From an optimization exercise on the open Yosys and OpenROAD flow, aimed at small area and few clock cycles; shortcuts taken in it are not production practice.
Only simulation tests tie the RTL to the original design; equivalence was not proved.
The series may have gaps, and a smaller design here may also do less where the tests do not look.
No activity file was given, so power comes from the tool's default toggle rates.

run_1/power_grid.png
Bar = 200 microns. Pins as bars on the die edge. Tap cells in grey.
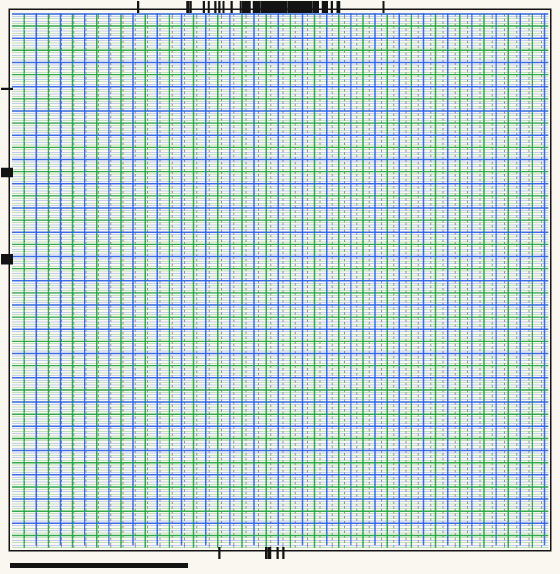
run_1/layer_met2.png
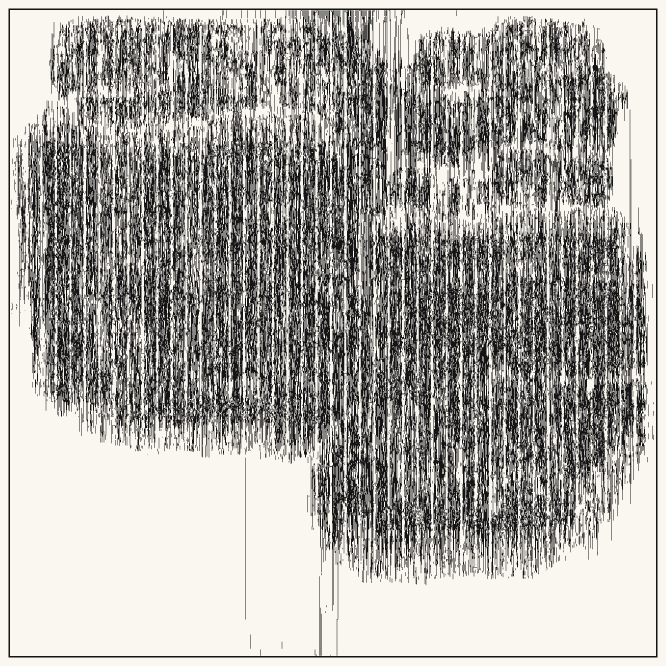
run_1/layer_met1.png
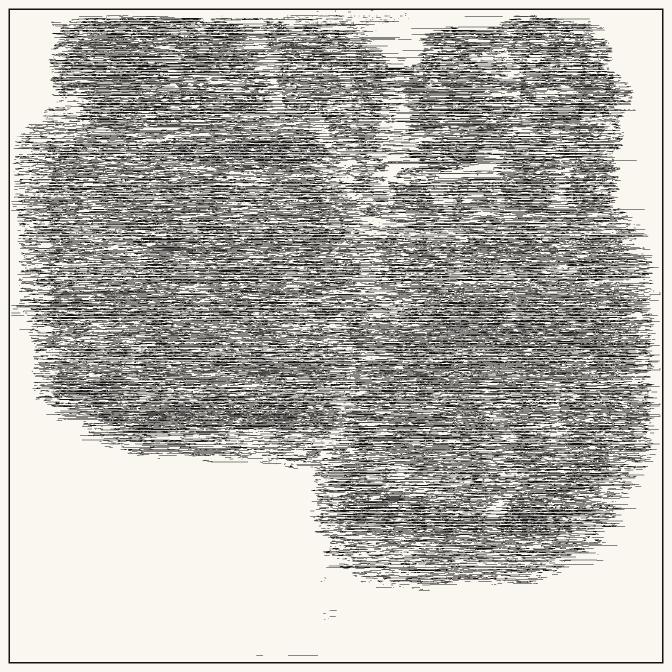
==> flow/run.sh <==
#!/bin/bash
# synth_recipe.tcl (not shown) runs the flow's synth.tcl, then flattens the netlist and writes it again
# the make line also repeats each setting of config.mk as NAME=value (left out here)
make -C /OpenROAD-flow-scripts/flow DESIGN_CONFIG=/design/flow/config.mk WORK_HOME=/design/flow/orfs CLKGATE_MAP_FILE= SYNTH_SCRIPT=/design/flow/synth_recipe.tcl finish
==> flow/config.mk <==
export PLATFORM = sky130hd
export DESIGN_NAME = datapath
export DESIGN_NICKNAME = datapath
export VERILOG_FILES = /design/flow/design.v
export SDC_FILE = /design/flow/constraint.sdc
export NUM_CORES = 8
export LEC_CHECK = 0
export CAP_MARGIN = 40
export CORE_MARGIN = 2
export CORE_UTILIZATION = 35
export SLEW_MARGIN = 30
==> flow/constraint.sdc <==
create_clock -name core_clock -period 25.0 [get_ports {clk}]
set_input_delay 5.0000 -clock core_clock [delete_from_list [all_inputs] [get_ports {clk}]]
set_output_delay 5.0000 -clock core_clock [all_outputs]
set_load 0.01 [all_outputs]
==> flow/design.v <==
module GPR(
    input clk, reset,
    input [4:0] read1, read2, write,
    input [31:0] write_data,
    input write_enable,
    output [31:0] read_data1, read_data2
);
    reg [31:0] registers [0:31];  
    assign read_data1 = (reset) ? 32'b0 : registers[read1];
    assign read_data2 = (reset) ? 32'b0 : registers[read2];
    integer i;
    always @(posedge clk or posedge reset) begin
        if (reset) begin
            for (i = 0; i < 32; i = i + 1) begin
                registers[i] <= 32'b0;
            end
        end else if (write_enable && write != 5'b0) begin
            registers[write] <= write_data;
        end
    end
endmodule
module FPR(
    input clk, reset,
    input [4:0] read1, read2, write,
    input [31:0] write_data,
    input write_enable,
    output [31:0] read_data1, read_data2
);
    reg [31:0] registers [0:31];  
    assign read_data1 = (reset) ? 32'b0 : registers[read1];
    assign read_data2 = (reset) ? 32'b0 : registers[read2];
    integer i;
    always @(posedge clk or posedge reset) begin
        if (reset) begin
            for (i = 0; i < 32; i = i + 1) begin
                registers[i] <= 32'b0;
            end
        end else if (write_enable && write != 5'b0) begin
            registers[write] <= write_data;
        end
    end
endmodule
module ALU (
    input  [31:0] A,       
    input  [31:0] B,       
    input  [4:0]  ALUOp,   
    output reg [31:0] result,  
    output reg branch          
);
  localparam ALU_ADD   = 5'b00000;   
  localparam ALU_SUB   = 5'b00001;   
  localparam ALU_AND   = 5'b00010;   
  localparam ALU_OR    = 5'b00011;   
  localparam ALU_XOR   = 5'b00100;   
  localparam ALU_NOT   = 5'b00101;   
  localparam ALU_SLL   = 5'b00110;   
  localparam ALU_SRL   = 5'b00111;   
  localparam ALU_SRA   = 5'b01000;   
  localparam ALU_BEQ   = 5'b01001;   
  localparam ALU_BNE   = 5'b01010;   
  localparam ALU_BGT   = 5'b01011;   
  localparam ALU_BGTE   = 5'b01100;   
  localparam ALU_BLE   = 5'b01101;   
  localparam ALU_BLEQ   = 5'b01110;   
  localparam ALU_BLEU  = 5'b01111;   
  localparam ALU_BGTU  = 5'b10000;   
  localparam ALU_SLT   = 5'b10001;   
  localparam ALU_SEQ   = 5'b10010;   
  localparam ALU_LUI   = 5'b10011;   
  always @(*) begin
    result = 32'b0;
    branch = 1'b0;
    case (ALUOp)
      ALU_ADD:     result = A + B;
      ALU_SUB:     result = A - B;
      ALU_AND:     result = A & B;
      ALU_OR:      result = A | B;
      ALU_XOR:     result = A ^ B;
      ALU_NOT:     result = ~A;  
      ALU_SLL:     result = A << B[4:0];
      ALU_SRL:     result = A >> B[4:0];          
      ALU_SRA:     result = $signed(A) >>> B[4:0];  
      ALU_BEQ:     branch = (A == B);
      ALU_BNE:     branch = (A != B);
      ALU_BGT:     branch = ($signed(A) > $signed(B));
      ALU_BGTE:    branch = ($signed(A) >= $signed(B));
      ALU_BLE:     branch = ($signed(A) < $signed(B));
      ALU_BLEQ:    branch = ($signed(A) <= $signed(B));
      ALU_BLEU:    branch = (A < B);    
      ALU_BGTU:    branch = (A > B);    
      ALU_SLT:     result = ($signed(A) < $signed(B)) ? 32'b1 : 32'b0;
      ALU_SEQ:     result = (A == B) ? 32'b1 : 32'b0;
      ALU_LUI:     result = {B[15:0], A[15:0]};
      default: begin
        result = 32'b0;
        branch = 1'b0;
      end
    endcase
  end
endmodule
module FPU_Add (
    input  [31:0] A,     
    input  [31:0] B,     
    output reg [31:0] result
);
  reg         signA, signB, signRes;
  reg  [7:0]  expA, expB, expRes;
  reg  [22:0] fracA, fracB;
  reg  [23:0] normA, normB;
  reg  [24:0] mantA, mantB, mantSum, mantRes;
  reg  [4:0]  leadingZeros;
  integer     shift;
  function [4:0] countLeadingZeros;
    input [24:0] value;
    begin
      casex (value)
        25'b1xxxxxxxxxxxxxxxxxxxxxxxx: countLeadingZeros = 5'd0;
        25'b01xxxxxxxxxxxxxxxxxxxxxx: countLeadingZeros = 5'd1;
        25'b001xxxxxxxxxxxxxxxxxxxxx: countLeadingZeros = 5'd2;
        25'b0001xxxxxxxxxxxxxxxxxxxx: countLeadingZeros = 5'd3;
        25'b00001xxxxxxxxxxxxxxxxxxx: countLeadingZeros = 5'd4;
        25'b000001xxxxxxxxxxxxxxxxxx: countLeadingZeros = 5'd5;
        25'b0000001xxxxxxxxxxxxxxxxx: countLeadingZeros = 5'd6;
        25'b00000001xxxxxxxxxxxxxxxx: countLeadingZeros = 5'd7;
        25'b000000001xxxxxxxxxxxxxxx: countLeadingZeros = 5'd8;
        25'b0000000001xxxxxxxxxxxxxx: countLeadingZeros = 5'd9;
        25'b00000000001xxxxxxxxxxxxx: countLeadingZeros = 5'd10;
        25'b000000000001xxxxxxxxxxxx: countLeadingZeros = 5'd11;
        25'b0000000000001xxxxxxxxxxx: countLeadingZeros = 5'd12;
        25'b00000000000001xxxxxxxxxx: countLeadingZeros = 5'd13;
        25'b000000000000001xxxxxxxxx: countLeadingZeros = 5'd14;
        25'b0000000000000001xxxxxxxx: countLeadingZeros = 5'd15;
        25'b00000000000000001xxxxxxx: countLeadingZeros = 5'd16;
        25'b000000000000000001xxxxxx: countLeadingZeros = 5'd17;
        25'b0000000000000000001xxxxx: countLeadingZeros = 5'd18;
        25'b00000000000000000001xxxx: countLeadingZeros = 5'd19;
        25'b000000000000000000001xxx: countLeadingZeros = 5'd20;
        25'b0000000000000000000001xx: countLeadingZeros = 5'd21;
        25'b00000000000000000000001x: countLeadingZeros = 5'd22;
        25'b000000000000000000000001: countLeadingZeros = 5'd23;
        default: countLeadingZeros = 5'd24;  
      endcase
    end
  endfunction
  always @(*) begin
    shift = 0;
    leadingZeros = 5'd0;
    signA = A[31]; expA = A[30:23]; fracA = A[22:0]; normA = {1'b1, fracA};
    signB = B[31]; expB = B[30:23]; fracB = B[22:0]; normB = {1'b1, fracB};
    if(expA >= expB) begin
      shift = expA - expB;
      mantA = {1'b0, normA};
      mantB = {1'b0, normB} >> shift;
      expRes = expA;
    end else begin
      shift = expB - expA;
      mantA = {1'b0, normA} >> shift;
      mantB = {1'b0, normB};
      expRes = expB;
    end
    if(signA == signB) begin
      mantSum = mantA + mantB;
      signRes = signA;
    end else begin
      if(mantA >= mantB) begin
        mantSum = mantA - mantB;
        signRes = signA;
      end else begin
        mantSum = mantB - mantA;
        signRes = signB;
      end
    end
    if(mantSum[24]) begin
      mantRes = mantSum >> 1;
      expRes = expRes + 1;
    end else begin
      leadingZeros = countLeadingZeros(mantSum);
      mantRes = mantSum << leadingZeros;
      expRes = (expRes > leadingZeros) ? expRes - leadingZeros : 0;
    end
    result = (mantSum == 0) ? 32'b0 : {signRes, expRes, mantRes[22:0]};
  end
endmodule
module FPU_Sub (
    input  [31:0] A,     
    input  [31:0] B,     
    output [31:0] result
);
  wire [31:0] B_neg;
  assign B_neg = {~B[31], B[30:0]};   
  FPU_Add add_inst (
    .A(A),
    .B(B_neg),
    .result(result)
  );
endmodule
module FPU_Compare (
    input  [31:0] A,
    input  [31:0] B,
    input  [2:0]  COMP_TYPE,  
    output reg    cc        
);
  reg        signA, signB;
  reg [7:0]  expA, expB;
  reg [22:0] fracA, fracB;
  reg        isZeroA, isZeroB;
  reg        isNaNA, isNaNB;
  integer cmp;  
  always @(*) begin
    signA = A[31];
    expA  = A[30:23];
    fracA = A[22:0];
    signB = B[31];
    expB  = B[30:23];
    fracB = B[22:0];
    isZeroA = (expA == 8'd0) && (fracA == 23'd0);
    isZeroB = (expB == 8'd0) && (fracB == 23'd0);
    isNaNA = (expA == 8'hFF) && (fracA != 0);
    isNaNB = (expB == 8'hFF) && (fracB != 0);
    if (isNaNA || isNaNB) begin
      cmp = 2;  
    end
    else if (isZeroA && isZeroB) begin
      cmp = 0;  
    end
    else if (signA != signB) begin
      cmp = (signA) ? -1 : 1;
    end
    else begin
      if (expA > expB)
        cmp = (signA == 0) ? 1 : -1;   
      else if (expA < expB)
        cmp = (signA == 0) ? -1 : 1;
      else begin
        if (fracA > fracB)
          cmp = (signA == 0) ? 1 : -1;
        else if (fracA < fracB)
          cmp = (signA == 0) ? -1 : 1;
        else
          cmp = 0;
      end
    end
    if (cmp == 2) begin
      cc = 1'b0;
    end
    else begin
      case (COMP_TYPE)
        3'd0: cc = (cmp == 0);           
        3'd1: cc = (cmp <= 0);           
        3'd2: cc = (cmp < 0);            
        3'd3: cc = (cmp >= 0);           
        3'd4: cc = (cmp > 0);            
        default: cc = 1'b0;
      endcase
    end
  end
endmodule
module FPU_Mov (
    input  [31:0] A,   
    output [31:0] result   
);
  assign result = A;
endmodule
module FPU (
    input  [31:0] A,
    input  [31:0] B,
    input  [3:0]  FPUOp,   
    output reg [31:0] result,
    output reg cc         
);
  wire [31:0] add_out, sub_out, mov_out;
  FPU_Add add_inst (
    .A(A),
    .B(B),
    .result(add_out)
  );
  FPU_Sub sub_inst (
    .A(A),
    .B(B),
    .result(sub_out)
  );
  FPU_Mov mov_inst (
    .A(A),
    .result(mov_out)
  );
  reg [2:0] comp_mode;
  wire compare_cc;
  FPU_Compare cmp_inst_eq (.A(A), .B(B), .COMP_TYPE(comp_mode) ,.cc(compare_cc));
  always @(*) begin
    comp_mode = 3'b000;
    cc = 1'b0;
    result = 32'b0;
    case (FPUOp)
      4'b0000: begin  
        result = add_out;
      end
      4'b0001: begin  
        result = sub_out;
      end
      4'b0010: begin  
        comp_mode = 3'b000; 
        cc = compare_cc;
        result = A;
      end
      4'b0011: begin  
        comp_mode = 3'b001;
        cc = compare_cc; 
        result = A;
      end
      4'b0100: begin  
        comp_mode = 3'b010; 
        cc = compare_cc; 
        result = A;
      end
      4'b0101: begin  
        comp_mode = 3'b011;
        cc = compare_cc; 
        result = A;
      end
      4'b0110: begin  
        comp_mode = 3'b100;
        cc = compare_cc; 
        result = A;
      end
      4'b0111: begin  
        result = mov_out;
      end
      default: begin
      end
    endcase
  end
endmodule
module control(
    input clk,
    input reset,
    input [5:0] opcode,
    input [5:0] funct,
    output reg [4:0] ALUOp,
    output reg ALUSrc,
    output reg MAUen,
    output reg [1:0] MAUOp,
    output reg RegDst,
    output reg RegWrite,
    output reg [1:0] MemToReg,
    output reg MemRead,
    output reg MemWrite,
    output reg Branch,
    output reg [1:0] Jump,
    output reg [3:0] FPUOp,
    output reg FPWrite,
    output reg FPWriteData,
    output reg Shift,
    output reg done
);
    always @(*) begin
        if (reset) begin
            ALUOp <= 5'b00000;
            ALUSrc <= 1'b0;
            MAUen <= 1'b0;
            MAUOp <= 2'b00;
            RegWrite <= 1'b0;
            RegDst <= 1'b0;
            MemToReg <= 2'b00;
            MemRead <= 1'b0;
            MemWrite <= 1'b0;
            Branch <= 1'b0;
            Jump <= 2'b00;
            FPUOp <= 4'b0000;
            FPWrite <= 1'b0;
            FPWriteData <= 1'b0;
            Shift <= 1'b0;
            done <= 0;
        end else begin
            ALUOp <= 5'b00000;
            ALUSrc <= 1'b0;
            MAUen <= 1'b0;
            MAUOp <= 2'b00;
            RegWrite <= 1'b0;
            RegDst <= 1'b0;
            MemToReg <= 2'b00;
            MemRead <= 1'b0;
            MemWrite <= 1'b0;
            Branch <= 1'b0;
            Jump <= 2'b00;
            FPUOp <= 4'b0000;
            FPWrite <= 1'b0;
            FPWriteData <= 1'b0;
            Shift <= 1'b0;
            done <= 1'b0;
            case (opcode)
                6'd0: begin
                    case (funct)
                        6'd0: begin  
                            ALUOp <= 5'b00110;  
                            ALUSrc <= 1'b1;
                            MAUen <= 1'b0;
                            RegWrite <= 1'b1;
                            RegDst <= 1'b1;  
                            MemToReg <= 2'b00;  
                            MemRead <= 1'b0;
                            MemWrite <= 1'b0;
                            Branch <= 1'b0;
                            Jump <= 2'b00;
                            FPUOp <= 4'b0000;
                            FPWrite <= 1'b0;
                            Shift <= 1'b1;  
                        end
                        6'd1: begin  
                            ALUOp <= 5'b00111;
                            ALUSrc <= 1'b1;
                            MAUen <= 1'b0;
                            RegWrite <= 1'b1;
                            RegDst <= 1'b1;  
                            MemToReg <= 2'b00;  
                            MemRead <= 1'b0;
                            MemWrite <= 1'b0;
                            Branch <= 1'b0;
                            Jump <= 2'b00;
                            FPUOp <= 4'b0000;
                            FPWrite <= 1'b0;
                            Shift <= 1'b1;  
                        end
                        6'd2: begin  
                            ALUOp <= 5'b00110;
                            ALUSrc <= 1'b1;
                            MAUen <= 1'b0;
                            RegWrite <= 1'b1;
                            RegDst <= 1'b1;  
                            MemToReg <= 2'b00;  
                            MemRead <= 1'b0;
                            MemWrite <= 1'b0;
                            Branch <= 1'b0;
                            Jump <= 2'b00;
                            FPUOp <= 4'b0000;
                            FPWrite <= 1'b0;
                            Shift <= 1'b1;  
                        end
                        6'd3: begin  
                            ALUOp <= 5'b01000;
                            ALUSrc <= 1'b1;
                            MAUen <= 1'b0;
                            RegWrite <= 1'b1;
                            RegDst <= 1'b1;  
                            MemToReg <= 2'b00;  
                            MemRead <= 1'b0;
                            MemWrite <= 1'b0;
                            Branch <= 1'b0;
                            Jump <= 2'b00;
                            FPUOp <= 4'b0000;
                            FPWrite <= 1'b0;
                            Shift <= 1'b1;  
                        end
                        6'd8: begin  
                            ALUOp <= 5'b00000;
                            ALUSrc <= 1'b0;
                            MAUen <= 1'b0;
                            RegWrite <= 1'b0;
                            MemRead <= 1'b0;
                            MemWrite <= 1'b0;
                            Branch <= 1'b0;
                            Jump <= 2'b10;  
                            FPUOp <= 4'b0000;
                            FPWrite <= 1'b0;
                            Shift <= 1'b0;
                        end
                        6'd28: begin  
                            ALUOp <= 5'b00000;
                            ALUSrc <= 1'b0;
                            MAUen <= 1'b1;
                            MAUOp <= 2'b00;  
                            RegWrite <= 1'b0;
                            MemRead <= 1'b0;
                            MemWrite <= 1'b0;
                            Branch <= 1'b0;
                            Jump <= 2'b00;
                            FPUOp <= 4'b0000;
                            FPWrite <= 1'b0;
                            Shift <= 1'b0;
                        end
                        6'd29: begin  
                            ALUOp <= 5'b00000;
                            ALUSrc <= 1'b0;
                            MAUen <= 1'b1;
                            MAUOp <= 2'b01;  
                            RegWrite <= 1'b0;
                            MemRead <= 1'b0;
                            MemWrite <= 1'b0;
                            Branch <= 1'b0;
                            Jump <= 2'b00;
                            FPUOp <= 4'b0000;
                            FPWrite <= 1'b0;
                            Shift <= 1'b0;
                        end
                        6'd30: begin  
                            ALUOp <= 5'b00000;
                            ALUSrc <= 1'b0;
                            MAUen <= 1'b1;
                            MAUOp <= 2'b10;  
                             RegWrite <= 1'b0;
                            MemRead <= 1'b0;
                            MemWrite <= 1'b0;
                            Branch <= 1'b0;
                            Jump <= 2'b00;
                            FPUOp <= 4'b0000;
                            FPWrite <= 1'b0;
                            Shift <= 1'b0;
                        end
                        6'd32: begin  
                            ALUOp <= 5'b00000;  
                            ALUSrc <= 1'b0;
                            MAUen <= 1'b0;
                            RegWrite <= 1'b1;   
                            RegDst <= 1'b1;  
                            MemToReg <= 2'b00;  
                            MemRead <= 1'b0;
                            MemWrite <= 1'b0;
                            Branch <= 1'b0;
                            Jump <= 2'b00;
                            FPUOp <= 4'b0000;
                            FPWrite <= 1'b0;
                            Shift <= 1'b0;
                        end
                        6'd33: begin  
                            ALUOp <= 5'b00000;  
                            ALUSrc <= 1'b0;
                            MAUen <= 1'b0;
                            RegWrite <= 1'b1;
                            RegDst <= 1'b1;  
                            MemToReg <= 2'b00;  
                            MemRead <= 1'b0;
                            MemWrite <= 1'b0;
                            Branch <= 1'b0;
                            Jump <= 2'b00;
                            FPUOp <= 4'b0000;
                            FPWrite <= 1'b0;
                            Shift <= 1'b1;  
                        end
                        6'd34: begin  
                            ALUOp <= 5'b00001;  
                            ALUSrc <= 1'b0;
                            MAUen <= 1'b0;
                            RegWrite <= 1'b1;
                            RegDst <= 1'b1;  
                            MemToReg <= 2'b00;  
                            MemRead <= 1'b0;
                            MemWrite <= 1'b0;
                            Branch <= 1'b0;
                            Jump <= 2'b00;
                            FPUOp <= 4'b0000;
                            FPWrite <= 1'b0;
                            Shift <= 1'b1;  
                        end
                        6'd35: begin  
                            ALUOp <= 5'b00001;  
                            ALUSrc <= 1'b0;
                            MAUen <= 1'b0;
                            RegWrite <= 1'b1;
                            RegDst <= 1'b1;  
                            MemToReg <= 2'b00;  
                            MemRead <= 1'b0;
                            MemWrite <= 1'b0;
                            Branch <= 1'b0;
                            Jump <= 2'b00;
                            FPUOp <= 4'b0000;
                            FPWrite <= 1'b0;
                            Shift <= 1'b1;  
                        end
                        6'd36: begin  
                            ALUOp <= 5'b00010;  
                            ALUSrc <= 1'b0;
                            MAUen <= 1'b0;
                            RegWrite <= 1'b1;
                            RegDst <= 1'b1;  
                            MemToReg <= 2'b00;  
                            MemRead <= 1'b0;
                            MemWrite <= 1'b0;
                            Branch <= 1'b0;
                            Jump <= 2'b00;
                            FPUOp <= 4'b0000;
                            FPWrite <= 1'b0;
                            Shift <= 1'b1;  
                        end
                        6'd37: begin  
                            ALUOp <= 5'b00011;  
                            ALUSrc <= 1'b0;
                            MAUen <= 1'b0;
                            RegWrite <= 1'b1;
                            RegDst <= 1'b1;  
                            MemToReg <= 2'b00;  
                            MemRead <= 1'b0;
                            MemWrite <= 1'b0;
                            Branch <= 1'b0;
                            Jump <= 2'b00;
                            FPUOp <= 4'b0000;
                            FPWrite <= 1'b0;
                            Shift <= 1'b1;  
                        end
                        6'd38: begin  
                            ALUOp <= 5'b00100;  
                            ALUSrc <= 1'b0;
                            MAUen <= 1'b0;
                            RegWrite <= 1'b1;
                            RegDst <= 1'b1;  
                            MemToReg <= 2'b00;  
                            MemRead <= 1'b0;
                            MemWrite <= 1'b0;
                            Branch <= 1'b0;
                            Jump <= 2'b00;
                            FPUOp <= 4'b0000;
                            FPWrite <= 1'b0;
                            Shift <= 1'b1;  
                        end
                        6'd39: begin  
                            ALUOp <= 5'b00101;  
                            ALUSrc <= 1'b0;
                            MAUen <= 1'b0;
                            RegWrite <= 1'b1;
                            RegDst <= 1'b1;  
                            MemToReg <= 2'b00;  
                            MemRead <= 1'b0;
                            MemWrite <= 1'b0;
                            Branch <= 1'b0;
                            Jump <= 2'b00;
                            FPUOp <= 4'b0000;
                            FPWrite <= 1'b0;
                            Shift <= 1'b1;  
                        end
                        6'd42: begin  
                            ALUOp <= 5'b10001;  
                            ALUSrc <= 1'b0;
                            MAUen <= 1'b0;
                            RegWrite <= 1'b1;
                            RegDst <= 1'b1;  
                            MemToReg <= 2'b00;  
                            MemRead <= 1'b0;
                            MemWrite <= 1'b0;
                            Branch <= 1'b0;
                            Jump <= 2'b00;
                            FPUOp <= 4'b0000;
                            FPWrite <= 1'b0;
                            Shift <= 1'b1;  
                        end
                    endcase
                end
                6'd1: begin
                    ALUOp <= 5'b00000;  
                    ALUSrc <= 1'b0;
                    MAUen <= 1'b0;
                    MemRead <= 1'b0;
                    MemWrite <= 1'b0;
                    Branch <= 1'b0;
                    Jump <= 2'b00;
                    Shift <= 1'b0;
                    if(funct != 6'd8) begin
                        RegWrite <= 1'b0;
                    end
                    else begin
                        RegWrite <= 1'b1;
                        RegDst <= 1'b1;  
                        MemToReg <= 2'b10;  
                    end
                    case (funct)
                        6'd0: begin  
                        FPUOp <= 4'b0000;  
                        FPWrite <= 1'b1;
                        FPWriteData <= 1'b0;  
                        end
                        6'd1: begin  
                        FPUOp <= 4'b0001;  
                        FPWrite <= 1'b1;
                        FPWriteData <= 1'b0;  
                        end
                        6'd6: begin  
                        FPUOp <= 4'b0111;  
                        FPWrite <= 1'b1;
                        FPWriteData <= 1'b0;  
                        end
                        6'd8: begin  
                        FPUOp <= 4'b0111;  
                        FPWrite <= 1'b0;  
                        end
                        6'd9: begin  
                        FPUOp <= 4'b0000;  
                        FPWrite <= 1'b1;
                        FPWriteData <= 1'b1;  
                        end
                        6'd24: begin  
                        FPUOp <= 4'b0010;  
                        FPWrite <= 1'b0;
                        end
                        6'd25: begin  
                        FPUOp <= 4'b0011;  
                        FPWrite <= 1'b0;
                        end
                        6'd26: begin  
                        FPUOp <= 4'b0100;  
                        FPWrite <= 1'b0;
                        end
                        6'd27: begin  
                        FPUOp <= 4'b0101;  
                        FPWrite <= 1'b0;
                        end
                        6'd28: begin  
                        FPUOp <= 4'b0110;  
                        FPWrite <= 1'b0;
                        end
                    endcase
                end
                6'd2: begin  
                    ALUOp <= 5'b00000;  
                    ALUSrc <= 1'b0;
                    MAUen <= 1'b0;
                    RegWrite <= 1'b0;
                    MemRead <= 1'b0;
                    MemWrite <= 1'b0;
                    Branch <= 1'b0;
                    Jump <= 2'b01;  
                    FPUOp <= 4'b0000;
                    FPWrite <= 1'b0;
                    Shift <= 1'b0;
                end
                6'd3: begin  
                    ALUOp <= 5'b00000;  
                    ALUSrc <= 1'b0;
                    MAUen <= 1'b0;
                    RegWrite <= 1'b1;
                    RegDst <= 1'b0;
                    MemToReg <= 2'b11;
                    MemRead <= 1'b0;
                    MemWrite <= 1'b0;
                    Branch <= 1'b0;
                    Jump <= 2'b01;  
                    FPUOp <= 4'b0000;
                    FPWrite <= 1'b0;
                    Shift <= 1'b0;
                end
                6'd8: begin  
                    ALUOp <= 5'b00000;  
                    ALUSrc <= 1'b1;
                    MAUen <= 1'b0;
                    RegWrite <= 1'b1;
                    RegDst <= 1'b0;
                    MemToReg <= 2'b00;
                    MemRead <= 1'b0;
                    MemWrite <= 1'b0;
                    Branch <= 1'b0;
                    Jump <= 2'b00;
                    FPUOp <= 4'b0000;
                    FPWrite <= 1'b0;
                    Shift <= 1'b0;
                end
                6'd9: begin  
                    ALUOp <= 5'b00000;  
                    ALUSrc <= 1'b1;
                    MAUen <= 1'b0;
                    RegWrite <= 1'b1;
                    RegDst <= 1'b0;
                    MemToReg <= 2'b00;
                    MemRead <= 1'b0;
                    MemWrite <= 1'b0;
                    Branch <= 1'b0;
                    Jump <= 2'b00;
                    FPUOp <= 4'b0000;
                    FPWrite <= 1'b0;
                    Shift <= 1'b0;
                end
                6'd10: begin  
                    ALUOp <= 5'b10001;  
                    ALUSrc <= 1'b1;
                    MAUen <= 1'b0;
                    RegWrite <= 1'b1;
                    RegDst <= 1'b0;
                    MemToReg <= 2'b00;
                    MemRead <= 1'b0;
                    MemWrite <= 1'b0;
                    Branch <= 1'b0;
                    Jump <= 2'b00;
                    FPUOp <= 4'b0000;
                    FPWrite <= 1'b0;
                    Shift <= 1'b0;
                end
                6'd11: begin  
                    ALUOp <= 5'b10010;  
                    ALUSrc <= 1'b1;
                    MAUen <= 1'b0;
                    RegWrite <= 1'b1;
                    RegDst <= 1'b0;
                    MemToReg <= 2'b00;
                    MemRead <= 1'b0;
                    MemWrite <= 1'b0;
                    Branch <= 1'b0;
                    Jump <= 2'b00;
                    FPUOp <= 4'b0000;
                    FPWrite <= 1'b0;
                    Shift <= 1'b0;
                end
                6'd12: begin  
                    ALUOp <= 5'b00010;  
                    ALUSrc <= 1'b1;
                    MAUen <= 1'b0;
                    RegWrite <= 1'b1;
                    RegDst <= 1'b0;
                    MemToReg <= 2'b00;
                    MemRead <= 1'b0;
                    MemWrite <= 1'b0;
                    Branch <= 1'b0;
                    Jump <= 2'b00;
                    FPUOp <= 4'b0000;
                    FPWrite <= 1'b0;
                    Shift <= 1'b0;
                end
                6'd13: begin  
                    ALUOp <= 5'b00011;  
                    ALUSrc <= 1'b1;
                    MAUen <= 1'b0;
                    RegWrite <= 1'b1;
                    RegDst <= 1'b0;
                    MemToReg <= 2'b00;
                    MemRead <= 1'b0;
                    MemWrite <= 1'b0;
                    Branch <= 1'b0;
                    Jump <= 2'b00;
                    FPUOp <= 4'b0000;
                    FPWrite <= 1'b0;
                    Shift <= 1'b0;
                end
                6'd14: begin  
                    ALUOp <= 5'b00100;  
                    ALUSrc <= 1'b1;
                    MAUen <= 1'b0;
                    RegWrite <= 1'b1;
                    RegDst <= 1'b0;
                    MemToReg <= 2'b00;
                    MemRead <= 1'b0;
                    MemWrite <= 1'b0;
                    Branch <= 1'b0;
                    Jump <= 2'b00;
                    FPUOp <= 4'b0000;
                    FPWrite <= 1'b0;
                    Shift <= 1'b0;
                end
                6'd15: begin  
                    ALUOp <= 5'b10011;  
                    ALUSrc <= 1'b1;
                    MAUen <= 1'b0;
                    RegWrite <= 1'b1;
                    RegDst <= 1'b0;
                    MemToReg <= 2'b00;
                    MemRead <= 1'b0;
                    MemWrite <= 1'b0;
                    Branch <= 1'b0;
                    Jump <= 2'b00;
                    FPUOp <= 4'b0000;
                    FPWrite <= 1'b0;
                    Shift <= 1'b0;
                end
                6'd24: begin  
                    ALUOp <= 5'b01001;  
                    ALUSrc <= 1'b0;
                    MAUen <= 1'b0;
                    RegWrite <= 1'b0;
                    MemRead <= 1'b0;
                    MemWrite <= 1'b0;
                    Branch <= 1'b1;
                    Jump <= 2'b00;
                    FPUOp <= 4'b0000;
                    FPWrite <= 1'b0;
                    Shift <= 1'b0;
                end
                6'd25: begin  
                    ALUOp <= 5'b01010;  
                    ALUSrc <= 1'b0;
                    MAUen <= 1'b0;
                    RegWrite <= 1'b0;
                    MemRead <= 1'b0;
                    MemWrite <= 1'b0;
                    Branch <= 1'b1;
                    Jump <= 2'b00;
                    FPUOp <= 4'b0000;
                    FPWrite <= 1'b0;
                    Shift <= 1'b0;
                end
                6'd26: begin  
                    ALUOp <= 5'b01011;  
                    ALUSrc <= 1'b0;
                    MAUen <= 1'b0;
                    RegWrite <= 1'b0;
                    MemRead <= 1'b0;
                    MemWrite <= 1'b0;
                    Branch <= 1'b1;
                    Jump <= 2'b00;
                    FPUOp <= 4'b0000;
                    FPWrite <= 1'b0;
                    Shift <= 1'b0;
                end
                6'd27: begin  
                    ALUOp <= 5'b01100;  
                    ALUSrc <= 1'b0;
                    MAUen <= 1'b0;
                    RegWrite <= 1'b0;
                    MemRead <= 1'b0;
                    MemWrite <= 1'b0;
                    Branch <= 1'b1;
                    Jump <= 2'b00;
                    FPUOp <= 4'b0000;
                    FPWrite <= 1'b0;
                    Shift <= 1'b0;
                end
                6'd28: begin  
                    ALUOp <= 5'b01101;  
                    ALUSrc <= 1'b0;
                    MAUen <= 1'b0;
                    RegWrite <= 1'b0;
                    MemRead <= 1'b0;
                    MemWrite <= 1'b0;
                    Branch <= 1'b1;
                    Jump <= 2'b00;
                    FPUOp <= 4'b0000;
                    FPWrite <= 1'b0;
                    Shift <= 1'b0;
                end
                6'd29: begin  
                    ALUOp <= 5'b01110;  
                    ALUSrc <= 1'b0;
                    MAUen <= 1'b0;
                    RegWrite <= 1'b0;
                    MemRead <= 1'b0;
                    MemWrite <= 1'b0;
                    Branch <= 1'b1;
                    Jump <= 2'b00;
                    FPUOp <= 4'b0000;
                    FPWrite <= 1'b0;
                    Shift <= 1'b0;
                end
                6'd30: begin  
                    ALUOp <= 5'b01111;  
                    ALUSrc <= 1'b0;
                    MAUen <= 1'b0;
                    RegWrite <= 1'b0;
                    MemRead <= 1'b0;
                    MemWrite <= 1'b0;
                    Branch <= 1'b1;
                    Jump <= 2'b00;
                    FPUOp <= 4'b0000;
                    FPWrite <= 1'b0;
                    Shift <= 1'b0;
                end
                6'd31: begin  
                    ALUOp <= 5'b10000;  
                    ALUSrc <= 1'b0;
                    MAUen <= 1'b0;
                    RegWrite <= 1'b0;
                    MemRead <= 1'b0;
                    MemWrite <= 1'b0;
                    Branch <= 1'b1;
                    Jump <= 2'b00;
                    FPUOp <= 4'b0000;
                    FPWrite <= 1'b0;
                    Shift <= 1'b0;
                end
                6'd35: begin  
                    ALUOp <= 5'b00000;  
                    ALUSrc <= 1'b1;
                    MAUen <= 1'b0;
                    RegWrite <= 1'b1;
                    RegDst <= 1'b0;
                    MemToReg <= 2'b01;
                    MemRead <= 1'b1;
                    MemWrite <= 1'b0;
                    Branch <= 1'b0;
                    Jump <= 2'b00;
                    FPUOp <= 4'b0000;
                    FPWrite <= 1'b0;
                    Shift <= 1'b0;
                end
                6'd43: begin  
                    ALUOp <= 5'b00000;  
                    ALUSrc <= 1'b1;
                    MAUen <= 1'b0;
                    RegWrite <= 1'b0;
                    MemRead <= 1'b0;
                    MemWrite <= 1'b1;
                    Branch <= 1'b0;
                    Jump <= 2'b00;
                    FPUOp <= 4'b0000;
                    FPWrite <= 1'b0;
                    Shift <= 1'b0;
                end
                6'd63: begin  
                    done <= 1;
                end
            endcase
         end
      end
endmodule
module datapath(
    input clk,
    input rst,
    output [9:0] imem_addr,
    input [31:0] imem_rdata,
    output [9:0] dmem_addr,
    output [31:0] dmem_wdata,
    output dmem_we,
    input [31:0] dmem_rdata,
    output done
);
    reg [31:0] PC;
    wire [31:0] Instruction;
    wire [31:0] PCNext;
    always @(posedge clk or posedge rst) begin
        if (rst) begin
            PC <= 32'b0;
        end else begin
            if (done) begin
                PC <= PC;
            end else begin
                PC <= PCNext;
            end
        end
    end
    assign imem_addr = PC[9:0];
    assign Instruction = imem_rdata;
    wire [4:0] ALUOp;
    wire ALUSrc, MAUen, RegDst, RegWrite, MemRead, MemWrite , Branch, FPWrite, FPWriteData, Shift;
    wire [1:0] MAUOp, MemToReg, Jump;
    wire [3:0] FPUOp;
    control ctrl(
        .clk(clk),
        .reset(rst),
        .opcode(Instruction[31:26]),
        .funct(Instruction[5:0]),
        .ALUOp(ALUOp),
        .ALUSrc(ALUSrc),
        .MAUen(MAUen),
        .MAUOp(MAUOp),
        .RegDst(RegDst),
        .RegWrite(RegWrite),
        .MemToReg(MemToReg),
        .MemRead(MemRead),
        .MemWrite(MemWrite),
        .Branch(Branch),
        .Jump(Jump),
        .FPUOp(FPUOp),
        .FPWrite(FPWrite),
        .FPWriteData(FPWriteData),
        .Shift(Shift),
        .done(done)
    );
    wire [31:0] GPRWrite;
    MUX2to1 mux1(
        .a({27'b0, Instruction[20:16]}),
        .b({27'b0, Instruction[15:11]}),
        .sel(RegDst),
        .out(GPRWrite)
    );
    wire [31:0] GPRRead1, GPRRead2, GPRWriteData;
    GPR gpr(
        .clk(clk),
        .reset(rst),
        .read1(Instruction[25:21]),
        .read2(Instruction[20:16]),
        .write(GPRWrite[4:0]),
        .write_data(GPRWriteData),
        .write_enable(RegWrite),
        .read_data1(GPRRead1),
        .read_data2(GPRRead2)
    );
    wire [31:0] ShiftSelect;
    MUX2to1 mux2(
        .a({16'b0, Instruction[15:0]}),
        .b({27'b0, Instruction[10:6]}),
        .sel(Shift),
        .out(ShiftSelect)
    );
    wire [31:0] ShiftExtended;
    SignExtender16to32 sign_extender(
        .in(ShiftSelect[15:0]),
        .out(ShiftExtended)
    );
    wire [31:0] ALUIn2;
    MUX2to1 mux3(
        .a(GPRRead2),
        .b(ShiftExtended),
        .sel(ALUSrc),
        .out(ALUIn2)
    );
    wire [31:0] ALUResult;
    wire branch;
    ALU alu(
        .A(GPRRead1),
        .B(ALUIn2),
        .ALUOp(ALUOp),
        .result(ALUResult),
        .branch(branch)
    );
    assign dmem_addr = ALUResult[9:0];
    assign dmem_wdata = GPRRead2;
    assign dmem_we = MemWrite;
    wire [31:0] MemReadData;
    assign MemReadData = dmem_rdata;
    wire [31:0] FPUResult;
    wire [31:0] PCPlus4;
    Adder adder1(
        .a(PC),
        .b(32'd1),
        .sum(PCPlus4)
    );
    MUX4to1 mux4(
        .a(ALUResult),
        .b(MemReadData),
        .c(FPUResult),
        .d(PCPlus4),
        .sel(MemToReg),
        .out(GPRWriteData)
    );
    wire [31:0] FPRRead1, FPRRead2;
    wire [31:0] FPRWriteData;
    MUX2to1 mux5(
        .a(FPUResult),
        .b(ALUResult),
        .sel(FPWriteData),
        .out(FPRWriteData)
    );
    FPR fpr(
        .clk(clk),
        .reset(rst),
        .read1(Instruction[25:21]),
        .read2(Instruction[20:16]),
        .write(Instruction[15:11]),
        .write_data(FPRWriteData),
        .write_enable(FPWrite),
        .read_data1(FPRRead1),
        .read_data2(FPRRead2)
    );
    wire cc;
    FPU fpu(
        .A(FPRRead1),
        .B(FPRRead2),
        .FPUOp(FPUOp),
        .cc(cc),
        .result(FPUResult)
    );
    wire [31:0] JumpAddress;
    assign JumpAddress = {PCPlus4[31:26], Instruction[25:0]};
    wire [31:0] BranchAddress;
    Adder adder2(
        .a(PCPlus4),
        .b(ShiftExtended),
        .sum(BranchAddress)
    );
    wire [31:0] BranchTarget;
    MUX2to1 mux6(
        .a(PCPlus4),
        .b(BranchAddress),
        .sel((Branch && branch)),
        .out(BranchTarget)
    );
    MUX4to1 mux7(
        .a(BranchTarget),
        .b(JumpAddress),
        .c(ALUResult),
        .d(PCPlus4),
        .sel(Jump),
        .out(PCNext)
    );
endmodule
module Adder(
    input [31:0] a, b,
    output [31:0] sum
);
    assign sum = a + b;
endmodule
module MUX2to1(
    input [31:0] a, b,
    input sel,
    output [31:0] out
);
    assign out = (sel) ? b : a;
endmodule
module MUX4to1(
    input [31:0] a, b, c, d,
    input [1:0] sel,
    output [31:0] out
);
    assign out = (sel == 2'b00) ? a :
                 (sel == 2'b01) ? b :
                 (sel == 2'b10) ? c : d;
endmodule
module SignExtender16to32(
    input [15:0] in,
    output [31:0] out
);
    assign out = { {16{in[15]}}, in };
endmodule
==> flow_summary_export.csv, run 1 <==
group,metric,value,unit
pwr,p_total,9.14,mW
sta,finalCriticalPeriod,21580,ps
clock_network,clockBufferDepth,4,
clock_network,hold_buffers,0,
clock_network,cts.sinks,2080,
sta,setup_slack,3420,ps
clock_network,post-cts-setup-buffers,0,
sta,rsz0062_at_grt,"no",
setup_path,critPathCaptureType,"register",
logic_synthesis,synthTopCellsByArea,"dfrtp_1, a22oi_1, nand2_1",
placement,io_buffer_count,119,
clock_network,clockRootBuffer,"clkbuf_16",
setup_path,slowest_stage,"nor2_4",
die,die_area,0.367,sq mm
clock_network,cts-resized-gates,0,
placement,gp_congestion,1.03,
cells_and_area,fin_util,40.2,%
setup_path,critPathKind,"primary input to register",
setup_path,cp-start-kind,"primary input",
clock_network,cts.clk_slew.worst_paths,60,ps
drt,ant_nets,0,
placement,place_ws,3190,ps
die,rows,220,
clock_network,cts_tree,"done",
drt,drtPass1Iterations,14,
setup_path,crit_arrival,22390,ps
outcome,outcome,"timing/DRC/antenna clean",
cells_and_area,fillCellCount,36157,
setup_path,crit_start,"imem_rdata[22]",
grt,antenna_found_initial,60,
cells_and_area,fin_nets,15362,
cells_and_area,synthToLayoutAreaGrowth,14.2,%
logic_synthesis,post_synth.cell_area_avg,8.23,sq um
sta,max_slew.worst_pin.slew,1060,ps
grt,grt_usage,39.0,%
clock_network,clk_latency,990,ps
Testbench counts for the RTL of run 1, summed over its fixed seeds: cycles 77,863.
About power_grid.png:
- green: VSS
- blue: VDD
- signal pins: 120
- met4 straps: 44
Peak VDD IR: 0.0547 mV
die width: 606 microns
Core Area: 0.360 sq mm
Die Ht: 606 microns

About layer_met2.png:
- wire length on this layer: 280 mm
- nets with wire on the layer: 11642
- longest straight run: 182 microns
DRT Wirelength: 741 mm
GRT met2 Usage: 51.7%
via count: 139k

About layer_met1.png:
- main direction: horizontal
- longest straight run: 95.2 microns
- share of all routed wire: 36%
- nets with wire on the layer: 14485
- wire length on this layer: 266 mm

[run 1: synthesized netlist by cell type, drive strengths merged, types with 31 or more instances]
| library cell | count |
|---|---|
| and3 | 65 |
| mux2 | 239 |
| or2 | 38 |
| nand2 | 3143 |
| dfrtp | 2080 |
| xor2 | 31 |
| o31ai | 60 |
| a211oi | 192 |
| or3 | 104 |
| a21o | 70 |
| buf | 328 |
| clkbuf | 1046 |
| o21a | 59 |
| o22ai | 69 |
| nor2b | 37 |
| nand3 | 218 |
| xnor2 | 104 |
| nor4 | 154 |
| mux2i | 206 |
| nand4 | 141 |
| inv | 260 |
| o211ai | 75 |
| a221oi | 61 |
| and2 | 42 |
| nor3 | 267 |
| a22oi | 1870 |
| o21bai | 41 |
| nand2b | 61 |
| o221ai | 46 |
| a22o | 37 |
| nor2 | 807 |
| a21oi | 539 |
| a31oi | 66 |
| o21ai | 2161 |
| ha | 225 |
[run 1: worst max-delay path: cells and delay by family]
kind	cells	cell delay, ps
simple gates	21	6160
compound gates	22	5570
buf+inv	9	2770
fa+ha+maj	5	2080
xor+xnor	1	690
[run 1: per-layer routing]
| layer | vias to the layer above | share of wire (%) | global-route usage, % |
|---|---|---|---|
| met3 | 4035 | 16 | 18.2 |
| met2 | 13315 | 38 | 51.7 |
| met5 | - | 0.095 | 0.235 |
| met1 | 66261 | 36 | 48.7 |
| met4 | 50 | 9.8 | 29.1 |
| li1 | 55386 | - | - |
[run 1: final cells by class]
| class | instances | area share [%] |
|---|---|---|
| Timing Repair Buffer | 844 | 5.50 |
| Sequential cell | 2080 | 36.0 |
| Inverter | 266 | 0.699 |
| Clock inverter | 87 | 0.814 |
| Antenna cell | 72 | 0.125 |
| Clock buffer | 308 | 4.48 |
| Tap cell | 4773 | 4.13 |
| Multi-Input combinational cell | 11647 | 48.3 |
[run 1: worst paths after layout]
kind | endpoint | slack (ps) | cells past startpoint
worst max-delay path | gpr.registers[27][28] | 3420 | 58
worst min-delay path | fpr.registers[0][22] | 400 | 0
worst max register to register | gpr.registers[27][28] | 9900 | 53
worst min register to register | fpr.registers[0][22] | 400 | 0
max in group asynchronous | fpr.registers[27][17] | 16570 | 12
min in group asynchronous | PC[2] | 4560 | 3
[run 1: flip-flops by register name, summed over array words and instances, names as in the netlist]
name	count
fpr.registers	1024
gpr.registers	1024
PC	32
[run 1: where the power goes]
part	internal, mW	total (mW)	switching [mW]
registers	3.43	3.49	0.0687
clock network	2.04	3.60	1.55
logic	0.650	2.05	1.40
total	6.12	9.14	3.02
[run 1: placed cells by master, fill, tap and decap left out, drive strengths merged, types with 42 or more instances in the layout]
| cell | synthesis | final |
|---|---|---|
| xnor2 | 104 | 104 |
| clkinv | 6 | 52 |
| a21oi | 539 | 539 |
| a221oi | 61 | 61 |
| mux2 | 239 | 239 |
| and3 | 65 | 65 |
| a211oi | 192 | 192 |
| nand2 | 3143 | 3143 |
| o21ai | 2161 | 2161 |
| clkdlybuf4s50 | 0 | 118 |
| a22oi | 1870 | 1870 |
| nand2b | 61 | 61 |
| mux2i | 206 | 206 |
| a21o | 70 | 70 |
| nand3 | 218 | 218 |
| o211ai | 75 | 75 |
| clkbuf | 1046 | 313 |
| inv | 260 | 271 |
| nor4 | 154 | 154 |
| o22ai | 69 | 69 |
| diode | 0 | 72 |
| nor2 | 807 | 807 |
| ha | 225 | 225 |
| dfrtp | 2080 | 2080 |
| or3 | 104 | 104 |
| nor3 | 267 | 267 |
| nand4 | 141 | 141 |
| o21a | 59 | 59 |
| buf | 328 | 717 |
| and2 | 42 | 42 |
| o221ai | 46 | 46 |
| a31oi | 66 | 66 |
| o31ai | 60 | 60 |
[run 1: kinds of logic (layout without fill, tap and decap cells)]
| kind of cell | Yosys count | in the layout | share of synthesized area, % |
|---|---|---|---|
| xor+xnor | 135 | 135 | 0.954 |
| fa+ha+maj | 235 | 235 | 2.38 |
| mux | 450 | 450 | 3.87 |
| other cells | 0 | 72 | 0 |
| compound gates | 5652 | 5652 | 28.9 |
| simple gates | 5175 | 5175 | 17.6 |
| flops | 2080 | 2080 | 41.1 |
| buf+inv | 1655 | 1505 | 5.26 |
run_1/wires.png
Bar = 200 microns. Only two layers are drawn.
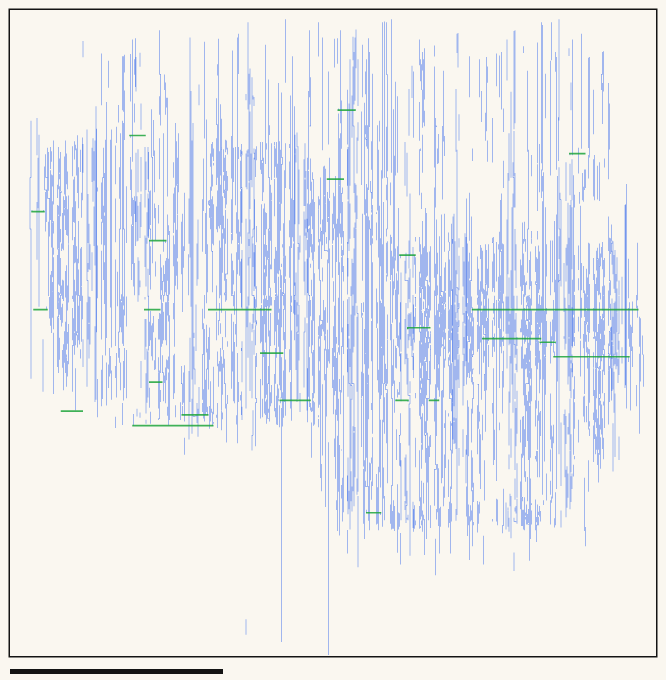

## Run 2: large edit since run 1, in outline
flow/design.v: 1194 -> 1663 lines; modules unchanged: 0
  datapath: edited, 171 -> 47 lines
  exec_unit: new, 1179 lines
  fadd: new, 354 lines
  regfile: new, 55 lines
  rf_nand22: new, 3 lines
  k_inv: new, 1 lines
  k_nand2: new, 1 lines
  k_nand3: new, 1 lines
  k_nand4: new, 1 lines
  k_nor2: new, 1 lines
  k_and2: new, 1 lines
  k_and3: new, 1 lines
  k_and4: new, 1 lines
  k_or2: new, 1 lines
  k_nand2b: new, 1 lines
  k_a21o: new, 1 lines
  k_a22o: new, 1 lines
  k_a22oi: new, 1 lines
  k_a222oi: new, 3 lines
  k_mux2i: new, 1 lines
  k_xor2: new, 1 lines
  k_xnor2: new, 1 lines
  k_ha: new, 1 lines
  k_fa: new, 4 lines
  k_dff: new, 1 lines
  removed: GPR, FPR, ALU, FPU_Add, FPU_Sub, FPU_Compare, FPU_Mov, FPU, control, Adder, MUX2to1, MUX4to1, SignExtender16to32
==> module k_a222oi as of run 2 <==
module k_a222oi(input a1, input a2, input b1, input b2, input c1, input c2, output y);
    assign y = ~((a1 & a2) | (b1 & b2) | (c1 & c2));
endmodule
==> module k_fa as of run 2 <==
module k_fa(input a, input b, input c, output s, output co);
    assign s = a ^ b ^ c;
    assign co = (a & b) | (c & (a ^ b));
endmodule
==> module k_xnor2 as of run 2 <==
module k_xnor2(input a, input b, output y); assign y = ~(a ^ b); endmodule
==> module k_nand4 as of run 2 <==
module k_nand4(input a, input b, input c, input d, output y); assign y = ~(a & b & c & d); endmodule
==> module k_and2 as of run 2 <==
module k_and2(input a, input b, output y); assign y = a & b; endmodule
==> module k_mux2i as of run 2 <==
module k_mux2i(input a0, input a1, input s, output y); assign y = ~(s ? a1 : a0); endmodule
==> module k_nand3 as of run 2 <==
module k_nand3(input a, input b, input c, output y); assign y = ~(a & b & c); endmodule
==> module k_a22oi as of run 2 <==
module k_a22oi(input a1, input a2, input b1, input b2, output y); assign y = ~((a1 & a2) | (b1 & b2)); endmodule
==> module rf_nand22 as of run 2 <==
module rf_nand22(input [21:0] y, output o);
    assign o = ~&y;
endmodule
==> module k_a21o as of run 2 <==
module k_a21o(input a1, input a2, input b1, output y); assign y = (a1 & a2) | b1; endmodule
==> module k_nand2b as of run 2 <==
module k_nand2b(input an, input b, output y); assign y = an | ~b; endmodule
==> module k_or2 as of run 2 <==
module k_or2(input a, input b, output y); assign y = a | b; endmodule
==> module k_nand2 as of run 2 <==
module k_nand2(input a, input b, output y); assign y = ~(a & b); endmodule
==> module k_a22o as of run 2 <==
module k_a22o(input a1, input a2, input b1, input b2, output y); assign y = (a1 & a2) | (b1 & b2); endmodule
==> module k_and3 as of run 2 <==
module k_and3(input a, input b, input c, output y); assign y = a & b & c; endmodule
==> module k_inv as of run 2 <==
module k_inv(input a, output y); assign y = ~a; endmodule
==> module k_xor2 as of run 2 <==
module k_xor2(input a, input b, output y); assign y = a ^ b; endmodule
==> module k_ha as of run 2 <==
module k_ha(input a, input b, output s, output co); assign s = a ^ b; assign co = a & b; endmodule
==> module k_and4 as of run 2 <==
module k_and4(input a, input b, input c, input d, output y); assign y = a & b & c & d; endmodule
==> module k_nor2 as of run 2 <==
module k_nor2(input a, input b, output y); assign y = ~(a | b); endmodule
==> module regfile as of run 2 <==
module regfile(
    input clk, rst,
    input [5:0] ra, rb,
    input we,
    input [5:0] wa,
    input [31:0] wda,        
    input [31:0] wdb,        
    output [31:0] da, db
);
    localparam N = 62;
    wire [N-1:0] sa, sb, sat, sbt, sw, swt, swn, swk;
    wire [31:0] q [0:N-1];
    wire rstn = ~rst;
    wire [7:0] whi, wlo, ahi, alo, bhi, blo;
    genvar r, b, k;
    generate for (k = 0; k < 8; k = k + 1) begin : pre
        assign whi[k] = we & rstn & (wa[5:3] == k);
        assign wlo[k] = (wa[2:0] == k);
        assign ahi[k] = (ra[5:3] == k);
        assign alo[k] = (ra[2:0] == k);
        assign bhi[k] = (rb[5:3] == k);
        assign blo[k] = (rb[2:0] == k);
    end endgenerate
    generate for (r = 0; r < N; r = r + 1) begin : row
        localparam [5:0] IDX = (r < 31) ? r + 1 : r + 2;
        k_nand2 en(.a(whi[IDX >> 3]), .b(wlo[IDX & 7]), .y(swt[r]));
        k_inv enb(.a(swt[r]), .y(sw[r]));              
        k_nand2 hld(.a(swt[r]), .b(rstn), .y(swk[r]));
        k_inv hldb(.a(swk[r]), .y(swn[r]));            
        k_nand2 ra_(.a(ahi[IDX >> 3]), .b(alo[IDX & 7]), .y(sat[r]));
        k_inv rab(.a(sat[r]), .y(sa[r]));
        k_nand2 rb_(.a(bhi[IDX >> 3]), .b(blo[IDX & 7]), .y(sbt[r]));
        k_inv rbb(.a(sbt[r]), .y(sb[r]));
        for (b = 0; b < 32; b = b + 1) begin : c
            wire d;
            k_a22o h(.a1(q[r][b]), .a2(swn[r]), .b1((r < 31) ? wda[b] : wdb[b]), .b2(sw[r]), .y(d));
            k_dff f(.clk(clk), .d(d), .q(q[r][b]));
        end
    end endgenerate
    generate for (b = 0; b < 32; b = b + 1) begin : col
        wire [21:0] ya, yb;
        for (k = 0; k < 20; k = k + 1) begin : g3
            k_a222oi pa(.a1(q[3*k][b]), .a2(sa[3*k]), .b1(q[3*k+1][b]), .b2(sa[3*k+1]),
                        .c1(q[3*k+2][b]), .c2(sa[3*k+2]), .y(ya[k]));
            k_a222oi pb(.a1(q[3*k][b]), .a2(sb[3*k]), .b1(q[3*k+1][b]), .b2(sb[3*k+1]),
                        .c1(q[3*k+2][b]), .c2(sb[3*k+2]), .y(yb[k]));
        end
        k_nand2 pa60(.a(q[60][b]), .b(sa[60]), .y(ya[20]));
        k_nand2 pa61(.a(q[61][b]), .b(sa[61]), .y(ya[21]));
        k_nand2 pb60(.a(q[60][b]), .b(sb[60]), .y(yb[20]));
        k_nand2 pb61(.a(q[61][b]), .b(sb[61]), .y(yb[21]));
        rf_nand22 oa(.y(ya), .o(da[b]));
        rf_nand22 ob(.y(yb), .o(db[b]));
    end endgenerate
endmodule
==> module k_dff as of run 2 <==
module k_dff(input clk, input d, output reg q); always @(posedge clk) q <= d; endmodule
==> module datapath as of run 2 <==
module datapath(
    input clk,
    input rst,
    output [9:0] imem_addr,
    input [31:0] imem_rdata,
    output [9:0] dmem_addr,
    output [31:0] dmem_wdata,
    output dmem_we,
    input [31:0] dmem_rdata,
    output done
);
    reg [31:0] IR;       
    reg [31:0] PC;
    reg        run;      
    reg        IRfp;     
    wire [31:0] A, B, wdata, wdatb, PCnext;
    wire [5:0]  ra, rb, waddr;
    wire        we;
    regfile rf(
        .clk(clk), .rst(rst),
        .ra(ra), .rb(rb),
        .we(we), .wa(waddr), .wda(wdata), .wdb(wdatb),
        .da(A), .db(B)
    );
    assign ra = {IRfp, IR[25:21]};
    assign rb = {IRfp, IR[20:16]};
    assign dmem_wdata = B;
    exec_unit ex(
        .IR(IR), .PC(PC), .run(run), .A(A), .B(B), .dmem_rdata(dmem_rdata),
        .we(we), .waddr(waddr), .wdata(wdata), .wdatb(wdatb), .PCnext(PCnext),
        .dmem_addr(dmem_addr), .dmem_we(dmem_we), .done(done)
    );
    always @(posedge clk or posedge rst) begin
        if (rst) begin
            PC  <= 32'd0;
            run <= 1'b0;
        end else begin
            PC  <= PCnext;
            run <= 1'b1;
        end
    end
    always @(posedge clk) begin
        IR   <= imem_rdata;
        IRfp <= (imem_rdata[31:26] == 6'd1) & (imem_rdata[5:0] != 6'd9);
    end
    assign imem_addr = PCnext[9:0];
endmodule
--- a/flow/config.mk
+++ b/flow/config.mk
@@ -6,6 +6,13 @@
 export NUM_CORES = 8
 export LEC_CHECK = 0
-export CAP_MARGIN = 40
+export CAP_MARGIN = 5
 export CORE_MARGIN = 2
-export CORE_UTILIZATION = 35
-export SLEW_MARGIN = 30
+export CORE_UTILIZATION = 58
+export CTS_BUF_LIST = sky130_fd_sc_hd__clkbuf_8
+export CTS_CLUSTER_DIAMETER = 50
+export CTS_CLUSTER_SIZE = 14
+export GPL_TIMING_DRIVEN = 0
+export PLACE_DENSITY = 0.63
+export SLEW_MARGIN = 5
+export SYNTH_HIERARCHICAL = 1
+export SYNTH_MINIMUM_KEEP_SIZE = 0
run_2/wires.png
Bar = 100 microns. Only two layers are drawn.
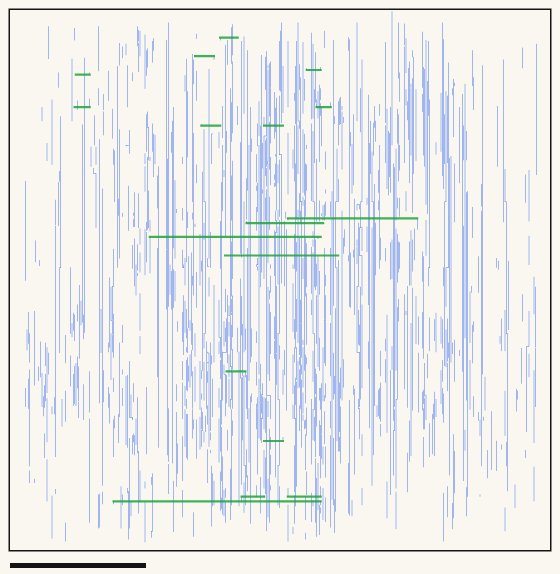
- blue: metal 4 (wire length 33.6 mm)
- green: metal 5 (wire length 675 microns)

run_2/power_grid.png
Bar = 100 microns. Pins as bars on the die edge. Tap cells in grey.
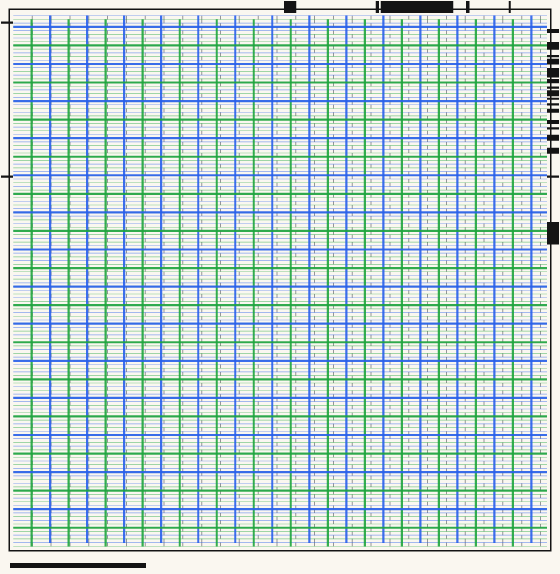
- blue: VDD
- green: VSS
- rows: 143
- met5 straps: 28
- met1 rails: 144
Core Area: 0.152 sq mm
Peak VDD IR: 0.0572 mV

==> run 2 against run 1 <==
The layout now fails its checks (max-capacitance violations, max-slew violations); fmax grew 2.0%; sequential power shrank 5%; sequential share of layout area grew 5.6 points; register-to-register slack lost 6100 ps; critical endpoint is now rf.row[59].c[18].f.q; largest power group is now registers; highest routed layer unchanged.
==> flow_summary_export.csv, run 2 <==
group,metric,value,unit
cells_and_area,largestRegisters,"rf.row.c.f.q (1984), IR (32), PC (32)",
cells_and_area,fillCellCount,12223,
setup_path,crit_arrival,21990,ps
clock_network,cts_tree,"done",
cells_and_area,regMostFlops,"rf.row.c.f.q",
clock_network,cts.clk_slew.worst_paths,90,ps
clock_network,cts.sinks,2050,
drt,wl,446,mm
die,die_x,396,microns
cells_and_area,largest_reg_flops,1984,
drt,drtPass1Iterations,22,
setup_path,crit_family,"compound AO/OA/AOI/OAI gates",
cells_and_area,fin_nets,8510,
sta,finalCriticalPeriod,21150,ps
pwr,power.leakage,37.3,nW
cells_and_area,synthToLayoutAreaGrowth,11.2,%
outcome,violations,"max-capacitance violations, max-slew violations",
outcome,outcome,"failed layout checks",
worst_hold_path,hold_depth,1,
die,die_y,396,microns
worst_hold_path,holdPathEnd,"rf.row[61].c[9].f.q",
clock_network,clk_latency,1010,ps
setup_path,r2r_cells,61,
clock_network,clockBufferDepth,3,
setup_path,r2r-end,"rf.row[59].c[18].f.q",
clock_network,hold_buffers,0,
setup_path,r2r_slack,3850,ps
sta,maxSlewViolCount,139,
logic_synthesis,yosys.area_share.xor_xnor,1.49,%
placement,io_buffer_count,119,
logic_synthesis,netlist_top_cells_count,"a22o_1, dfxtp_1, a222oi_1",
logic_synthesis,synth.area.mux_share,2.81,%
setup_path,slowest_stage,"nor4_1",
drt,ant_nets,0,
logic_synthesis,synth_compound_area_share,38.2,%
placement,gp_congestion,1.12,
logic_synthesis,synthTopCellsByArea,"dfxtp_1, a22o_1, a222oi_1",
die,die_area,0.157,sq mm
clock_network,cts-resized-gates,0,
logic_synthesis,synthMostInstantiatedCell,"a22o_1",
setup_path,critPathKind,"register to register",
logic_synthesis,synth_top_family_by_area,"compound AO/OA/AOI/OAI gates",
clock_network,clockRootBuffer,"clkbuf_8",
sta,rsz0062_at_grt,"no",
die,rows,143,
cells_and_area,fin_util,65.0,%
sta,max_slew.worst_pin.slew,1640,ps
setup_path,cp-start-kind,"register",
run,maxCapViolations,14,
logic_synthesis,yosys.area_share.simple,7.02,%
Testbench counts for the RTL of run 2, summed over its fixed seeds: cycles 77,903.
## run 2: kinds of logic (layout without fill, tap and decap cells)
group | count (synthesis) | after routing
AO/OA/AOI/OAI | 3693 | 3693
flip-flops | 2050 | 2050
AND/OR/NAND/NOR | 1180 | 1180
buffers and inverters | 410 | 938
multiplexers | 247 | 247
XOR/XNOR | 148 | 148
adder cells (fa/ha/maj) | 140 | 140
other | 1 | 11
## run 2: modules after synthesis (local to each module, per instance), a selection
module | cell area, sq um | flops+latches | cells | times used
k_fa | 20.0 | 0 | 1 | 45
k_xnor2 | 8.76 | 0 | 1 | 35
k_nand2b | 6.26 | 0 | 1 | 5
k_nand2 | 3.75 | 0 | 1 | 440
k_xor2 | 8.76 | 0 | 1 | 81
k_inv | 3.75 | 0 | 1 | 336
k_nand3 | 5.00 | 0 | 1 | 26
datapath | 1530 | 66 | 73 | 1
## run 2: area by class of cell
cell class	count	share of cell area, %
Timing Repair Buffer	250	3.40
Tap cell	2030	2.56
Antenna cell	10	0.0253
Sequential cell	2050	41.6
Clock buffer	204	2.84
Inverter	359	1.36
Multi-Input combinational cell	5409	47.2
Buffer	51	0.356
Clock inverter	74	0.689
## run 2: stage by stage
stage               total power [mW]  setup slack [ps]  instance area, sq um
finish                          5.85              3850                 99000
floorplan                       3.62              5830                 89100
global route                    5.95              3930                 99000
detailed placement              3.83              5460                 94900
CTS                             5.78              5430                 98400
global placement                3.81              -940                 92800
## run 2: worst max-delay path by stage
| stage | from | to | slack [ps] | cells past startpoint |
|---|---|---|---|---|
| after CTS | IR[17] | rf.row[11].c[26].f.q | 5430 | 65 |
| after global placement | IR[30] | rf.row[13].c[25].f.q | -940 | 58 |
| after floorplan | IR[31] | rf.row[0].c[25].f.q | 5830 | 57 |
| after global routing | IR[17] | rf.row[59].c[18].f.q | 3930 | 59 |
| final | IR[19] | rf.row[59].c[18].f.q | 3850 | 61 |
| after detailed placement | IR[17] | rf.row[23].c[26].f.q | 5460 | 65 |
## run 2: report_power, final
| group | leakage [nW] | switching (mW) | internal, mW |
|---|---|---|---|
| logic | 18.8 | 0.337 | 0.141 |
| registers | 16.7 | 0.0340 | 3.28 |
| clock network | 1.85 | 1.22 | 0.831 |
## run 2: routing by layer
layer  global-route usage, %  up-vias  wire length [microns]
li1                        -    36030                      -
met1                    65.8    44854                 152000
met2                    71.2     9365                 171000
met3                    31.2     1949                  89100
met4                    31.1       35                  33600
met5                    2.34        -                    674
run_2/layer_met2.png
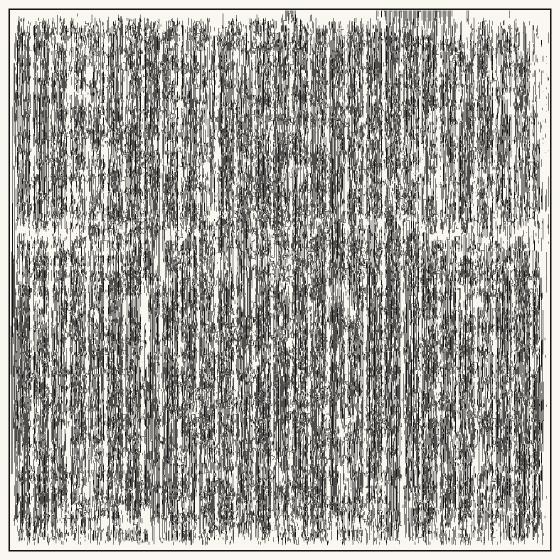

==> run 2 -> run 3 <==
--- a/flow/config.mk
+++ b/flow/config.mk
@@ -7,3 +7,3 @@
 export LEC_CHECK = 0
-export CAP_MARGIN = 5
+export CAP_MARGIN = 10
 export CORE_MARGIN = 2
@@ -15,3 +15,3 @@
 export PLACE_DENSITY = 0.63
-export SLEW_MARGIN = 5
+export SLEW_MARGIN = 10
 export SYNTH_HIERARCHICAL = 1
run_3/layer_met2.png
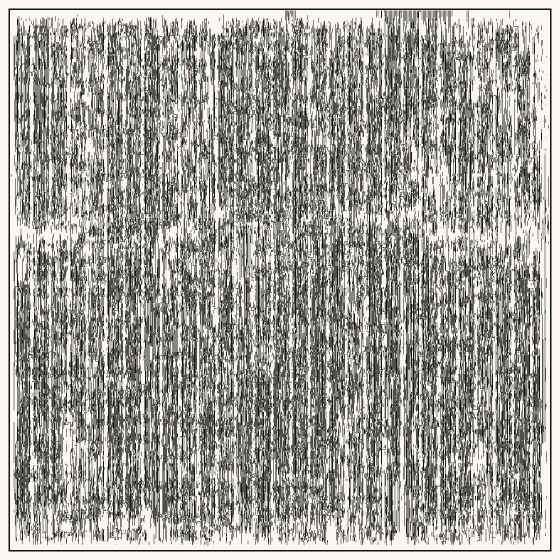
- nets with wire on the layer: 7797
- share of all routed wire: 38%
- wire length on this layer: 171 mm
- longest straight run: 211 microns

==> run 3 against run 2 <==
Still fails the layout checks on max-capacitance violations, max-slew violations; critical path type unchanged; clock power barely moved; die area unchanged; clock skew about the same; global-route usage up 0.22 points; design area is 1.5% higher.
==> flow_summary_export.csv, run 3 <==
group,metric,value,unit
logic_synthesis,synthTopCellsByArea,"dfxtp_1, a22o_1, a222oi_1",
clock_network,clk_latency,1040,ps
drt,drtPass1Iterations,23,
sta,maxSlewViolCount,2,
setup_path,slowest_stage,"nor4_1",
pwr,power.leakage,37.9,nW
logic_synthesis,netlist_top_cells_count,"a22o_1, dfxtp_1, a222oi_1",
drt,ant_nets,0,
drt,met2_length,171,mm
clock_network,cts.clk_slew.worst_paths,90,ps
clock_network,cts-resized-gates,0,
cells_and_area,largestRegisters,"rf.row.c.f.q (1984), IR (32), PC (32)",
drt,dr_wl_met3,88.2,mm
cells_and_area,regMostFlops,"rf.row.c.f.q",
cells_and_area,largest_reg_flops,1984,
clock_network,clockBufferDepth,3,
cells_and_area,synthToLayoutAreaGrowth,12.9,%
placement,io_buffer_count,119,
sta,finalCriticalPeriod,20600,ps
pwr,vdd_drop_max,0.0562,mV
run,maxCapViolations,2,
worst_hold_path,hold_depth,1,
drt,met1_length,151,mm
die,die_y,396,microns
cells_and_area,fillCellCount,12006,
drt,wl,447,mm
placement,gp_congestion,1.12,
clock_network,clockRootBuffer,"clkbuf_8",
sta,rsz0062_at_grt,"no",
outcome,outcome,"failed layout checks",
setup_path,r2r_slack,4400,ps
sta,holdWs,518,ps
setup_path,r2r_cells,65,
die,die_x,396,microns
placement,place_ws,6000,ps
cells_and_area,fin_nets,8584,
die,core_area,0.152,sq mm
setup_path,cp-start-kind,"register",
setup_path,critPathKind,"register to register",
logic_synthesis,synthMostInstantiatedCell,"a22o_1",
cells_and_area,final_area,0.101,sq mm
setup_path,r2r-end,"rf.row[44].c[27].f.q",
worst_hold_path,holdPathEnd,"rf.row[61].c[3].f.q",
drt,highest_layer,"met5",
outcome,violations,"max-capacitance violations, max-slew violations",
die,die_area,0.157,sq mm
clock_network,cts_tree,"done",
clock_network,hold_buffers,0,
placement,place_area,0.0968,sq mm
run_3/wires.png
Bar = 100 microns. Only two layers are drawn.
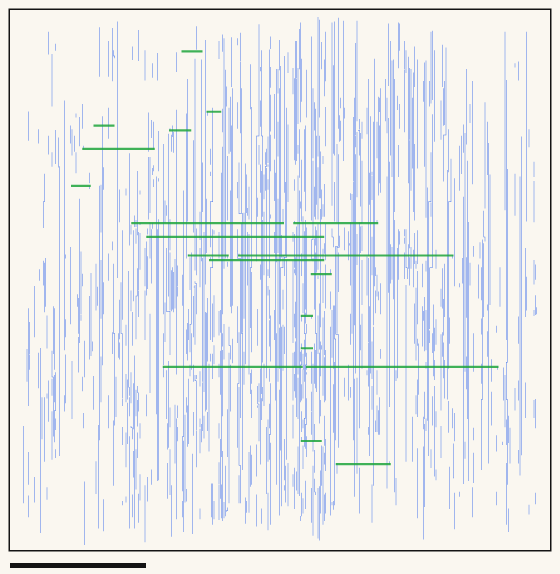
- green: metal 5 (wire length 1010 microns)
- blue: metal 4 (wire length 35.9 mm)

[run 3: cell counts after synthesis]
Identical to the previous run, type by type.
[run 3: how the worst max path moves through the flow]
stage           start                   end  slack [ps]  depth (start not counted)
2_1_floorplan  IR[31]   rf.row[0].c[25].f.q        5830                         57
3_3_place_gp   IR[30]  rf.row[13].c[25].f.q        -940                         58
3_5_place_dp   IR[19]   rf.row[8].c[26].f.q        6000                         64
4_1_cts        IR[19]   rf.row[8].c[26].f.q        5940                         64
5_1_grt        IR[19]  rf.row[45].c[27].f.q        4330                         65
6_report       IR[19]  rf.row[44].c[27].f.q        4400                         65
[run 3: logic make-up after synthesis]
kind of cell	after synthesis	share of synthesized area [%]
other cells	1	0.00421
compound gates	3693	38.2
simple gates	1180	7.02
flops	2050	46.3
fa+ha+maj	140	2.35
mux	247	2.81
xor+xnor	148	1.49
buf+inv	410	1.91
[run 3: final cells by class]
cell class / count / area (sq um) / area share [%]
Multi-Input combinational cell: 5409 / 46700 / 46.5
Tap cell: 2030 / 2540 / 2.53
Clock buffer: 201 / 2770 / 2.75
Clock inverter: 70 / 806 / 0.801
Antenna cell: 21 / 52.6 / 0.0523
Sequential cell: 2050 / 41200 / 41.0
Timing Repair Buffer: 324 / 4740 / 4.71
Buffer: 51 / 353 / 0.351
Inverter: 359 / 1350 / 1.34
[run 3: stage by stage]
stage               std cells  TNS [ps]  utilization (%)
detailed placement      10219         0             63.6
global placement        10018   -555200             61.0
floorplan                7869         0                -
finish                  10515         0             66.0
CTS                     10490         0             65.9
global route            10502         0             66.0
[run 3: critical path, delay by kind of cell (launching register included)]
kind	cells	cell delay, ps
AOI/OAI and AO/OA	34	8770
xor gates and xnor gates	4	860
adders and majority gates	5	1280
buffers and inverters	6	2000
DFF	1	920
muxes	5	1270
and+or+nand+nor	11	5240
[run 3: power by group]
part	leakage (nW)	internal, mW	switching [mW]
registers	16.7	3.28	0.0340
logic	19.4	0.150	0.340
clock network	1.83	0.872	1.21
total	37.9	4.31	1.59
[run 3: modules after synthesis, one instance, submodules excluded, excerpt]
module	flops+latches	cells inside
k_xnor2	0	1
k_a22o	0	1
k_nand2b	0	1
k_inv	0	1
k_dff	1	1
k_nand3	0	1
regfile	0	59
k_a22oi	0	1
k_a21o	0	1
k_a222oi	0	1
[run 3: per-layer routing]
metal	global-route usage [%]	vias to the layer above
li1	-	36200
met1	65.5	44980
met2	71.5	9364
met3	30.9	1919
met4	33.2	38
met5	3.36	-
run_3/layer_met1.png
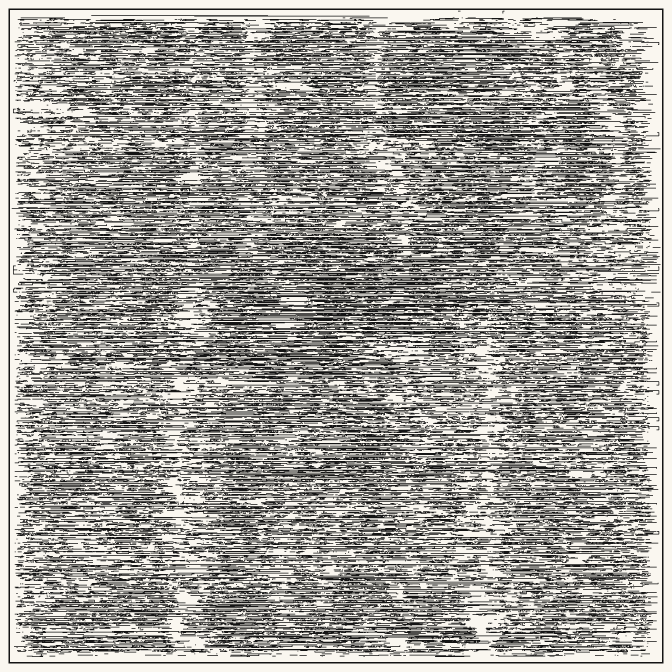

==> run 3 -> run 4 <==
==> flow/flow/run.sh (new file) <==
#!/bin/bash
set -euo pipefail
export BUFFER_PORTS_ARGS="-buffer_cell sky130_fd_sc_hd__buf_1"
sed -E 's/(CAP|SLEW)_MARGIN=[0-9.]+/\1_MARGIN=0/g' standard.sh > standard_m0.sh
bash standard_m0.sh cts > flow_to_cts.log 2>&1
bash standard.sh > flow_finish.log 2>&1
==> flow/standard.sh (new file) <==
#!/bin/bash
# synth_recipe.tcl (not shown) runs the flow's synth.tcl, then flattens the netlist and writes it again
# the make line also repeats each setting of config.mk as NAME=value (left out here)
make -C /OpenROAD-flow-scripts/flow DESIGN_CONFIG=/design/flow/config.mk WORK_HOME=/design/flow/orfs CLKGATE_MAP_FILE= SYNTH_SCRIPT=/design/flow/synth_recipe.tcl "${@:-finish}"
--- a/flow/config.mk
+++ b/flow/config.mk
@@ -7,3 +7,3 @@
 export LEC_CHECK = 0
-export CAP_MARGIN = 10
+export CAP_MARGIN = 15
 export CORE_MARGIN = 2
@@ -11,7 +11,7 @@
 export CTS_BUF_LIST = sky130_fd_sc_hd__clkbuf_8
-export CTS_CLUSTER_DIAMETER = 50
-export CTS_CLUSTER_SIZE = 14
+export CTS_CLUSTER_DIAMETER = 70
+export CTS_CLUSTER_SIZE = 16
 export GPL_TIMING_DRIVEN = 0
 export PLACE_DENSITY = 0.63
-export SLEW_MARGIN = 10
+export SLEW_MARGIN = 15
 export SYNTH_HIERARCHICAL = 1
removed: flow/run.sh
run_4/layer_met1.png
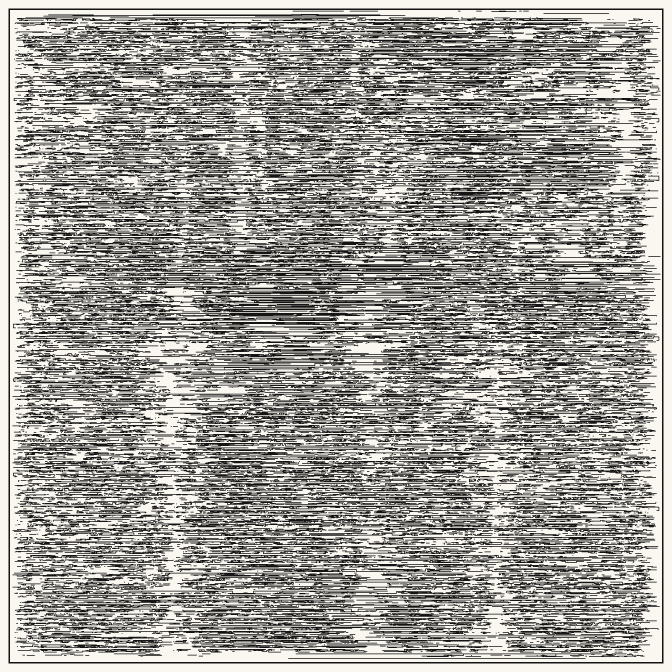
- longest straight run: 185 microns
- main direction: horizontal
- nets with wire on the layer: 8236

==> run 4 against run 3 <==
The layout fails its checks (max-capacitance violations); critical path depth is 2 lower; global-route usage increased by 0.23 points; design area is 3.2% lower; synthesized cell count did not move; first-iteration DRC count increased by 2.2%; hold slack improved by 3.7 ps; cell count decreased by 1.7%; sequential cell count unchanged; die area stayed put; sequential power barely moved; largest cell class unchanged.
==> flow_summary_export.csv, run 4 <==
group,metric,value,unit
clock_network,clockBufferDepth,3,
placement,gp_congestion,1.07,
cells_and_area,regMostFlops,"rf.row.c.f.q",
pwr,pwr-share-clk,31.7,%
cells_and_area,largest_reg_flops,1984,
setup_path,cp-start-kind,"register",
die,die_area,0.157,sq mm
drt,ant_nets,0,
setup_path,crit_start,"IR[19]",
cells_and_area,multi_input_area,0.0467,sq mm
pwr,p_int,4.01,mW
drt,drtPass1Iterations,20,
pwr,power.leakage,36.5,nW
clock_network,cts.clk_slew.worst_paths,100,ps
setup_path,r2r_slack,4370,ps
logic_synthesis,synth.area.mux_share,2.81,%
pwr,p_switching,1.52,mW
sta,rsz0062_at_grt,"no",
run,maxCapViolations,2,
clock_network,cts_tree,"done",
placement,place_ws,5130,ps
cells_and_area,drive_gt1_share,9.23,%
pwr,p_seq_share,60.0,%
clock_network,cts_buffers,153,
pwr,combPwrFrac,8.3,%
clock_network,cts-resized-gates,0,
setup_path,endpoint,"rf.row[41].c[25].f.q",
die,pin_count,120,
cells_and_area,synthToLayoutAreaGrowth,9.25,%
setup_path,crit_fanout,32,
outcome,violations,"max-capacitance violations",
die,die_x,396,microns
cells_and_area,fin_nets,8474,
outcome,outcome,"failed layout checks",
die,die_y,396,microns
sta,finalCriticalPeriod,20630,ps
setup_path,critPathKind,"register to register",
cells_and_area,largestRegisters,"rf.row.c.f.q (1984), IR (32), PC (32)",
pwr,vdd_drop_max,0.0598,mV
cells_and_area,fillCellCount,12308,
logic_synthesis,synth_top_family_by_area,"compound AO/OA/AOI/OAI gates",
setup_path,r2r_cells,63,
logic_synthesis,synthMostInstantiatedCell,"a22o_1",
clock_network,clockRootBuffer,"clkbuf_8",
clock_network,clk_latency,1060,ps
logic_synthesis,synth_compound_area_share,38.2,%
setup_path,r2r-end,"rf.row[41].c[25].f.q",
logic_synthesis,yosys.area_share.xor_xnor,1.49,%
die,core_area,0.152,sq mm
logic_synthesis,synth_adder_area_share,2.35,%
logic_synthesis,synthTopCellsByArea,"dfxtp_1, a22o_1, a222oi_1",
drt,wl,448,mm
run_4/wires.png
Bar = 100 microns. Only two layers are drawn.
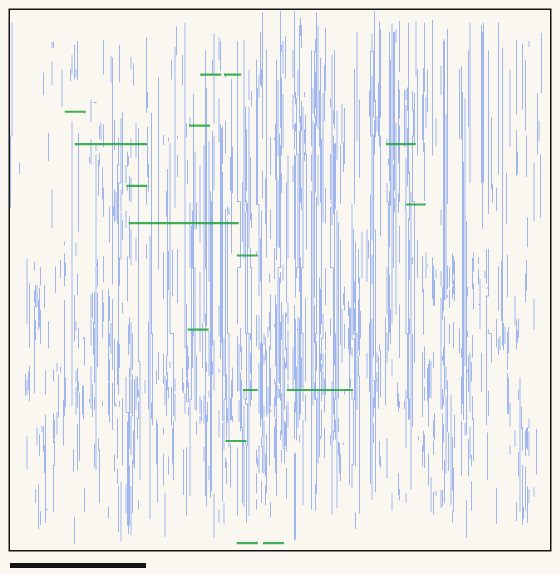
- green: metal 5 (wire length 355 microns)
- blue: metal 4 (wire length 35.4 mm)

run 4: cell types whose count changed in the layout (fill, tap and decap cells not counted), sizes merged, moves of 9 or more:
cell / before / now
clkdlybuf4s50: 119 / 0
clkbuf: 212 / 172
buf: 245 / 277
clkinvlp: 15 / 4
diode: 21 / 9
clkinv: 17 / 8
bufinv: 12 / 2
run 4: power by group through the flow:
stage               Clock, mW  Combinational, mW  Sequential (mW)
floorplan                   0              0.239             3.38
global placement            0              0.397             3.39
detailed placement          0              0.424             3.39
CTS                      1.72              0.426             3.32
global route             1.85              0.465             3.32
finish                   1.75              0.459             3.32
run 4: through the flow:
| step | util (%) | TNS [ps] | area [sq um] | hold slack (ps) | std cells |
|---|---|---|---|---|---|
| 5_1_grt | 63.9 | 0 | 97300 | 532 | 10338 |
| 3_5_place_dp | 62.0 | 0 | 94400 | 492 | 10124 |
| 2_1_floorplan | - | 0 | 89100 | 477 | 7869 |
| 4_1_cts | 63.6 | 0 | 96900 | 520 | 10312 |
| 6_report | 63.9 | 0 | 97300 | 522 | 10341 |
| 3_3_place_gp | 60.5 | -2839000 | 92100 | 487 | 10018 |
run 4: worst min-delay path by stage:
stage                              start              endpoint  cells after the start
global route         rf.row[43].c[6].f.q   rf.row[43].c[6].f.q                      1
finish              rf.row[60].c[21].f.q  rf.row[60].c[21].f.q                      1
floorplan             rf.row[0].c[0].f.q    rf.row[0].c[0].f.q                      1
detailed placement   rf.row[0].c[26].f.q   rf.row[0].c[26].f.q                      1
global placement    rf.row[21].c[18].f.q  rf.row[21].c[18].f.q                      1
CTS                   rf.row[4].c[1].f.q    rf.row[4].c[1].f.q                      1
run 4: area by class of cell:
class / instances / area share, %
clock buffers: 153 / 2.16
inverters: 359 / 1.39
diodes: 9 / 0.0231
well taps: 2030 / 2.61
clock inverters: 35 / 0.390
plain buffers: 51 / 0.363
multi-input cells: 5409 / 48.0
repair buffers: 245 / 2.69
flip-flops and latches: 2050 / 42.3
run 4: Yosys stat by module (local to each module, per instance), a selection:
module | cell area (sq um) | times used
k_inv | 3.75 | 336
k_nor2 | 3.75 | 10
k_and4 | 8.76 | 8
k_or2 | 6.26 | 6
k_nand2 | 3.75 | 440
k_nand3 | 5.00 | 26
regfile | 370 | 1
datapath | 1530 | 1
k_and3 | 6.26 | 24
k_fa | 20.0 | 45
k_a222oi | 10.0 | 1464
rf_nand22 | 46.3 | 64
k_a22oi | 12.5 | 16
k_xnor2 | 8.76 | 35
exec_unit | 981 | 1
run 4: kinds of logic (layout without fill, tap and decap cells):
family,Yosys count,count (layout)
buffers and inverters,410,843
adder cells (fa/ha/maj),140,140
AO/OA/AOI/OAI,3693,3693
other,1,10
AND/OR/NAND/NOR,1180,1180
XOR/XNOR,148,148
flip-flops,2050,2050
multiplexers,247,247
run 4: worst max-delay path, delay by kind of cell, from the launching register on:
family | cells | cell delay, ps
AOI/OAI and AO/OA | 33 | 9170
and+or+nand+nor | 11 | 4850
buffers and inverters | 6 | 1990
muxes | 5 | 1400
adders and majority gates | 4 | 1170
DFF | 1 | 910
xor gates and xnor gates | 4 | 900
run 4: metal layers:
metal	vias to the layer above	global-route usage (%)	wire length [microns]
li1	35914	-	-
met1	44621	67.6	152000
met2	9587	72.1	171000
met3	1972	28.7	88700
met4	32	32.3	35400
met5	-	0.985	354
run_4/layer_met2.png
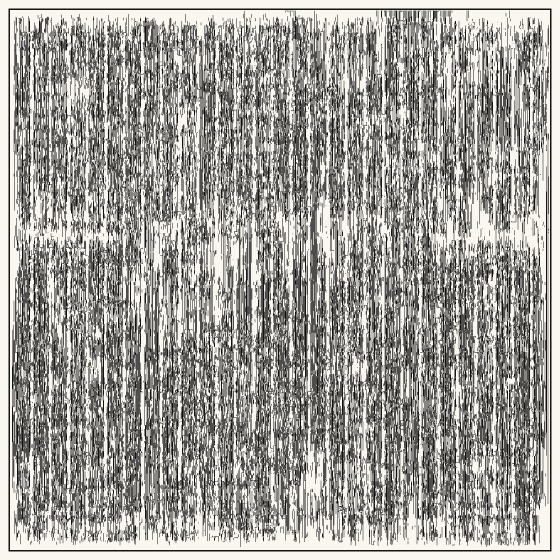

## Run 5: large edit since run 4, in outline
flow/design.v: 1663 -> 1589 lines; modules unchanged: 22
  datapath: edited, 47 -> 43 lines
  exec_unit: edited, 1179 -> 1109 lines
  fadd: edited, 354 -> 354 lines
==> module datapath as of run 5 <==
module datapath(
    input clk,
    input rst,
    output [9:0] imem_addr,
    input [31:0] imem_rdata,
    output [9:0] dmem_addr,
    output [31:0] dmem_wdata,
    output dmem_we,
    input [31:0] dmem_rdata,
    output done
);
    reg [31:0] IR;       
    reg [31:0] PC;
    reg        run;      
    reg        IRfp;     
    wire [31:0] A, B, wdata, wdatb, PCnext;
    wire [5:0]  ra, rb, waddr;
    wire        we;
    regfile rf(
        .clk(clk), .rst(rst),
        .ra(ra), .rb(rb),
        .we(we), .wa(waddr), .wda(wdata), .wdb(wdatb),
        .da(A), .db(B)
    );
    assign ra = {IRfp, IR[25:21]};
    assign rb = {IRfp, IR[20:16]};
    assign dmem_wdata = B;
    exec_unit ex(
        .IR(IR), .PC(PC), .run(run), .A(A), .B(B), .dmem_rdata(dmem_rdata),
        .we(we), .waddr(waddr), .wdata(wdata), .wdatb(wdatb), .PCnext(PCnext),
        .dmem_addr(dmem_addr), .dmem_we(dmem_we), .done(done)
    );
    always @(posedge clk or posedge rst) begin
        if (rst) run <= 1'b0;
        else run <= 1'b1;
    end
    always @(posedge clk) begin
        PC   <= PCnext;
        IR   <= imem_rdata;
        IRfp <= (imem_rdata[31:26] == 6'd1) & (imem_rdata[5:0] != 6'd9);
    end
    assign imem_addr = PCnext[9:0];
endmodule
--- a/flow/config.mk
+++ b/flow/config.mk
@@ -6,5 +6,5 @@
 export NUM_CORES = 8
 export LEC_CHECK = 0
-export CAP_MARGIN = 15
+export CAP_MARGIN = 25
 export CORE_MARGIN = 2
 export CORE_UTILIZATION = 58
@@ -14,5 +14,5 @@
 export GPL_TIMING_DRIVEN = 0
 export PLACE_DENSITY = 0.63
-export SLEW_MARGIN = 15
+export SLEW_MARGIN = 25
 export SYNTH_HIERARCHICAL = 1
 export SYNTH_MINIMUM_KEEP_SIZE = 0
run_5/layer_met2.png
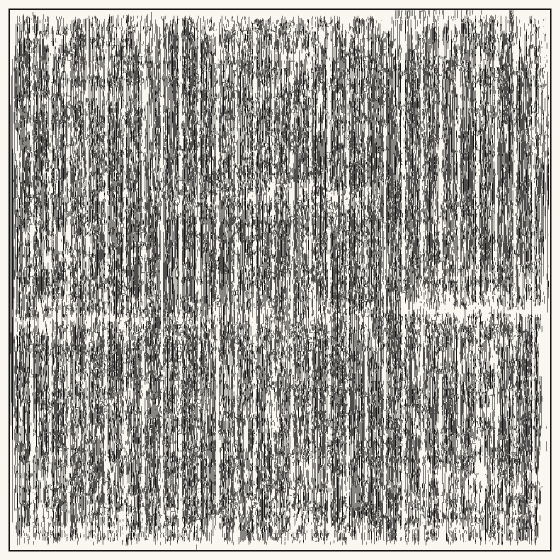
- longest straight run: 239 microns
- share of all routed wire: 38%
- main direction: vertical
GRT met2 Usage: 73.7%
via count: 92.3k

run_5/wires.png
Bar = 100 microns. Only two layers are drawn.
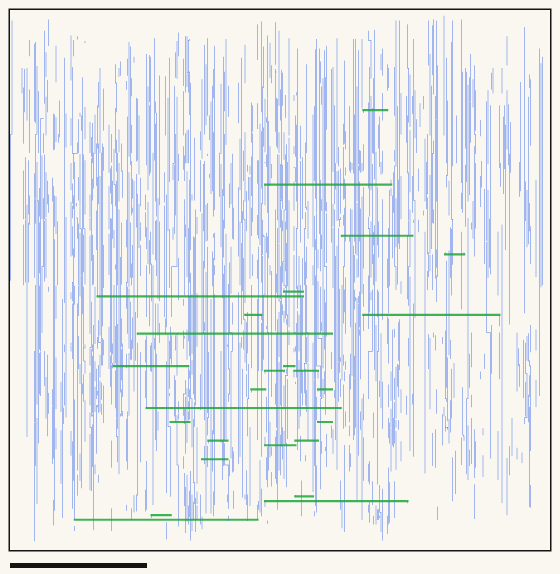
- green: metal 5 (wire length 1210 microns)
- blue: metal 4 (wire length 46.0 mm)
Avg WL per Cell: 44.7 microns
DRT Wirelength: 460 mm

==> run 5 against run 4 <==
Cell count fell by 0.56%; sequential power down 1%; highest routed layer unchanged; now clean on timing, DRC and antenna; largest cell class unchanged; first-iteration DRC count shrank 5.4%; die area down 0.76%; critical path type unchanged; routed wire length up 2.7%; utilization shrank 0.33 points; setup slack worse by 3300 ps; global-route usage increased by 1.8 points; register-to-register slack got worse by 3300 ps.
==> flow_summary_export.csv, run 5 <==
group,metric,value,unit
outcome,outcome,"timing/DRC/antenna clean",
sta,final.setup.tns,0,ps
die,die_area,0.156,sq mm
setup_path,cp-start-kind,"register",
logic_synthesis,synth_top_family_by_area,"compound AO/OA/AOI/OAI gates",
clock_network,clk_latency,1010,ps
cells_and_area,largestRegisters,"rf.row.c.f.q (1984), IR (32), PC (32)",
logic_synthesis,synth.area.mux_share,2.82,%
worst_hold_path,hold_depth,2,
clock_network,cts_tree,"done",
placement,place_ws,2390,ps
setup_path,r2r-end,"rf.row[59].c[24].f.q",
worst_hold_path,holdPathEnd,"PC[29]",
pwr,power.leakage,35.8,nW
cells_and_area,drive_gt1_share,9.03,%
drt,drtPass1Iterations,23,
sta,rsz0062_at_grt,"no",
die,die_x,394,microns
cells_and_area,final_area,0.0965,sq mm
logic_synthesis,yosys.area_share.xor_xnor,1.34,%
cells_and_area,fin_util,63.6,%
clock_network,cts.clk_slew.worst_paths,100,ps
setup_path,critPathKind,"register to register",
placement,place_area,0.0932,sq mm
run,maxCapViolations,0,
setup_path,r2r_cells,76,
placement,gp_congestion,1.09,
logic_synthesis,synth_compound_area_share,38.1,%
pwr,vdd_drop_max,0.0543,mV
setup_path,crit_fanout,32,
die,core_area,0.152,sq mm
sta,finalCriticalPeriod,23950,ps
clock_network,clockBufferDepth,3,
Testbench counts for the RTL of run 5, summed over its fixed seeds: cycles 77,903.
==> run 5: changes by cell type after synthesis, moves of 8 or more <==
| cell | before | now |
|---|---|---|
| dfxtp_1 | 2017 | 2049 |
| dfrtp_1 | 33 | 1 |
| a21o_1 | 82 | 66 |
| xor2_1 | 84 | 68 |
| nor2_1 | 65 | 57 |
| a22o_1 | 2059 | 2035 |
==> run 5: worst max path at each step <==
stage                     cells past startpoint                   end  startpoint
after floorplan                              76   rf.row[0].c[25].f.q      IR[28]
after global placement                       70  rf.row[37].c[27].f.q      IR[28]
after detailed placement                     78   rf.row[5].c[20].f.q        IRfp
after CTS                                    78  rf.row[17].c[20].f.q        IRfp
after global routing                         79  rf.row[59].c[24].f.q      IR[19]
final                                        76  rf.row[59].c[24].f.q      IR[19]
==> run 5: area by class of cell <==
type                       instances  area [sq um]
fill                           12575         55200
multi-input combinational       5342         46100
sequential                      2050         41000
tap                             2030          2540
timing repair buffer             230          2530
clock buffer                     158          2170
inverter                         355          1340
buffer                            50           349
clock inverter                    29           283
antenna                           39          97.6
==> run 5: per-layer routing <==
| layer | GRT usage [%] | share of wire [%] | vias to the layer above |
|---|---|---|---|
| met5 | 3.85 | 0.26 | - |
| met4 | 43.9 | 10 | 52 |
| met3 | 33.0 | 20 | 2346 |
| met2 | 73.7 | 38 | 9731 |
| met1 | 64.0 | 32 | 44576 |
| li1 | - | - | 35635 |
==> run 5: where the power goes <==
| part | total, mW | leakage [nW] | internal, mW | switching [mW] |
|---|---|---|---|---|
| clock | 1.75 | 1.28 | 0.597 | 1.16 |
| combinational | 0.359 | 18.0 | 0.0786 | 0.281 |
| sequential | 3.28 | 16.5 | 3.27 | 0.0156 |
==> run 5: logic make-up after synthesis <==
kind of cell	count (synthesis)
xor gates and xnor gates	132
muxes	247
adders and majority gates	140
buffers and inverters	405
other	1
AOI/OAI and AO/OA	3654
DFF	2050
and+or+nand+nor	1168
==> run 5: metrics by stage <==
stage / std cells / power (mW)
4_1_cts: 10213 / 5.33
5_1_grt: 10248 / 5.48
6_report: 10283 / 5.40
3_5_place_dp: 10026 / 3.68
3_3_place_gp: 9946 / 3.66
2_1_floorplan: 7797 / 3.52
==> run 5: worst max-delay path, delay by kind of cell (launching register included) <==
family,cells,cell delay [ps]
simple gates,12,6060
mux,5,1500
buf+inv,3,1570
xor+xnor,2,290
fa+ha+maj,4,1140
compound gates,50,12060
flops,1,970
==> run 5: Yosys stat by module, one instance, submodules excluded, a selection <==
module / copies in the design / flops+latches / area, sq um
k_a222oi: 1464 / 0 / 10.0
exec_unit: 1 / 0 / 972
k_a22o: 2035 / 0 / 8.76
k_dff: 1984 / 1 / 20.0
k_xnor2: 35 / 0 / 8.76
k_nand2: 440 / 0 / 3.75
k_a21o: 64 / 0 / 7.51
datapath: 1 / 66 / 1380
fadd: 1 / 0 / 1280
rf_nand22: 64 / 0 / 46.3
regfile: 1 / 0 / 370
k_and4: 8 / 0 / 8.76
k_nor2: 10 / 0 / 3.75
run_5/layer_met1.png
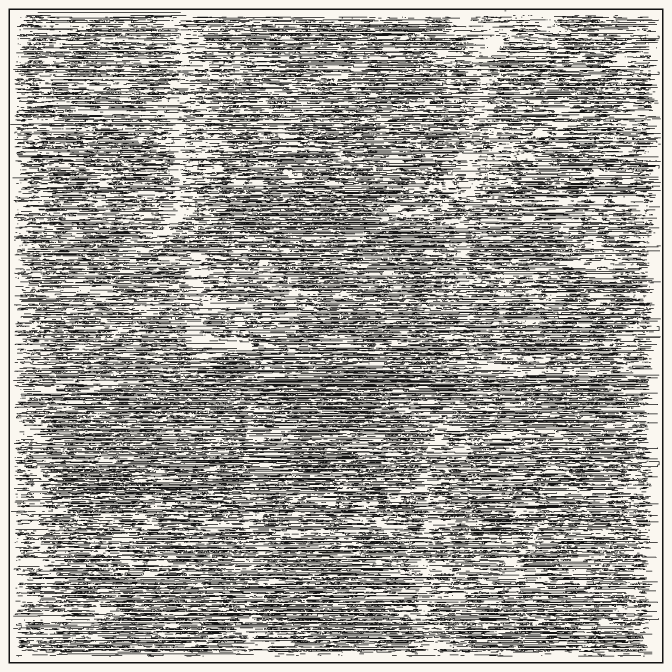

==> run 5 -> run 6 <==
--- a/flow/design.v
+++ b/flow/design.v
@@ -1557,8 +1557,18 @@
         k_nand2 pb61(.a(q[61][b]), .b(sb[61]), .y(yb[21]));
-        rf_nand22 oa(.y(ya), .o(da[b]));
-        rf_nand22 ob(.y(yb), .o(db[b]));
+        rf_or22 oa(.y(ya), .o(da[b]));
+        rf_or22 ob(.y(yb), .o(db[b]));
     end endgenerate
 endmodule
-module rf_nand22(input [21:0] y, output o);
-    assign o = ~&y;
+module rf_or22(input [21:0] y, output o);
+    wire [5:0] t;
+    wire [2:0] u;
+    genvar i;
+    generate for (i = 0; i < 5; i = i + 1) begin : l1
+        k_nand4 n(.a(y[4*i]), .b(y[4*i+1]), .c(y[4*i+2]), .d(y[4*i+3]), .y(t[i]));
+    end endgenerate
+    k_nand2 n5(.a(y[20]), .b(y[21]), .y(t[5]));
+    k_nor2 m0(.a(t[0]), .b(t[1]), .y(u[0]));
+    k_nor2 m1(.a(t[2]), .b(t[3]), .y(u[1]));
+    k_nor2 m2(.a(t[4]), .b(t[5]), .y(u[2]));
+    k_nand3 f(.a(u[0]), .b(u[1]), .c(u[2]), .y(o));
 endmodule
--- a/flow/flow/run.sh
+++ b/flow/flow/run.sh
@@ -4,2 +4,4 @@
 sed -E 's/(CAP|SLEW)_MARGIN=[0-9.]+/\1_MARGIN=0/g' standard.sh > standard_m0.sh
+bash standard_m0.sh synth > flow_synth.log 2>&1
+export DONT_USE_CELLS="sky130_fd_sc_hd__buf_8 sky130_fd_sc_hd__buf_12 sky130_fd_sc_hd__buf_16 sky130_fd_sc_hd__bufbuf_8 sky130_fd_sc_hd__bufbuf_16 sky130_fd_sc_hd__clkbuf_16"
 bash standard_m0.sh cts > flow_to_cts.log 2>&1
run_6/layer_met1.png
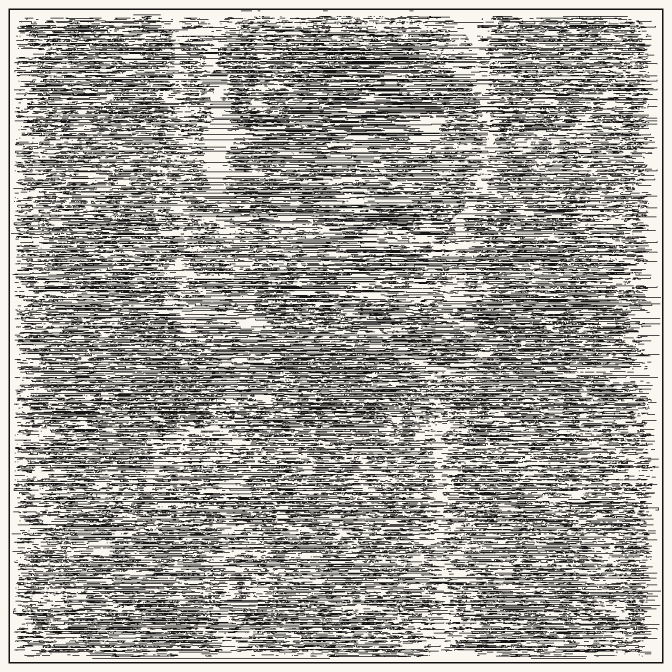
- main direction: horizontal
- longest straight run: 152 microns
- nets with wire on the layer: 8390
DRT Wirelength: 442 mm
grt met1 use: 63.6%
via count: 91.8k

==> run 6 against run 5 <==
Design area up 0.37%; clock power about the same; sequential cell count unchanged; hold slack better by 1.1 ps; highest routed layer unchanged; register-to-register slack better by 1500 ps; utilization up 0.16 points; still clean; cell count up 1.7%; synthesized cell count up 2.5%; area after synthesis up 0.36%; total power down 0.31%; fmax up 6.6%.
==> flow_summary_export.csv, run 6 <==
group,metric,value,unit
outcome,outcome,"timing/DRC/antenna clean",
pwr,p_total,5.38,mW
clock_network,cts_buffers,153,
logic_synthesis,synth_top_family_by_area,"compound AO/OA/AOI/OAI gates",
logic_synthesis,netlist_top_cells_count,"dfxtp_1, a22o_1, a222oi_1",
grt,grt_pass1_wl,613,mm
placement,io_buffer_count,119,
cells_and_area,final-seq-area,0.0410,sq mm
die,die_y,395,microns
sta,max_slew.worst_pin.slew,1170,ps
die,die_area,0.156,sq mm
cells_and_area,largestRegisters,"rf.row.c.f.q (1984), IR (32), PC (32)",
setup_path,crit_start,"IRfp",
clock_network,cts_tree,"done",
clock_network,cts-resized-gates,0,
worst_hold_path,hold_depth,2,
setup_path,r2r_cells,80,
setup_path,critPathKind,"register to register",
die,die_x,395,microns
cells_and_area,fin_util,63.7,%
drt,ant_nets,0,
run,maxCapViolations,0,
setup_path,endpoint,"rf.row[45].c[25].f.q",
setup_path,crit_fanout,32,
sta,final.setup.tns,0,ps
cells_and_area,multi_input_area,0.0462,sq mm
clock_network,clk_latency,990,ps
pwr,vdd_drop_max,0.0534,mV
setup_path,slowest_stage,"o31ai_4",
setup_path,r2r-end,"rf.row[45].c[25].f.q",
cells_and_area,largest_reg_flops,1984,
sta,rsz0062_at_grt,"no",
die,core_area,0.152,sq mm
drt,drtPass1Iterations,22,
setup_path,cp-start-kind,"register",
clock_network,clockBufferDepth,3,
logic_synthesis,yosys.area_share.xor_xnor,1.34,%
placement,post-dp-hpwl,260,mm
logic_synthesis,synth_flop_cell,"dfxtp_1",
cells_and_area,fillCellCount,12257,
logic_synthesis,post_synth.cell_area_avg,11.1,sq um
clock_network,cts.clk_slew.worst_paths,90,ps
logic_synthesis,postSynth.asyncResetShare,0.0488,%
cells_and_area,drive_gt1_share,8.42,%
die,start_util,58.4,%
clock_network,h-tree-depth,4,
grt,grt.overflow.total,0,
pwr,power.leakage,36.7,nW
logic_synthesis,synth.area.mux_share,2.81,%
drt,wl_per_cell,42.3,microns
logic_synthesis,synth_compound_area_share,37.9,%
sta,finalCriticalPeriod,22480,ps
sta,hold_viol,0,
sta,max_slew_margin,20.1,%
setup_path,crit_arrival,23330,ps
placement,gp_congestion,1.08,
Testbench counts for the RTL of run 6, summed over its fixed seeds: cycles 77,903.
run_6/layer_met2.png
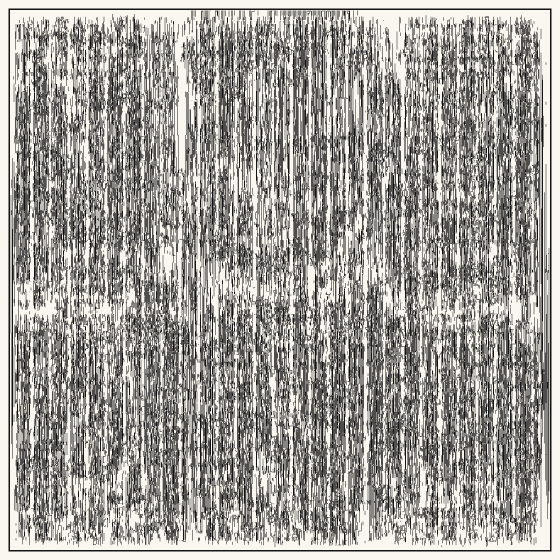
- nets with wire on the layer: 7715
- longest straight run: 202 microns
GRT met2 Usage: 73.4%

## run 6: cell count changes in the layout (fill, tap and decap cells not counted), moves of 13 or more
cell,before,now
and4_1,72,8
buf_16,35,48
diode_2,39,18
nand2_1,465,529
nand3_1,35,99
nor2_1,48,240
nor4_1,40,6
nor4_2,32,3
## run 6: worst min-delay path by stage
stage	from	slack, ps	endpoint
final	PC[31]	500	PC[31]
after global routing	rf.row[34].c[24].f.q	530	rf.row[34].c[24].f.q
after CTS	PC[31]	500	PC[31]
after detailed placement	PC[26]	490	PC[26]
after global placement	PC[28]	480	PC[28]
after floorplan	PC[26]	470	PC[26]
## run 6: routing by layer
metal	global-route usage (%)	up-vias	routed length [microns]
met1	63.6	44212	148000
met3	23.9	2239	77800
met4	42.3	28	44700
met5	1.02	-	344
met2	73.4	9291	172000
li1	-	35983	-
## run 6: area by class of cell
cell class              count  area share [%]
diodes                     18          0.0465
plain buffers              50           0.360
clock buffers             157            2.23
clock inverters            30           0.355
inverters                 355            1.38
multi-input cells        5534            47.7
flip-flops and latches   2050            42.4
well taps                2030            2.62
repair buffers            232            2.87
## run 6: worst max-delay path, delay by kind of cell, from the launching register on
family | cells | cell delay (ps)
AOI/OAI and AO/OA | 54 | 12820
and+or+nand+nor | 8 | 3290
muxes | 5 | 1590
buffers and inverters | 5 | 1500
adders and majority gates | 4 | 1350
xor gates and xnor gates | 4 | 900
DFF | 1 | 830
## run 6: cell families after synthesis
kind of cell / after synthesis
AOI/OAI and AO/OA: 3654
DFF: 2050
and+or+nand+nor: 1360
buffers and inverters: 405
muxes: 247
adders and majority gates: 140
xor gates and xnor gates: 132
other: 1
## run 6: report_power, final
group | internal [mW] | total, mW | switching (mW)
combinational | 0.0804 | 0.357 | 0.277
clock | 0.601 | 1.74 | 1.14
sequential | 3.27 | 3.28 | 0.0143
## run 6: metrics by stage
stage	instances	worst slack [ps]	hold slack [ps]	area [sq um]
floorplan	7989	3030	470	88700
global placement	10138	-6930	478	91700
detailed placement	10199	3300	489	93200
CTS	10386	3210	503	95700
global route	10440	2400	532	96800
finish	10456	2520	502	96800
## run 6: per-module statistics from Yosys (local to each module, per instance), a selection
module,flip-flops and latches,cells,copies in the design,area (sq um)
fadd,0,186,1,1280
exec_unit,0,152,1,972
regfile,0,59,1,370
k_fa,0,1,45,20.0
k_dff,1,1,1984,20.0
k_ha,0,1,86,12.5
k_and4,0,1,8,8.76
k_xnor2,0,1,35,8.76
k_xor2,0,1,64,8.76
k_a21o,0,1,64,7.51
k_nand4,0,1,320,6.26
k_nand2b,0,1,5,6.26
k_nand3,0,1,90,5.00
k_inv,0,1,332,3.75
k_nor2,0,1,202,3.75
run_6/wires.png
Bar = 100 microns. Only two layers are drawn.
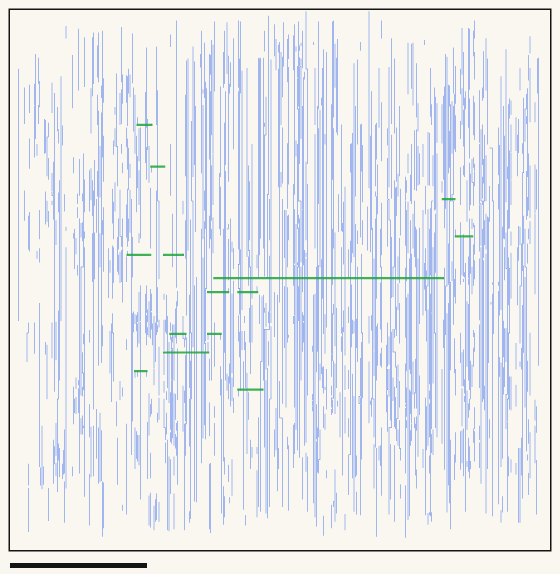

==> run 6 -> run 7 <==
==> flow/flow/run.sh (replaced) <==
#!/bin/bash
set -euo pipefail
here=$(pwd)
export BUFFER_PORTS_ARGS="-buffer_cell sky130_fd_sc_hd__buf_1"
cat > config_du.mk <<C
include $here/config.mk
export DONT_USE_CELLS += sky130_fd_sc_hd__buf_8 sky130_fd_sc_hd__buf_12 sky130_fd_sc_hd__buf_16 sky130_fd_sc_hd__bufbuf_8 sky130_fd_sc_hd__bufbuf_16 sky130_fd_sc_hd__clkbuf_16
C
sed -E 's/(CAP|SLEW)_MARGIN=[0-9.]+/\1_MARGIN=0/g' standard.sh > standard_m0.sh
sed -E "s#DESIGN_CONFIG=[^ ]+#DESIGN_CONFIG=$here/config_du.mk#" standard_m0.sh > standard_m0_du.sh
sed -E "s#DESIGN_CONFIG=[^ ]+#DESIGN_CONFIG=$here/config_du.mk#" standard.sh > standard_du.sh
bash standard_m0.sh synth > flow_synth.log 2>&1
bash standard_m0_du.sh cts > flow_to_cts.log 2>&1
bash standard_du.sh > flow_finish.log 2>&1
--- a/flow/config.mk
+++ b/flow/config.mk
@@ -11,4 +11,4 @@
 export CTS_BUF_LIST = sky130_fd_sc_hd__clkbuf_8
-export CTS_CLUSTER_DIAMETER = 70
-export CTS_CLUSTER_SIZE = 16
+export CTS_CLUSTER_DIAMETER = 60
+export CTS_CLUSTER_SIZE = 14
 export GPL_TIMING_DRIVEN = 0
run_7/wires.png
Bar = 100 microns. Only two layers are drawn.
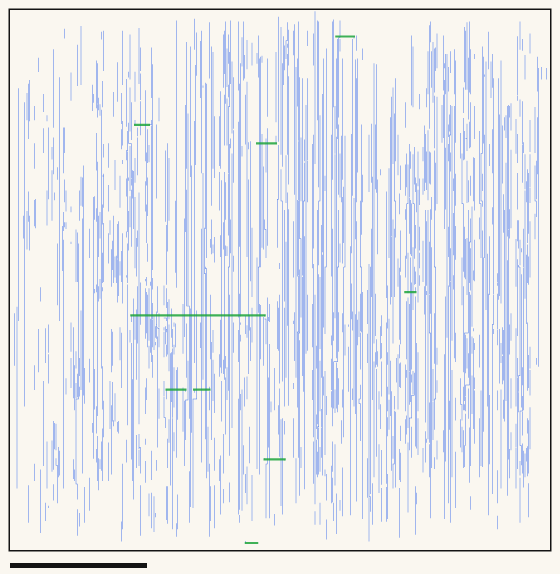
- green: metal 5 (wire length 190 microns)
- blue: metal 4 (wire length 45.3 mm)
Avg WL per Cell: 42.3 microns
Total Routing Usage GR: 53.2%

==> run 7 against run 6 <==
Largest power group unchanged; non-clock buffer count down 7; utilization down 0.57 points; first-iteration DRC count up 1.3%; largest cell class unchanged; highest routed layer unchanged; die area unchanged; design area down 0.90%; critical path depth unchanged; cell count up 0.16%; hold slack better by 0.57 ps; clock power up 6%; still clean.
==> flow_summary_export.csv, run 7 <==
group,metric,value,unit
cells_and_area,largest_reg_flops,1984,
placement,io_buffer_count,119,
setup_path,slowest_stage,"o31ai_4",
outcome,outcome,"timing/DRC/antenna clean",
sta,max_slew_margin,16.4,%
cells_and_area,largestRegisters,"rf.row.c.f.q (1984), IR (32), PC (32)",
sta,holdWs,503,ps
logic_synthesis,synth_flop_cell,"dfxtp_1",
die,die_y,395,microns
die,start_util,58.4,%
cells_and_area,final_cells,10473,
sta,final.setup.tns,0,ps
sta,hold_viol,0,
placement,place_ws,3470,ps
pwr,combPwrFrac,6.3,%
die,die_x,395,microns
setup_path,crit_buf_inv,5,
cells_and_area,drive_gt1_share,8.62,%
logic_synthesis,synth_top_family_by_area,"compound AO/OA/AOI/OAI gates",
logic_synthesis,netlist_top_cells_count,"dfxtp_1, a22o_1, a222oi_1",
pwr,power.leakage,36.6,nW
pwr,p_int,4.01,mW
setup_path,critPathKind,"register to register",
clock_network,clk_latency,1010,ps
setup_path,endpoint,"rf.row[9].c[27].f.q",
logic_synthesis,synth_compound_area_share,37.9,%
drt,drtPass1Iterations,22,
run_7/layer_met2.png
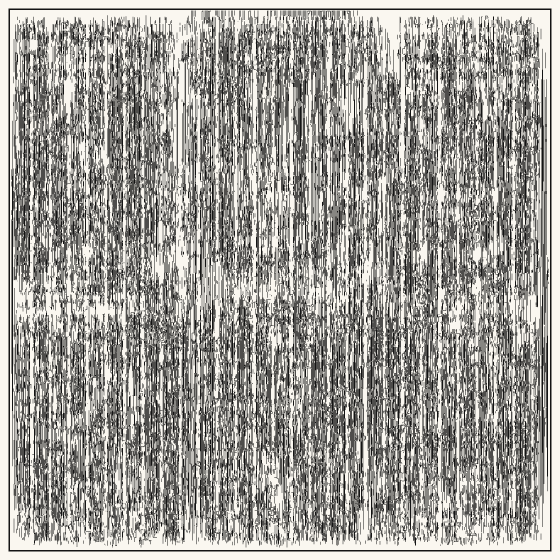
- share of all routed wire: 39%
- main direction: vertical
- nets with wire on the layer: 7701
via count: 91.9k
DRT Wirelength: 443 mm
GRT met2 Usage: 72.7%

-- run 7: cell counts after synthesis --
Identical to the previous run, type by type.
-- run 7: how the worst min path moves through the flow --
stage	start	end	slack, ps	depth (start not counted)
global route	rf.row[34].c[24].f.q	rf.row[34].c[24].f.q	530	1
global placement	PC[28]	PC[28]	480	2
detailed placement	PC[26]	PC[26]	490	2
floorplan	PC[26]	PC[26]	470	2
CTS	PC[31]	PC[31]	500	2
finish	PC[26]	PC[26]	500	2
-- run 7: worst register-to-register path: cells and delay by family, from the launching register on --
family | cells | cell delay (ps)
adder cells (fa/ha/maj) | 4 | 1310
multiplexers | 5 | 1620
AO/OA/AOI/OAI | 54 | 12780
buffers and inverters | 5 | 1550
XOR/XNOR | 4 | 890
flip-flops | 1 | 800
AND/OR/NAND/NOR | 8 | 3300
-- run 7: area by class of cell --
| class | instances | area [sq um] |
|---|---|---|
| Inverter | 355 | 1340 |
| Timing Repair Buffer | 225 | 1560 |
| Sequential cell | 2050 | 41000 |
| Clock inverter | 37 | 377 |
| Buffer | 50 | 349 |
| Clock buffer | 180 | 2480 |
| Tap cell | 2030 | 2540 |
| Multi-Input combinational cell | 5534 | 46300 |
| Antenna cell | 12 | 30.0 |
| Fill cell | 12387 | 55900 |
-- run 7: cell families after synthesis --
logic type,after synthesis
AOI/OAI and AO/OA,3654
DFF,2050
and+or+nand+nor,1360
buffers and inverters,405
muxes,247
adders and majority gates,140
xor gates and xnor gates,132
other,1
-- run 7: power by group through the flow --
stage / Clock (mW) / Combinational (mW) / Sequential [mW]
after floorplan: 0 / 0.171 / 3.35
after global placement: 0 / 0.303 / 3.36
after detailed placement: 0 / 0.313 / 3.36
after CTS: 1.83 / 0.313 / 3.28
after global routing: 1.94 / 0.341 / 3.28
final: 1.85 / 0.346 / 3.28
-- run 7: metrics by stage --
step | total power, mW | instance area [sq um] | util, %
6_report | 5.48 | 96000 | 63.2
3_3_place_gp | 3.66 | 91700 | 60.4
4_1_cts | 5.42 | 95400 | 62.8
2_1_floorplan | 3.52 | 88700 | -
3_5_place_dp | 3.67 | 92500 | 60.9
5_1_grt | 5.57 | 95900 | 63.2
-- run 7: routing by layer --
layer	GRT usage, %	routed length [microns]	part of all wire, %	vias to the layer above
met1	64.4	148000	33	44200
met2	72.7	171000	39	9404
met3	23.4	77800	18	2323
met4	42.5	45300	10	18
li1	-	-	-	35997
met5	0.185	189	0.043	-
-- run 7: per-module statistics from Yosys, one instance, submodules excluded, excerpt --
module	flip-flops and latches	copies in the design	cells inside
k_xnor2	0	35	1
k_mux2i	0	237	1
regfile	0	1	59
fadd	0	1	186
k_a21o	0	64	1
k_nand2	0	504	1
run_7/layer_met1.png
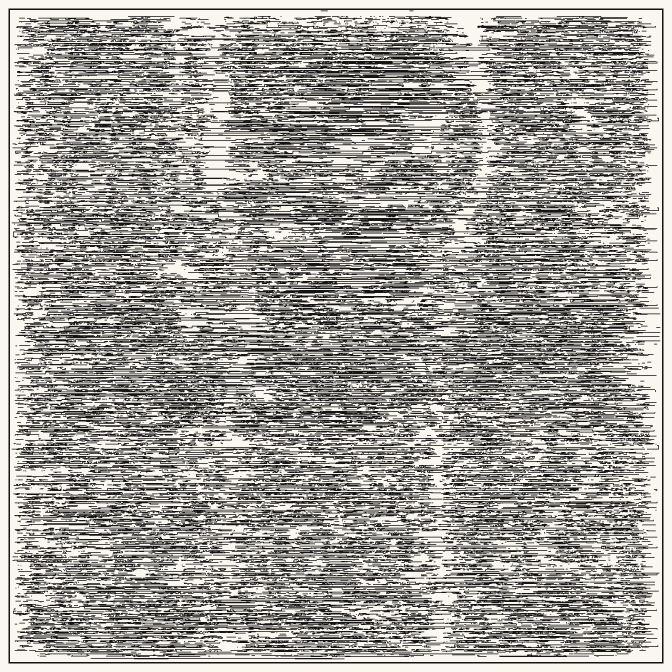

==> run 7 -> run 8 <==
--- a/flow/config.mk
+++ b/flow/config.mk
@@ -11,4 +11,4 @@
 export CTS_BUF_LIST = sky130_fd_sc_hd__clkbuf_8
-export CTS_CLUSTER_DIAMETER = 60
-export CTS_CLUSTER_SIZE = 14
+export CTS_CLUSTER_DIAMETER = 50
+export CTS_CLUSTER_SIZE = 12
 export GPL_TIMING_DRIVEN = 0
run_8/layer_met1.png
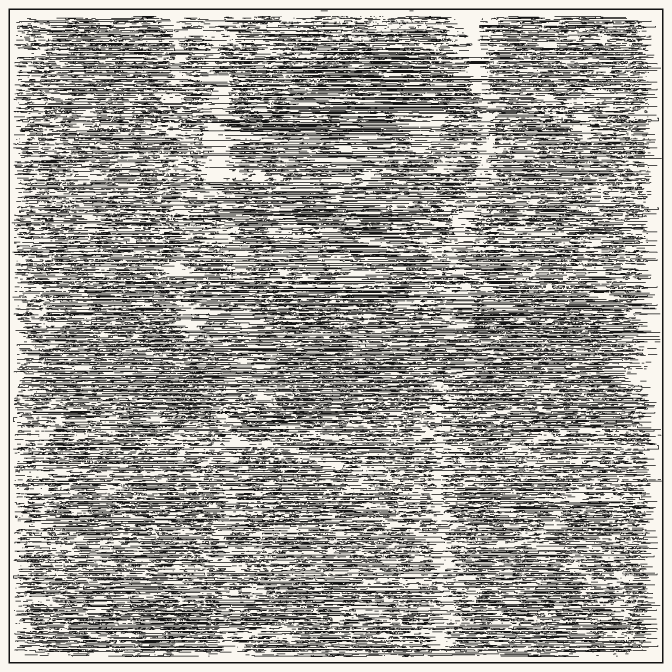
- longest straight run: 121 microns
- nets with wire on the layer: 8429

run_8/power_grid.png
Bar = 100 microns. Pins as bars on the die edge. Tap cells in grey.
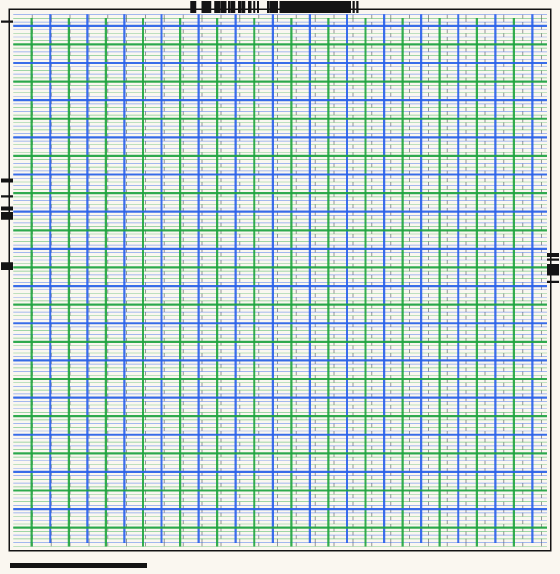
- blue: VDD
- green: VSS
- met1 rails: 144
- met4 straps: 28
- met5 straps: 28
Core Area: 0.152 sq mm
die width: 395 microns
Peak VDD IR: 0.0583 mV
Die Ht: 395 microns

==> run 8 against run 7 <==
Design area grew 0.61%; setup slack improved by 90 ps; register-to-register slack gained 90 ps; non-clock buffer count up 4; via count rose by 0.22%; synthesized cell count did not move; routed wire length barely moved; global-route usage up 0.19 points; clock power up 9%; sequential cell count unchanged; sequential power barely moved.
==> flow_summary_export.csv, run 8 <==
group,metric,value,unit
grt,top_usage_layer,"met2",
cells_and_area,fillCellCount,12379,
setup_path,slowest_delay,900,ps
die,start_util,58.4,%
logic_synthesis,synth_compound_area_share,37.9,%
pwr,combPwrFrac,6.1,%
grt,grtUsageMet2,73.0,%
cells_and_area,final_area,0.0966,sq mm
sta,hold_viol,0,
grt,grt_use_met3,25.2,%
sta,max_slew_margin,17.3,%
grt,grtUsageMet1,63.6,%
logic_synthesis,netlist_top_cells_count,"dfxtp_1, a22o_1, a222oi_1",
logic_synthesis,synth_flop_cell,"dfxtp_1",
cells_and_area,fin_util,63.6,%
outcome,outcome,"timing/DRC/antenna clean",
setup_path,critPathKind,"register to register",
pwr,p_int,4.16,mW
cells_and_area,drive_gt1_share,9.13,%
grt,grt_usage,53.4,%
setup_path,slowest_stage,"o31ai_4",
die,pin_count,120,
pwr,power.leakage,36.9,nW
cells_and_area,largest_reg_flops,1984,
placement,io_buffer_count,119,
clock_network,clk_latency,1040,ps
worst_hold_path,min_from,"PC[26]",
drt,wl_per_cell,42.1,microns
drt,drtPass1Iterations,22,
drt,wl,443,mm
sta,holdWs,504,ps
-- run 8: per-stage QoR --
stage	power, mW	setup WS [ps]	cells
finish	5.65	2740	10527
global route	5.75	2540	10511
CTS	5.60	3380	10459
detailed placement	3.67	3470	10199
global placement	3.66	-6930	10138
floorplan	3.52	3030	7989
-- run 8: kinds of logic (layout without fill, tap and decap cells) --
kind of cell             count (synthesis)  after routing
AO/OA/AOI/OAI                         3654           3654
flip-flops                            2050           2050
AND/OR/NAND/NOR                       1360           1360
buffers and inverters                  405            894
multiplexers                           247            247
adder cells (fa/ha/maj)                140            140
XOR/XNOR                               132            132
other                                    1             20
-- run 8: final timing paths --
path | to | cells past startpoint
min | PC[26] | 2
max in group asynchronous | run | 2
min reg2reg | PC[26] | 2
max | rf.row[3].c[27].f.q | 80
min in group asynchronous | run | 2
max reg2reg | rf.row[3].c[27].f.q | 80
-- run 8: cell type report --
type | count | share of cell area (%)
Buffer | 50 | 0.362
Antenna cell | 19 | 0.0492
Clock buffer | 215 | 3.06
Timing Repair Buffer | 229 | 1.66
Tap cell | 2030 | 2.63
Inverter | 355 | 1.38
Sequential cell | 2050 | 42.5
Multi-Input combinational cell | 5534 | 47.9
Clock inverter | 45 | 0.446
-- run 8: power by group through the flow --
stage	Combinational (mW)	Sequential, mW	Clock, mW
after global placement	0.303	3.36	0
after CTS	0.313	3.28	2.00
after detailed placement	0.313	3.36	0
final	0.347	3.28	2.02
after global routing	0.342	3.28	2.13
after floorplan	0.171	3.35	0
-- run 8: per-module statistics from Yosys, one instance, submodules excluded, a selection --
module,cells inside,times used,flops+latches,cell area (sq um)
k_and4,1,8,0,8.76
k_inv,1,332,0,3.75
k_xor2,1,64,0,8.76
k_ha,1,86,0,12.5
k_a222oi,1,1464,0,10.0
k_a22o,1,2035,0,8.76
k_nand3,1,90,0,5.00
-- run 8: metal layers --
layer	vias to the layer above	share of wire [%]
li1	36125	-
met1	44225	33
met2	9451	39
met3	2333	18
met4	12	10
met5	-	0.032
-- run 8: worst max-delay path, delay by kind of cell (launching register included) --
kind | cells | cell delay [ps]
AO/OA/AOI/OAI | 54 | 12760
XOR/XNOR | 4 | 880
adder cells (fa/ha/maj) | 4 | 1320
buffers and inverters | 5 | 1540
flip-flops | 1 | 820
multiplexers | 5 | 1590
AND/OR/NAND/NOR | 8 | 3130
run_8/layer_met2.png
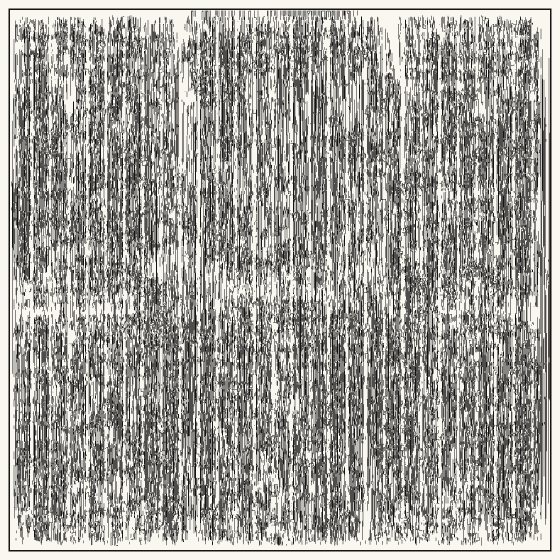

==> run 8 -> run 9 <==
--- a/flow/design.v
+++ b/flow/design.v
@@ -1557,18 +1557,8 @@
         k_nand2 pb61(.a(q[61][b]), .b(sb[61]), .y(yb[21]));
-        rf_or22 oa(.y(ya), .o(da[b]));
-        rf_or22 ob(.y(yb), .o(db[b]));
+        rf_nand22 oa(.y(ya), .o(da[b]));
+        rf_nand22 ob(.y(yb), .o(db[b]));
     end endgenerate
 endmodule
-module rf_or22(input [21:0] y, output o);
-    wire [5:0] t;
-    wire [2:0] u;
-    genvar i;
-    generate for (i = 0; i < 5; i = i + 1) begin : l1
-        k_nand4 n(.a(y[4*i]), .b(y[4*i+1]), .c(y[4*i+2]), .d(y[4*i+3]), .y(t[i]));
-    end endgenerate
-    k_nand2 n5(.a(y[20]), .b(y[21]), .y(t[5]));
-    k_nor2 m0(.a(t[0]), .b(t[1]), .y(u[0]));
-    k_nor2 m1(.a(t[2]), .b(t[3]), .y(u[1]));
-    k_nor2 m2(.a(t[4]), .b(t[5]), .y(u[2]));
-    k_nand3 f(.a(u[0]), .b(u[1]), .c(u[2]), .y(o));
+module rf_nand22(input [21:0] y, output o);
+    assign o = ~&y;
 endmodule
--- a/flow/flow/run.sh
+++ b/flow/flow/run.sh
@@ -6,3 +6,3 @@
 include $here/config.mk
-export DONT_USE_CELLS += sky130_fd_sc_hd__buf_8 sky130_fd_sc_hd__buf_12 sky130_fd_sc_hd__buf_16 sky130_fd_sc_hd__bufbuf_8 sky130_fd_sc_hd__bufbuf_16 sky130_fd_sc_hd__clkbuf_16
+export DONT_USE_CELLS += sky130_fd_sc_hd__buf_8 sky130_fd_sc_hd__buf_12 sky130_fd_sc_hd__buf_16 sky130_fd_sc_hd__bufbuf_8 sky130_fd_sc_hd__bufbuf_16 sky130_fd_sc_hd__clkbuf_16 sky130_fd_sc_hd__bufinv_8 sky130_fd_sc_hd__bufinv_16
 C
--- a/flow/config.mk
+++ b/flow/config.mk
@@ -7,3 +7,3 @@
 export LEC_CHECK = 0
-export CAP_MARGIN = 25
+export CAP_MARGIN = 20
 export CORE_MARGIN = 2
@@ -11,7 +11,7 @@
 export CTS_BUF_LIST = sky130_fd_sc_hd__clkbuf_8
-export CTS_CLUSTER_DIAMETER = 50
-export CTS_CLUSTER_SIZE = 12
+export CTS_CLUSTER_DIAMETER = 70
+export CTS_CLUSTER_SIZE = 16
 export GPL_TIMING_DRIVEN = 0
 export PLACE_DENSITY = 0.63
-export SLEW_MARGIN = 25
+export SLEW_MARGIN = 20
 export SYNTH_HIERARCHICAL = 1
run_9/layer_met2.png
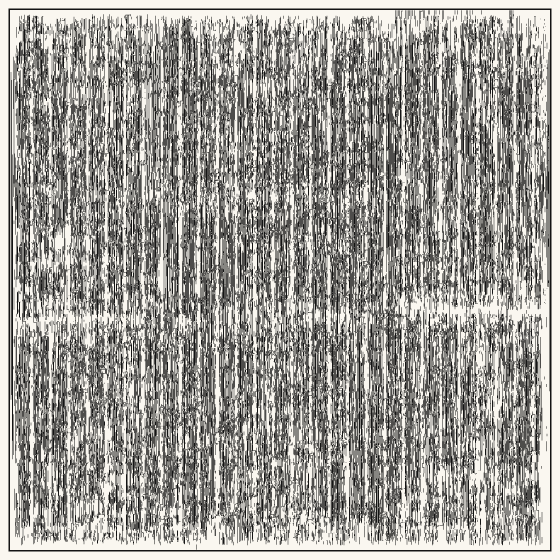
- main direction: vertical
- wire length on this layer: 174 mm
- share of all routed wire: 38%

==> run 9 against run 8 <==
The layout now fails its checks (max-capacitance violations, max-slew violations); via count about the same; critical path depth fell by 2; setup slack got worse by 1500 ps; cell count shrank 2.6%; routed wire length grew 3.7%; global-route usage up 2.3 points; critical endpoint is now rf.row[35].c[12].f.q.
==> flow_summary_export.csv, run 9 <==
group,metric,value,unit
pwr,power.leakage,35.4,nW
logic_synthesis,synth_compound_area_share,38.1,%
die,start_util,58.3,%
logic_synthesis,netlist_top_cells_count,"dfxtp_1, a22o_1, a222oi_1",
sta,maxSlewViolCount,3,
die,die_x,394,microns
logic_synthesis,yosys.area_share.simple,7.06,%
cells_and_area,fillCellCount,12580,
sta,hold_viol,0,
logic_synthesis,postSynth.asyncResetShare,0.0488,%
drt,wl_per_cell,44.8,microns
sta,final.setup.tns,0,ps
setup_path,slowest_delay,1080,ps
outcome,violations,"max-capacitance violations, max-slew violations",
grt,grt_max_degree,44,
cells_and_area,drive_gt1_share,8.77,%
logic_synthesis,synth_flop_cell,"dfxtp_1",
die,pin_count,120,
setup_path,slowest_stage,"dfxtp_1",
drt,ant_nets,0,
grt,grt_pass1_vias,84190,
clock_network,clk_latency,1060,ps
grt,grt.overflow.total,0,
die,die_y,394,microns
setup_path,r2r-end,"rf.row[35].c[12].f.q",
setup_path,crit_arrival,24690,ps
run,maxCapViolations,2,
die,core_area,0.152,sq mm
drt,drtPass1Iterations,22,
cells_and_area,largest_reg_flops,1984,
logic_synthesis,synth.top_cell.area_share,46.4,%
sta,rsz0062_at_grt,"no",
placement,io_buffer_count,119,
sta,max_slew_margin,-12.3,%
outcome,outcome,"failed layout checks",
setup_path,endpoint,"rf.row[35].c[12].f.q",
setup_path,critPathKind,"register to register",
grt,antenna_found_initial,44,
clock_network,hold_buffers,0,
pwr,p_total,5.37,mW
setup_path,cp-start-kind,"register",
Testbench counts for the RTL of run 9, summed over its fixed seeds: cycles 77,903.
run_9/layer_met1.png
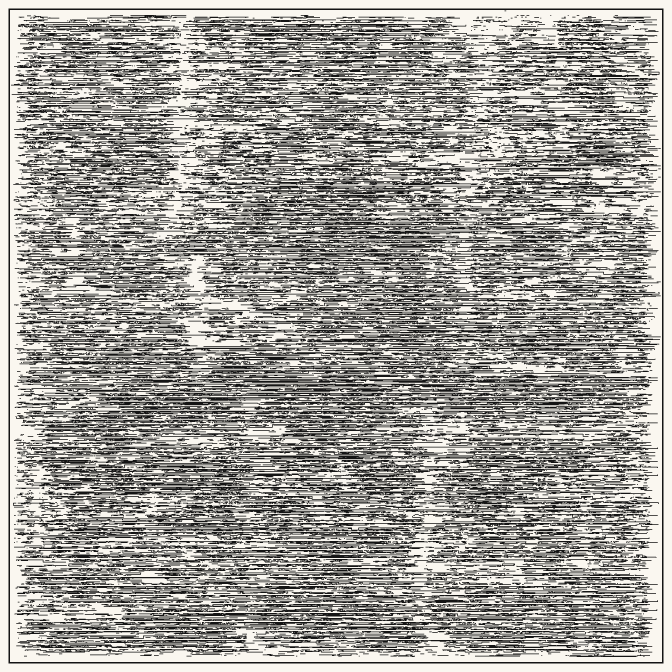
- wire length on this layer: 149 mm
- share of all routed wire: 32%
- longest straight run: 141 microns
- nets with wire on the layer: 8121
- main direction: horizontal

run 9: changes by cell type in the layout (fill, tap and decap cells not counted), moves of 6 or more:
cell | before | now
nor4_1 | 6 | 38
diode_2 | 19 | 25
and4_1 | 8 | 72
nor2_1 | 239 | 49
nand2_1 | 529 | 465
buf_6 | 92 | 66
nand3_1 | 99 | 35
clkbuf_8 | 215 | 154
nor4_2 | 2 | 35
run 9: kinds of logic after synthesis:
family,count (synthesis)
buffers and inverters,405
xor gates and xnor gates,132
muxes,247
and+or+nand+nor,1168
adders and majority gates,140
other,1
DFF,2050
AOI/OAI and AO/OA,3654
run 9: power breakdown:
group,switching (mW),leakage (nW),internal (mW)
Combinational,0.279,17.7,0.0707
Clock,1.16,1.25,0.576
Sequential,0.0156,16.5,3.27
Total,1.45,35.4,3.92
run 9: metal layers:
metal / GRT usage, % / part of all wire (%) / up-vias
met5: 5.20 / 0.34 / -
met4: 41.3 / 9.8 / 56
met3: 33.2 / 20 / 2257
met2: 74.7 / 38 / 9469
met1: 63.9 / 32 / 44816
li1: - / - / 35592
run 9: worst min path at each step:
stage | start | endpoint | slack, ps | cells past startpoint
after floorplan | PC[26] | PC[26] | 470 | 2
after global placement | PC[31] | PC[31] | 480 | 2
after detailed placement | rf.row[45].c[24].f.q | rf.row[45].c[24].f.q | 490 | 1
after CTS | PC[31] | PC[31] | 500 | 2
after global routing | rf.row[49].c[24].f.q | rf.row[49].c[24].f.q | 530 | 1
final | PC[31] | PC[31] | 500 | 2
run 9: worst max-delay path, delay by kind of cell, from the launching register on:
| kind | cells | cell delay, ps |
|---|---|---|
| AO/OA/AOI/OAI | 51 | 12140 |
| AND/OR/NAND/NOR | 10 | 5230 |
| adder cells (fa/ha/maj) | 2 | 710 |
| XOR/XNOR | 2 | 290 |
| multiplexers | 9 | 2430 |
| buffers and inverters | 4 | 1660 |
| flip-flops | 1 | 1080 |
run 9: area by class of cell:
cell class,count,area (sq um),area share [%]
Multi-Input combinational cell,5342,46100,48.4
Sequential cell,2050,41000,43.1
Tap cell,2030,2540,2.67
Clock buffer,153,2110,2.21
Timing Repair Buffer,215,1390,1.46
Inverter,355,1340,1.40
Buffer,50,349,0.366
Clock inverter,34,329,0.345
Antenna cell,25,62.6,0.0657
run 9: per-module statistics from Yosys, one instance, submodules excluded, a selection:
module / times used / cells inside
k_mux2i: 237 / 1
k_and4: 8 / 1
k_a222oi: 1464 / 1
k_fa: 45 / 1
k_ha: 86 / 1
rf_nand22: 64 / 7
regfile: 1 / 59
k_nand2: 440 / 1
k_nor2: 10 / 1
k_dff: 1984 / 1
k_inv: 332 / 1
k_nand2b: 5 / 1
run 9: metrics by stage:
step / cells / hold WS [ps] / instance area, sq um / setup slack (ps) / utilization [%]
3_5_place_dp: 10026 / 492 / 92400 / 2390 / 60.9
2_1_floorplan: 7797 / 470 / 88400 / 3030 / -
6_report: 10254 / 499 / 95300 / 1210 / 62.8
3_3_place_gp: 9946 / 484 / 91400 / -7180 / 60.2
4_1_cts: 10213 / 505 / 94900 / 2250 / 62.5
5_1_grt: 10235 / 529 / 95200 / 1440 / 62.8

==> port drivers added, routing unchanged <==
The flow's constraints put no driver on any port. The routed layouts listed below were extracted and timed again, unchanged, in two steps.
Step 1 sets driving cells, clkbuf_16 on the clock port and buf_2 on the other inputs (assumed; they add their load-dependent delay and slew).
Step 2 also shifts input and output timing later by t, the mid clock arrival at the registers, as if the neighbouring blocks saw the same clock.
Slacks: no drivers / after step 1 / after step 2; pairs: no drivers / after step 1.
run	t, ns	slack for setup (ns)	worst setup path after step 2	worst register clock-pin slew, ns	cell pins on the clock port's net
run 1	1.080	3.422 / 3.502 / 2.422	input to register	0.07 / 0.07	1
run 2	1.055	3.849 / 3.849 / 3.849	register to register	0.10 / 0.10	1
run 3	1.094	4.403 / 4.403 / 4.403	register to register	0.10 / 0.10	1
run 4	1.097	4.370 / 4.370 / 4.370	register to register	0.11 / 0.11	1
run 5	1.071	1.049 / 1.049 / 1.049	register to register	0.11 / 0.11	1
run 6	1.029	2.523 / 2.523 / 2.523	register to register	0.11 / 0.11	1
run 7	1.057	2.654 / 2.654 / 2.654	register to register	0.10 / 0.10	1
run 8	1.099	2.744 / 2.744 / 2.744	register to register	0.09 / 0.09	1
run 9	1.110	1.210 / 1.210 / 1.210	register to register	0.12 / 0.12	1
The setup slack of run 1, which loses most, moves by +0.080 ns with the drivers and by -1.000 ns with both steps.
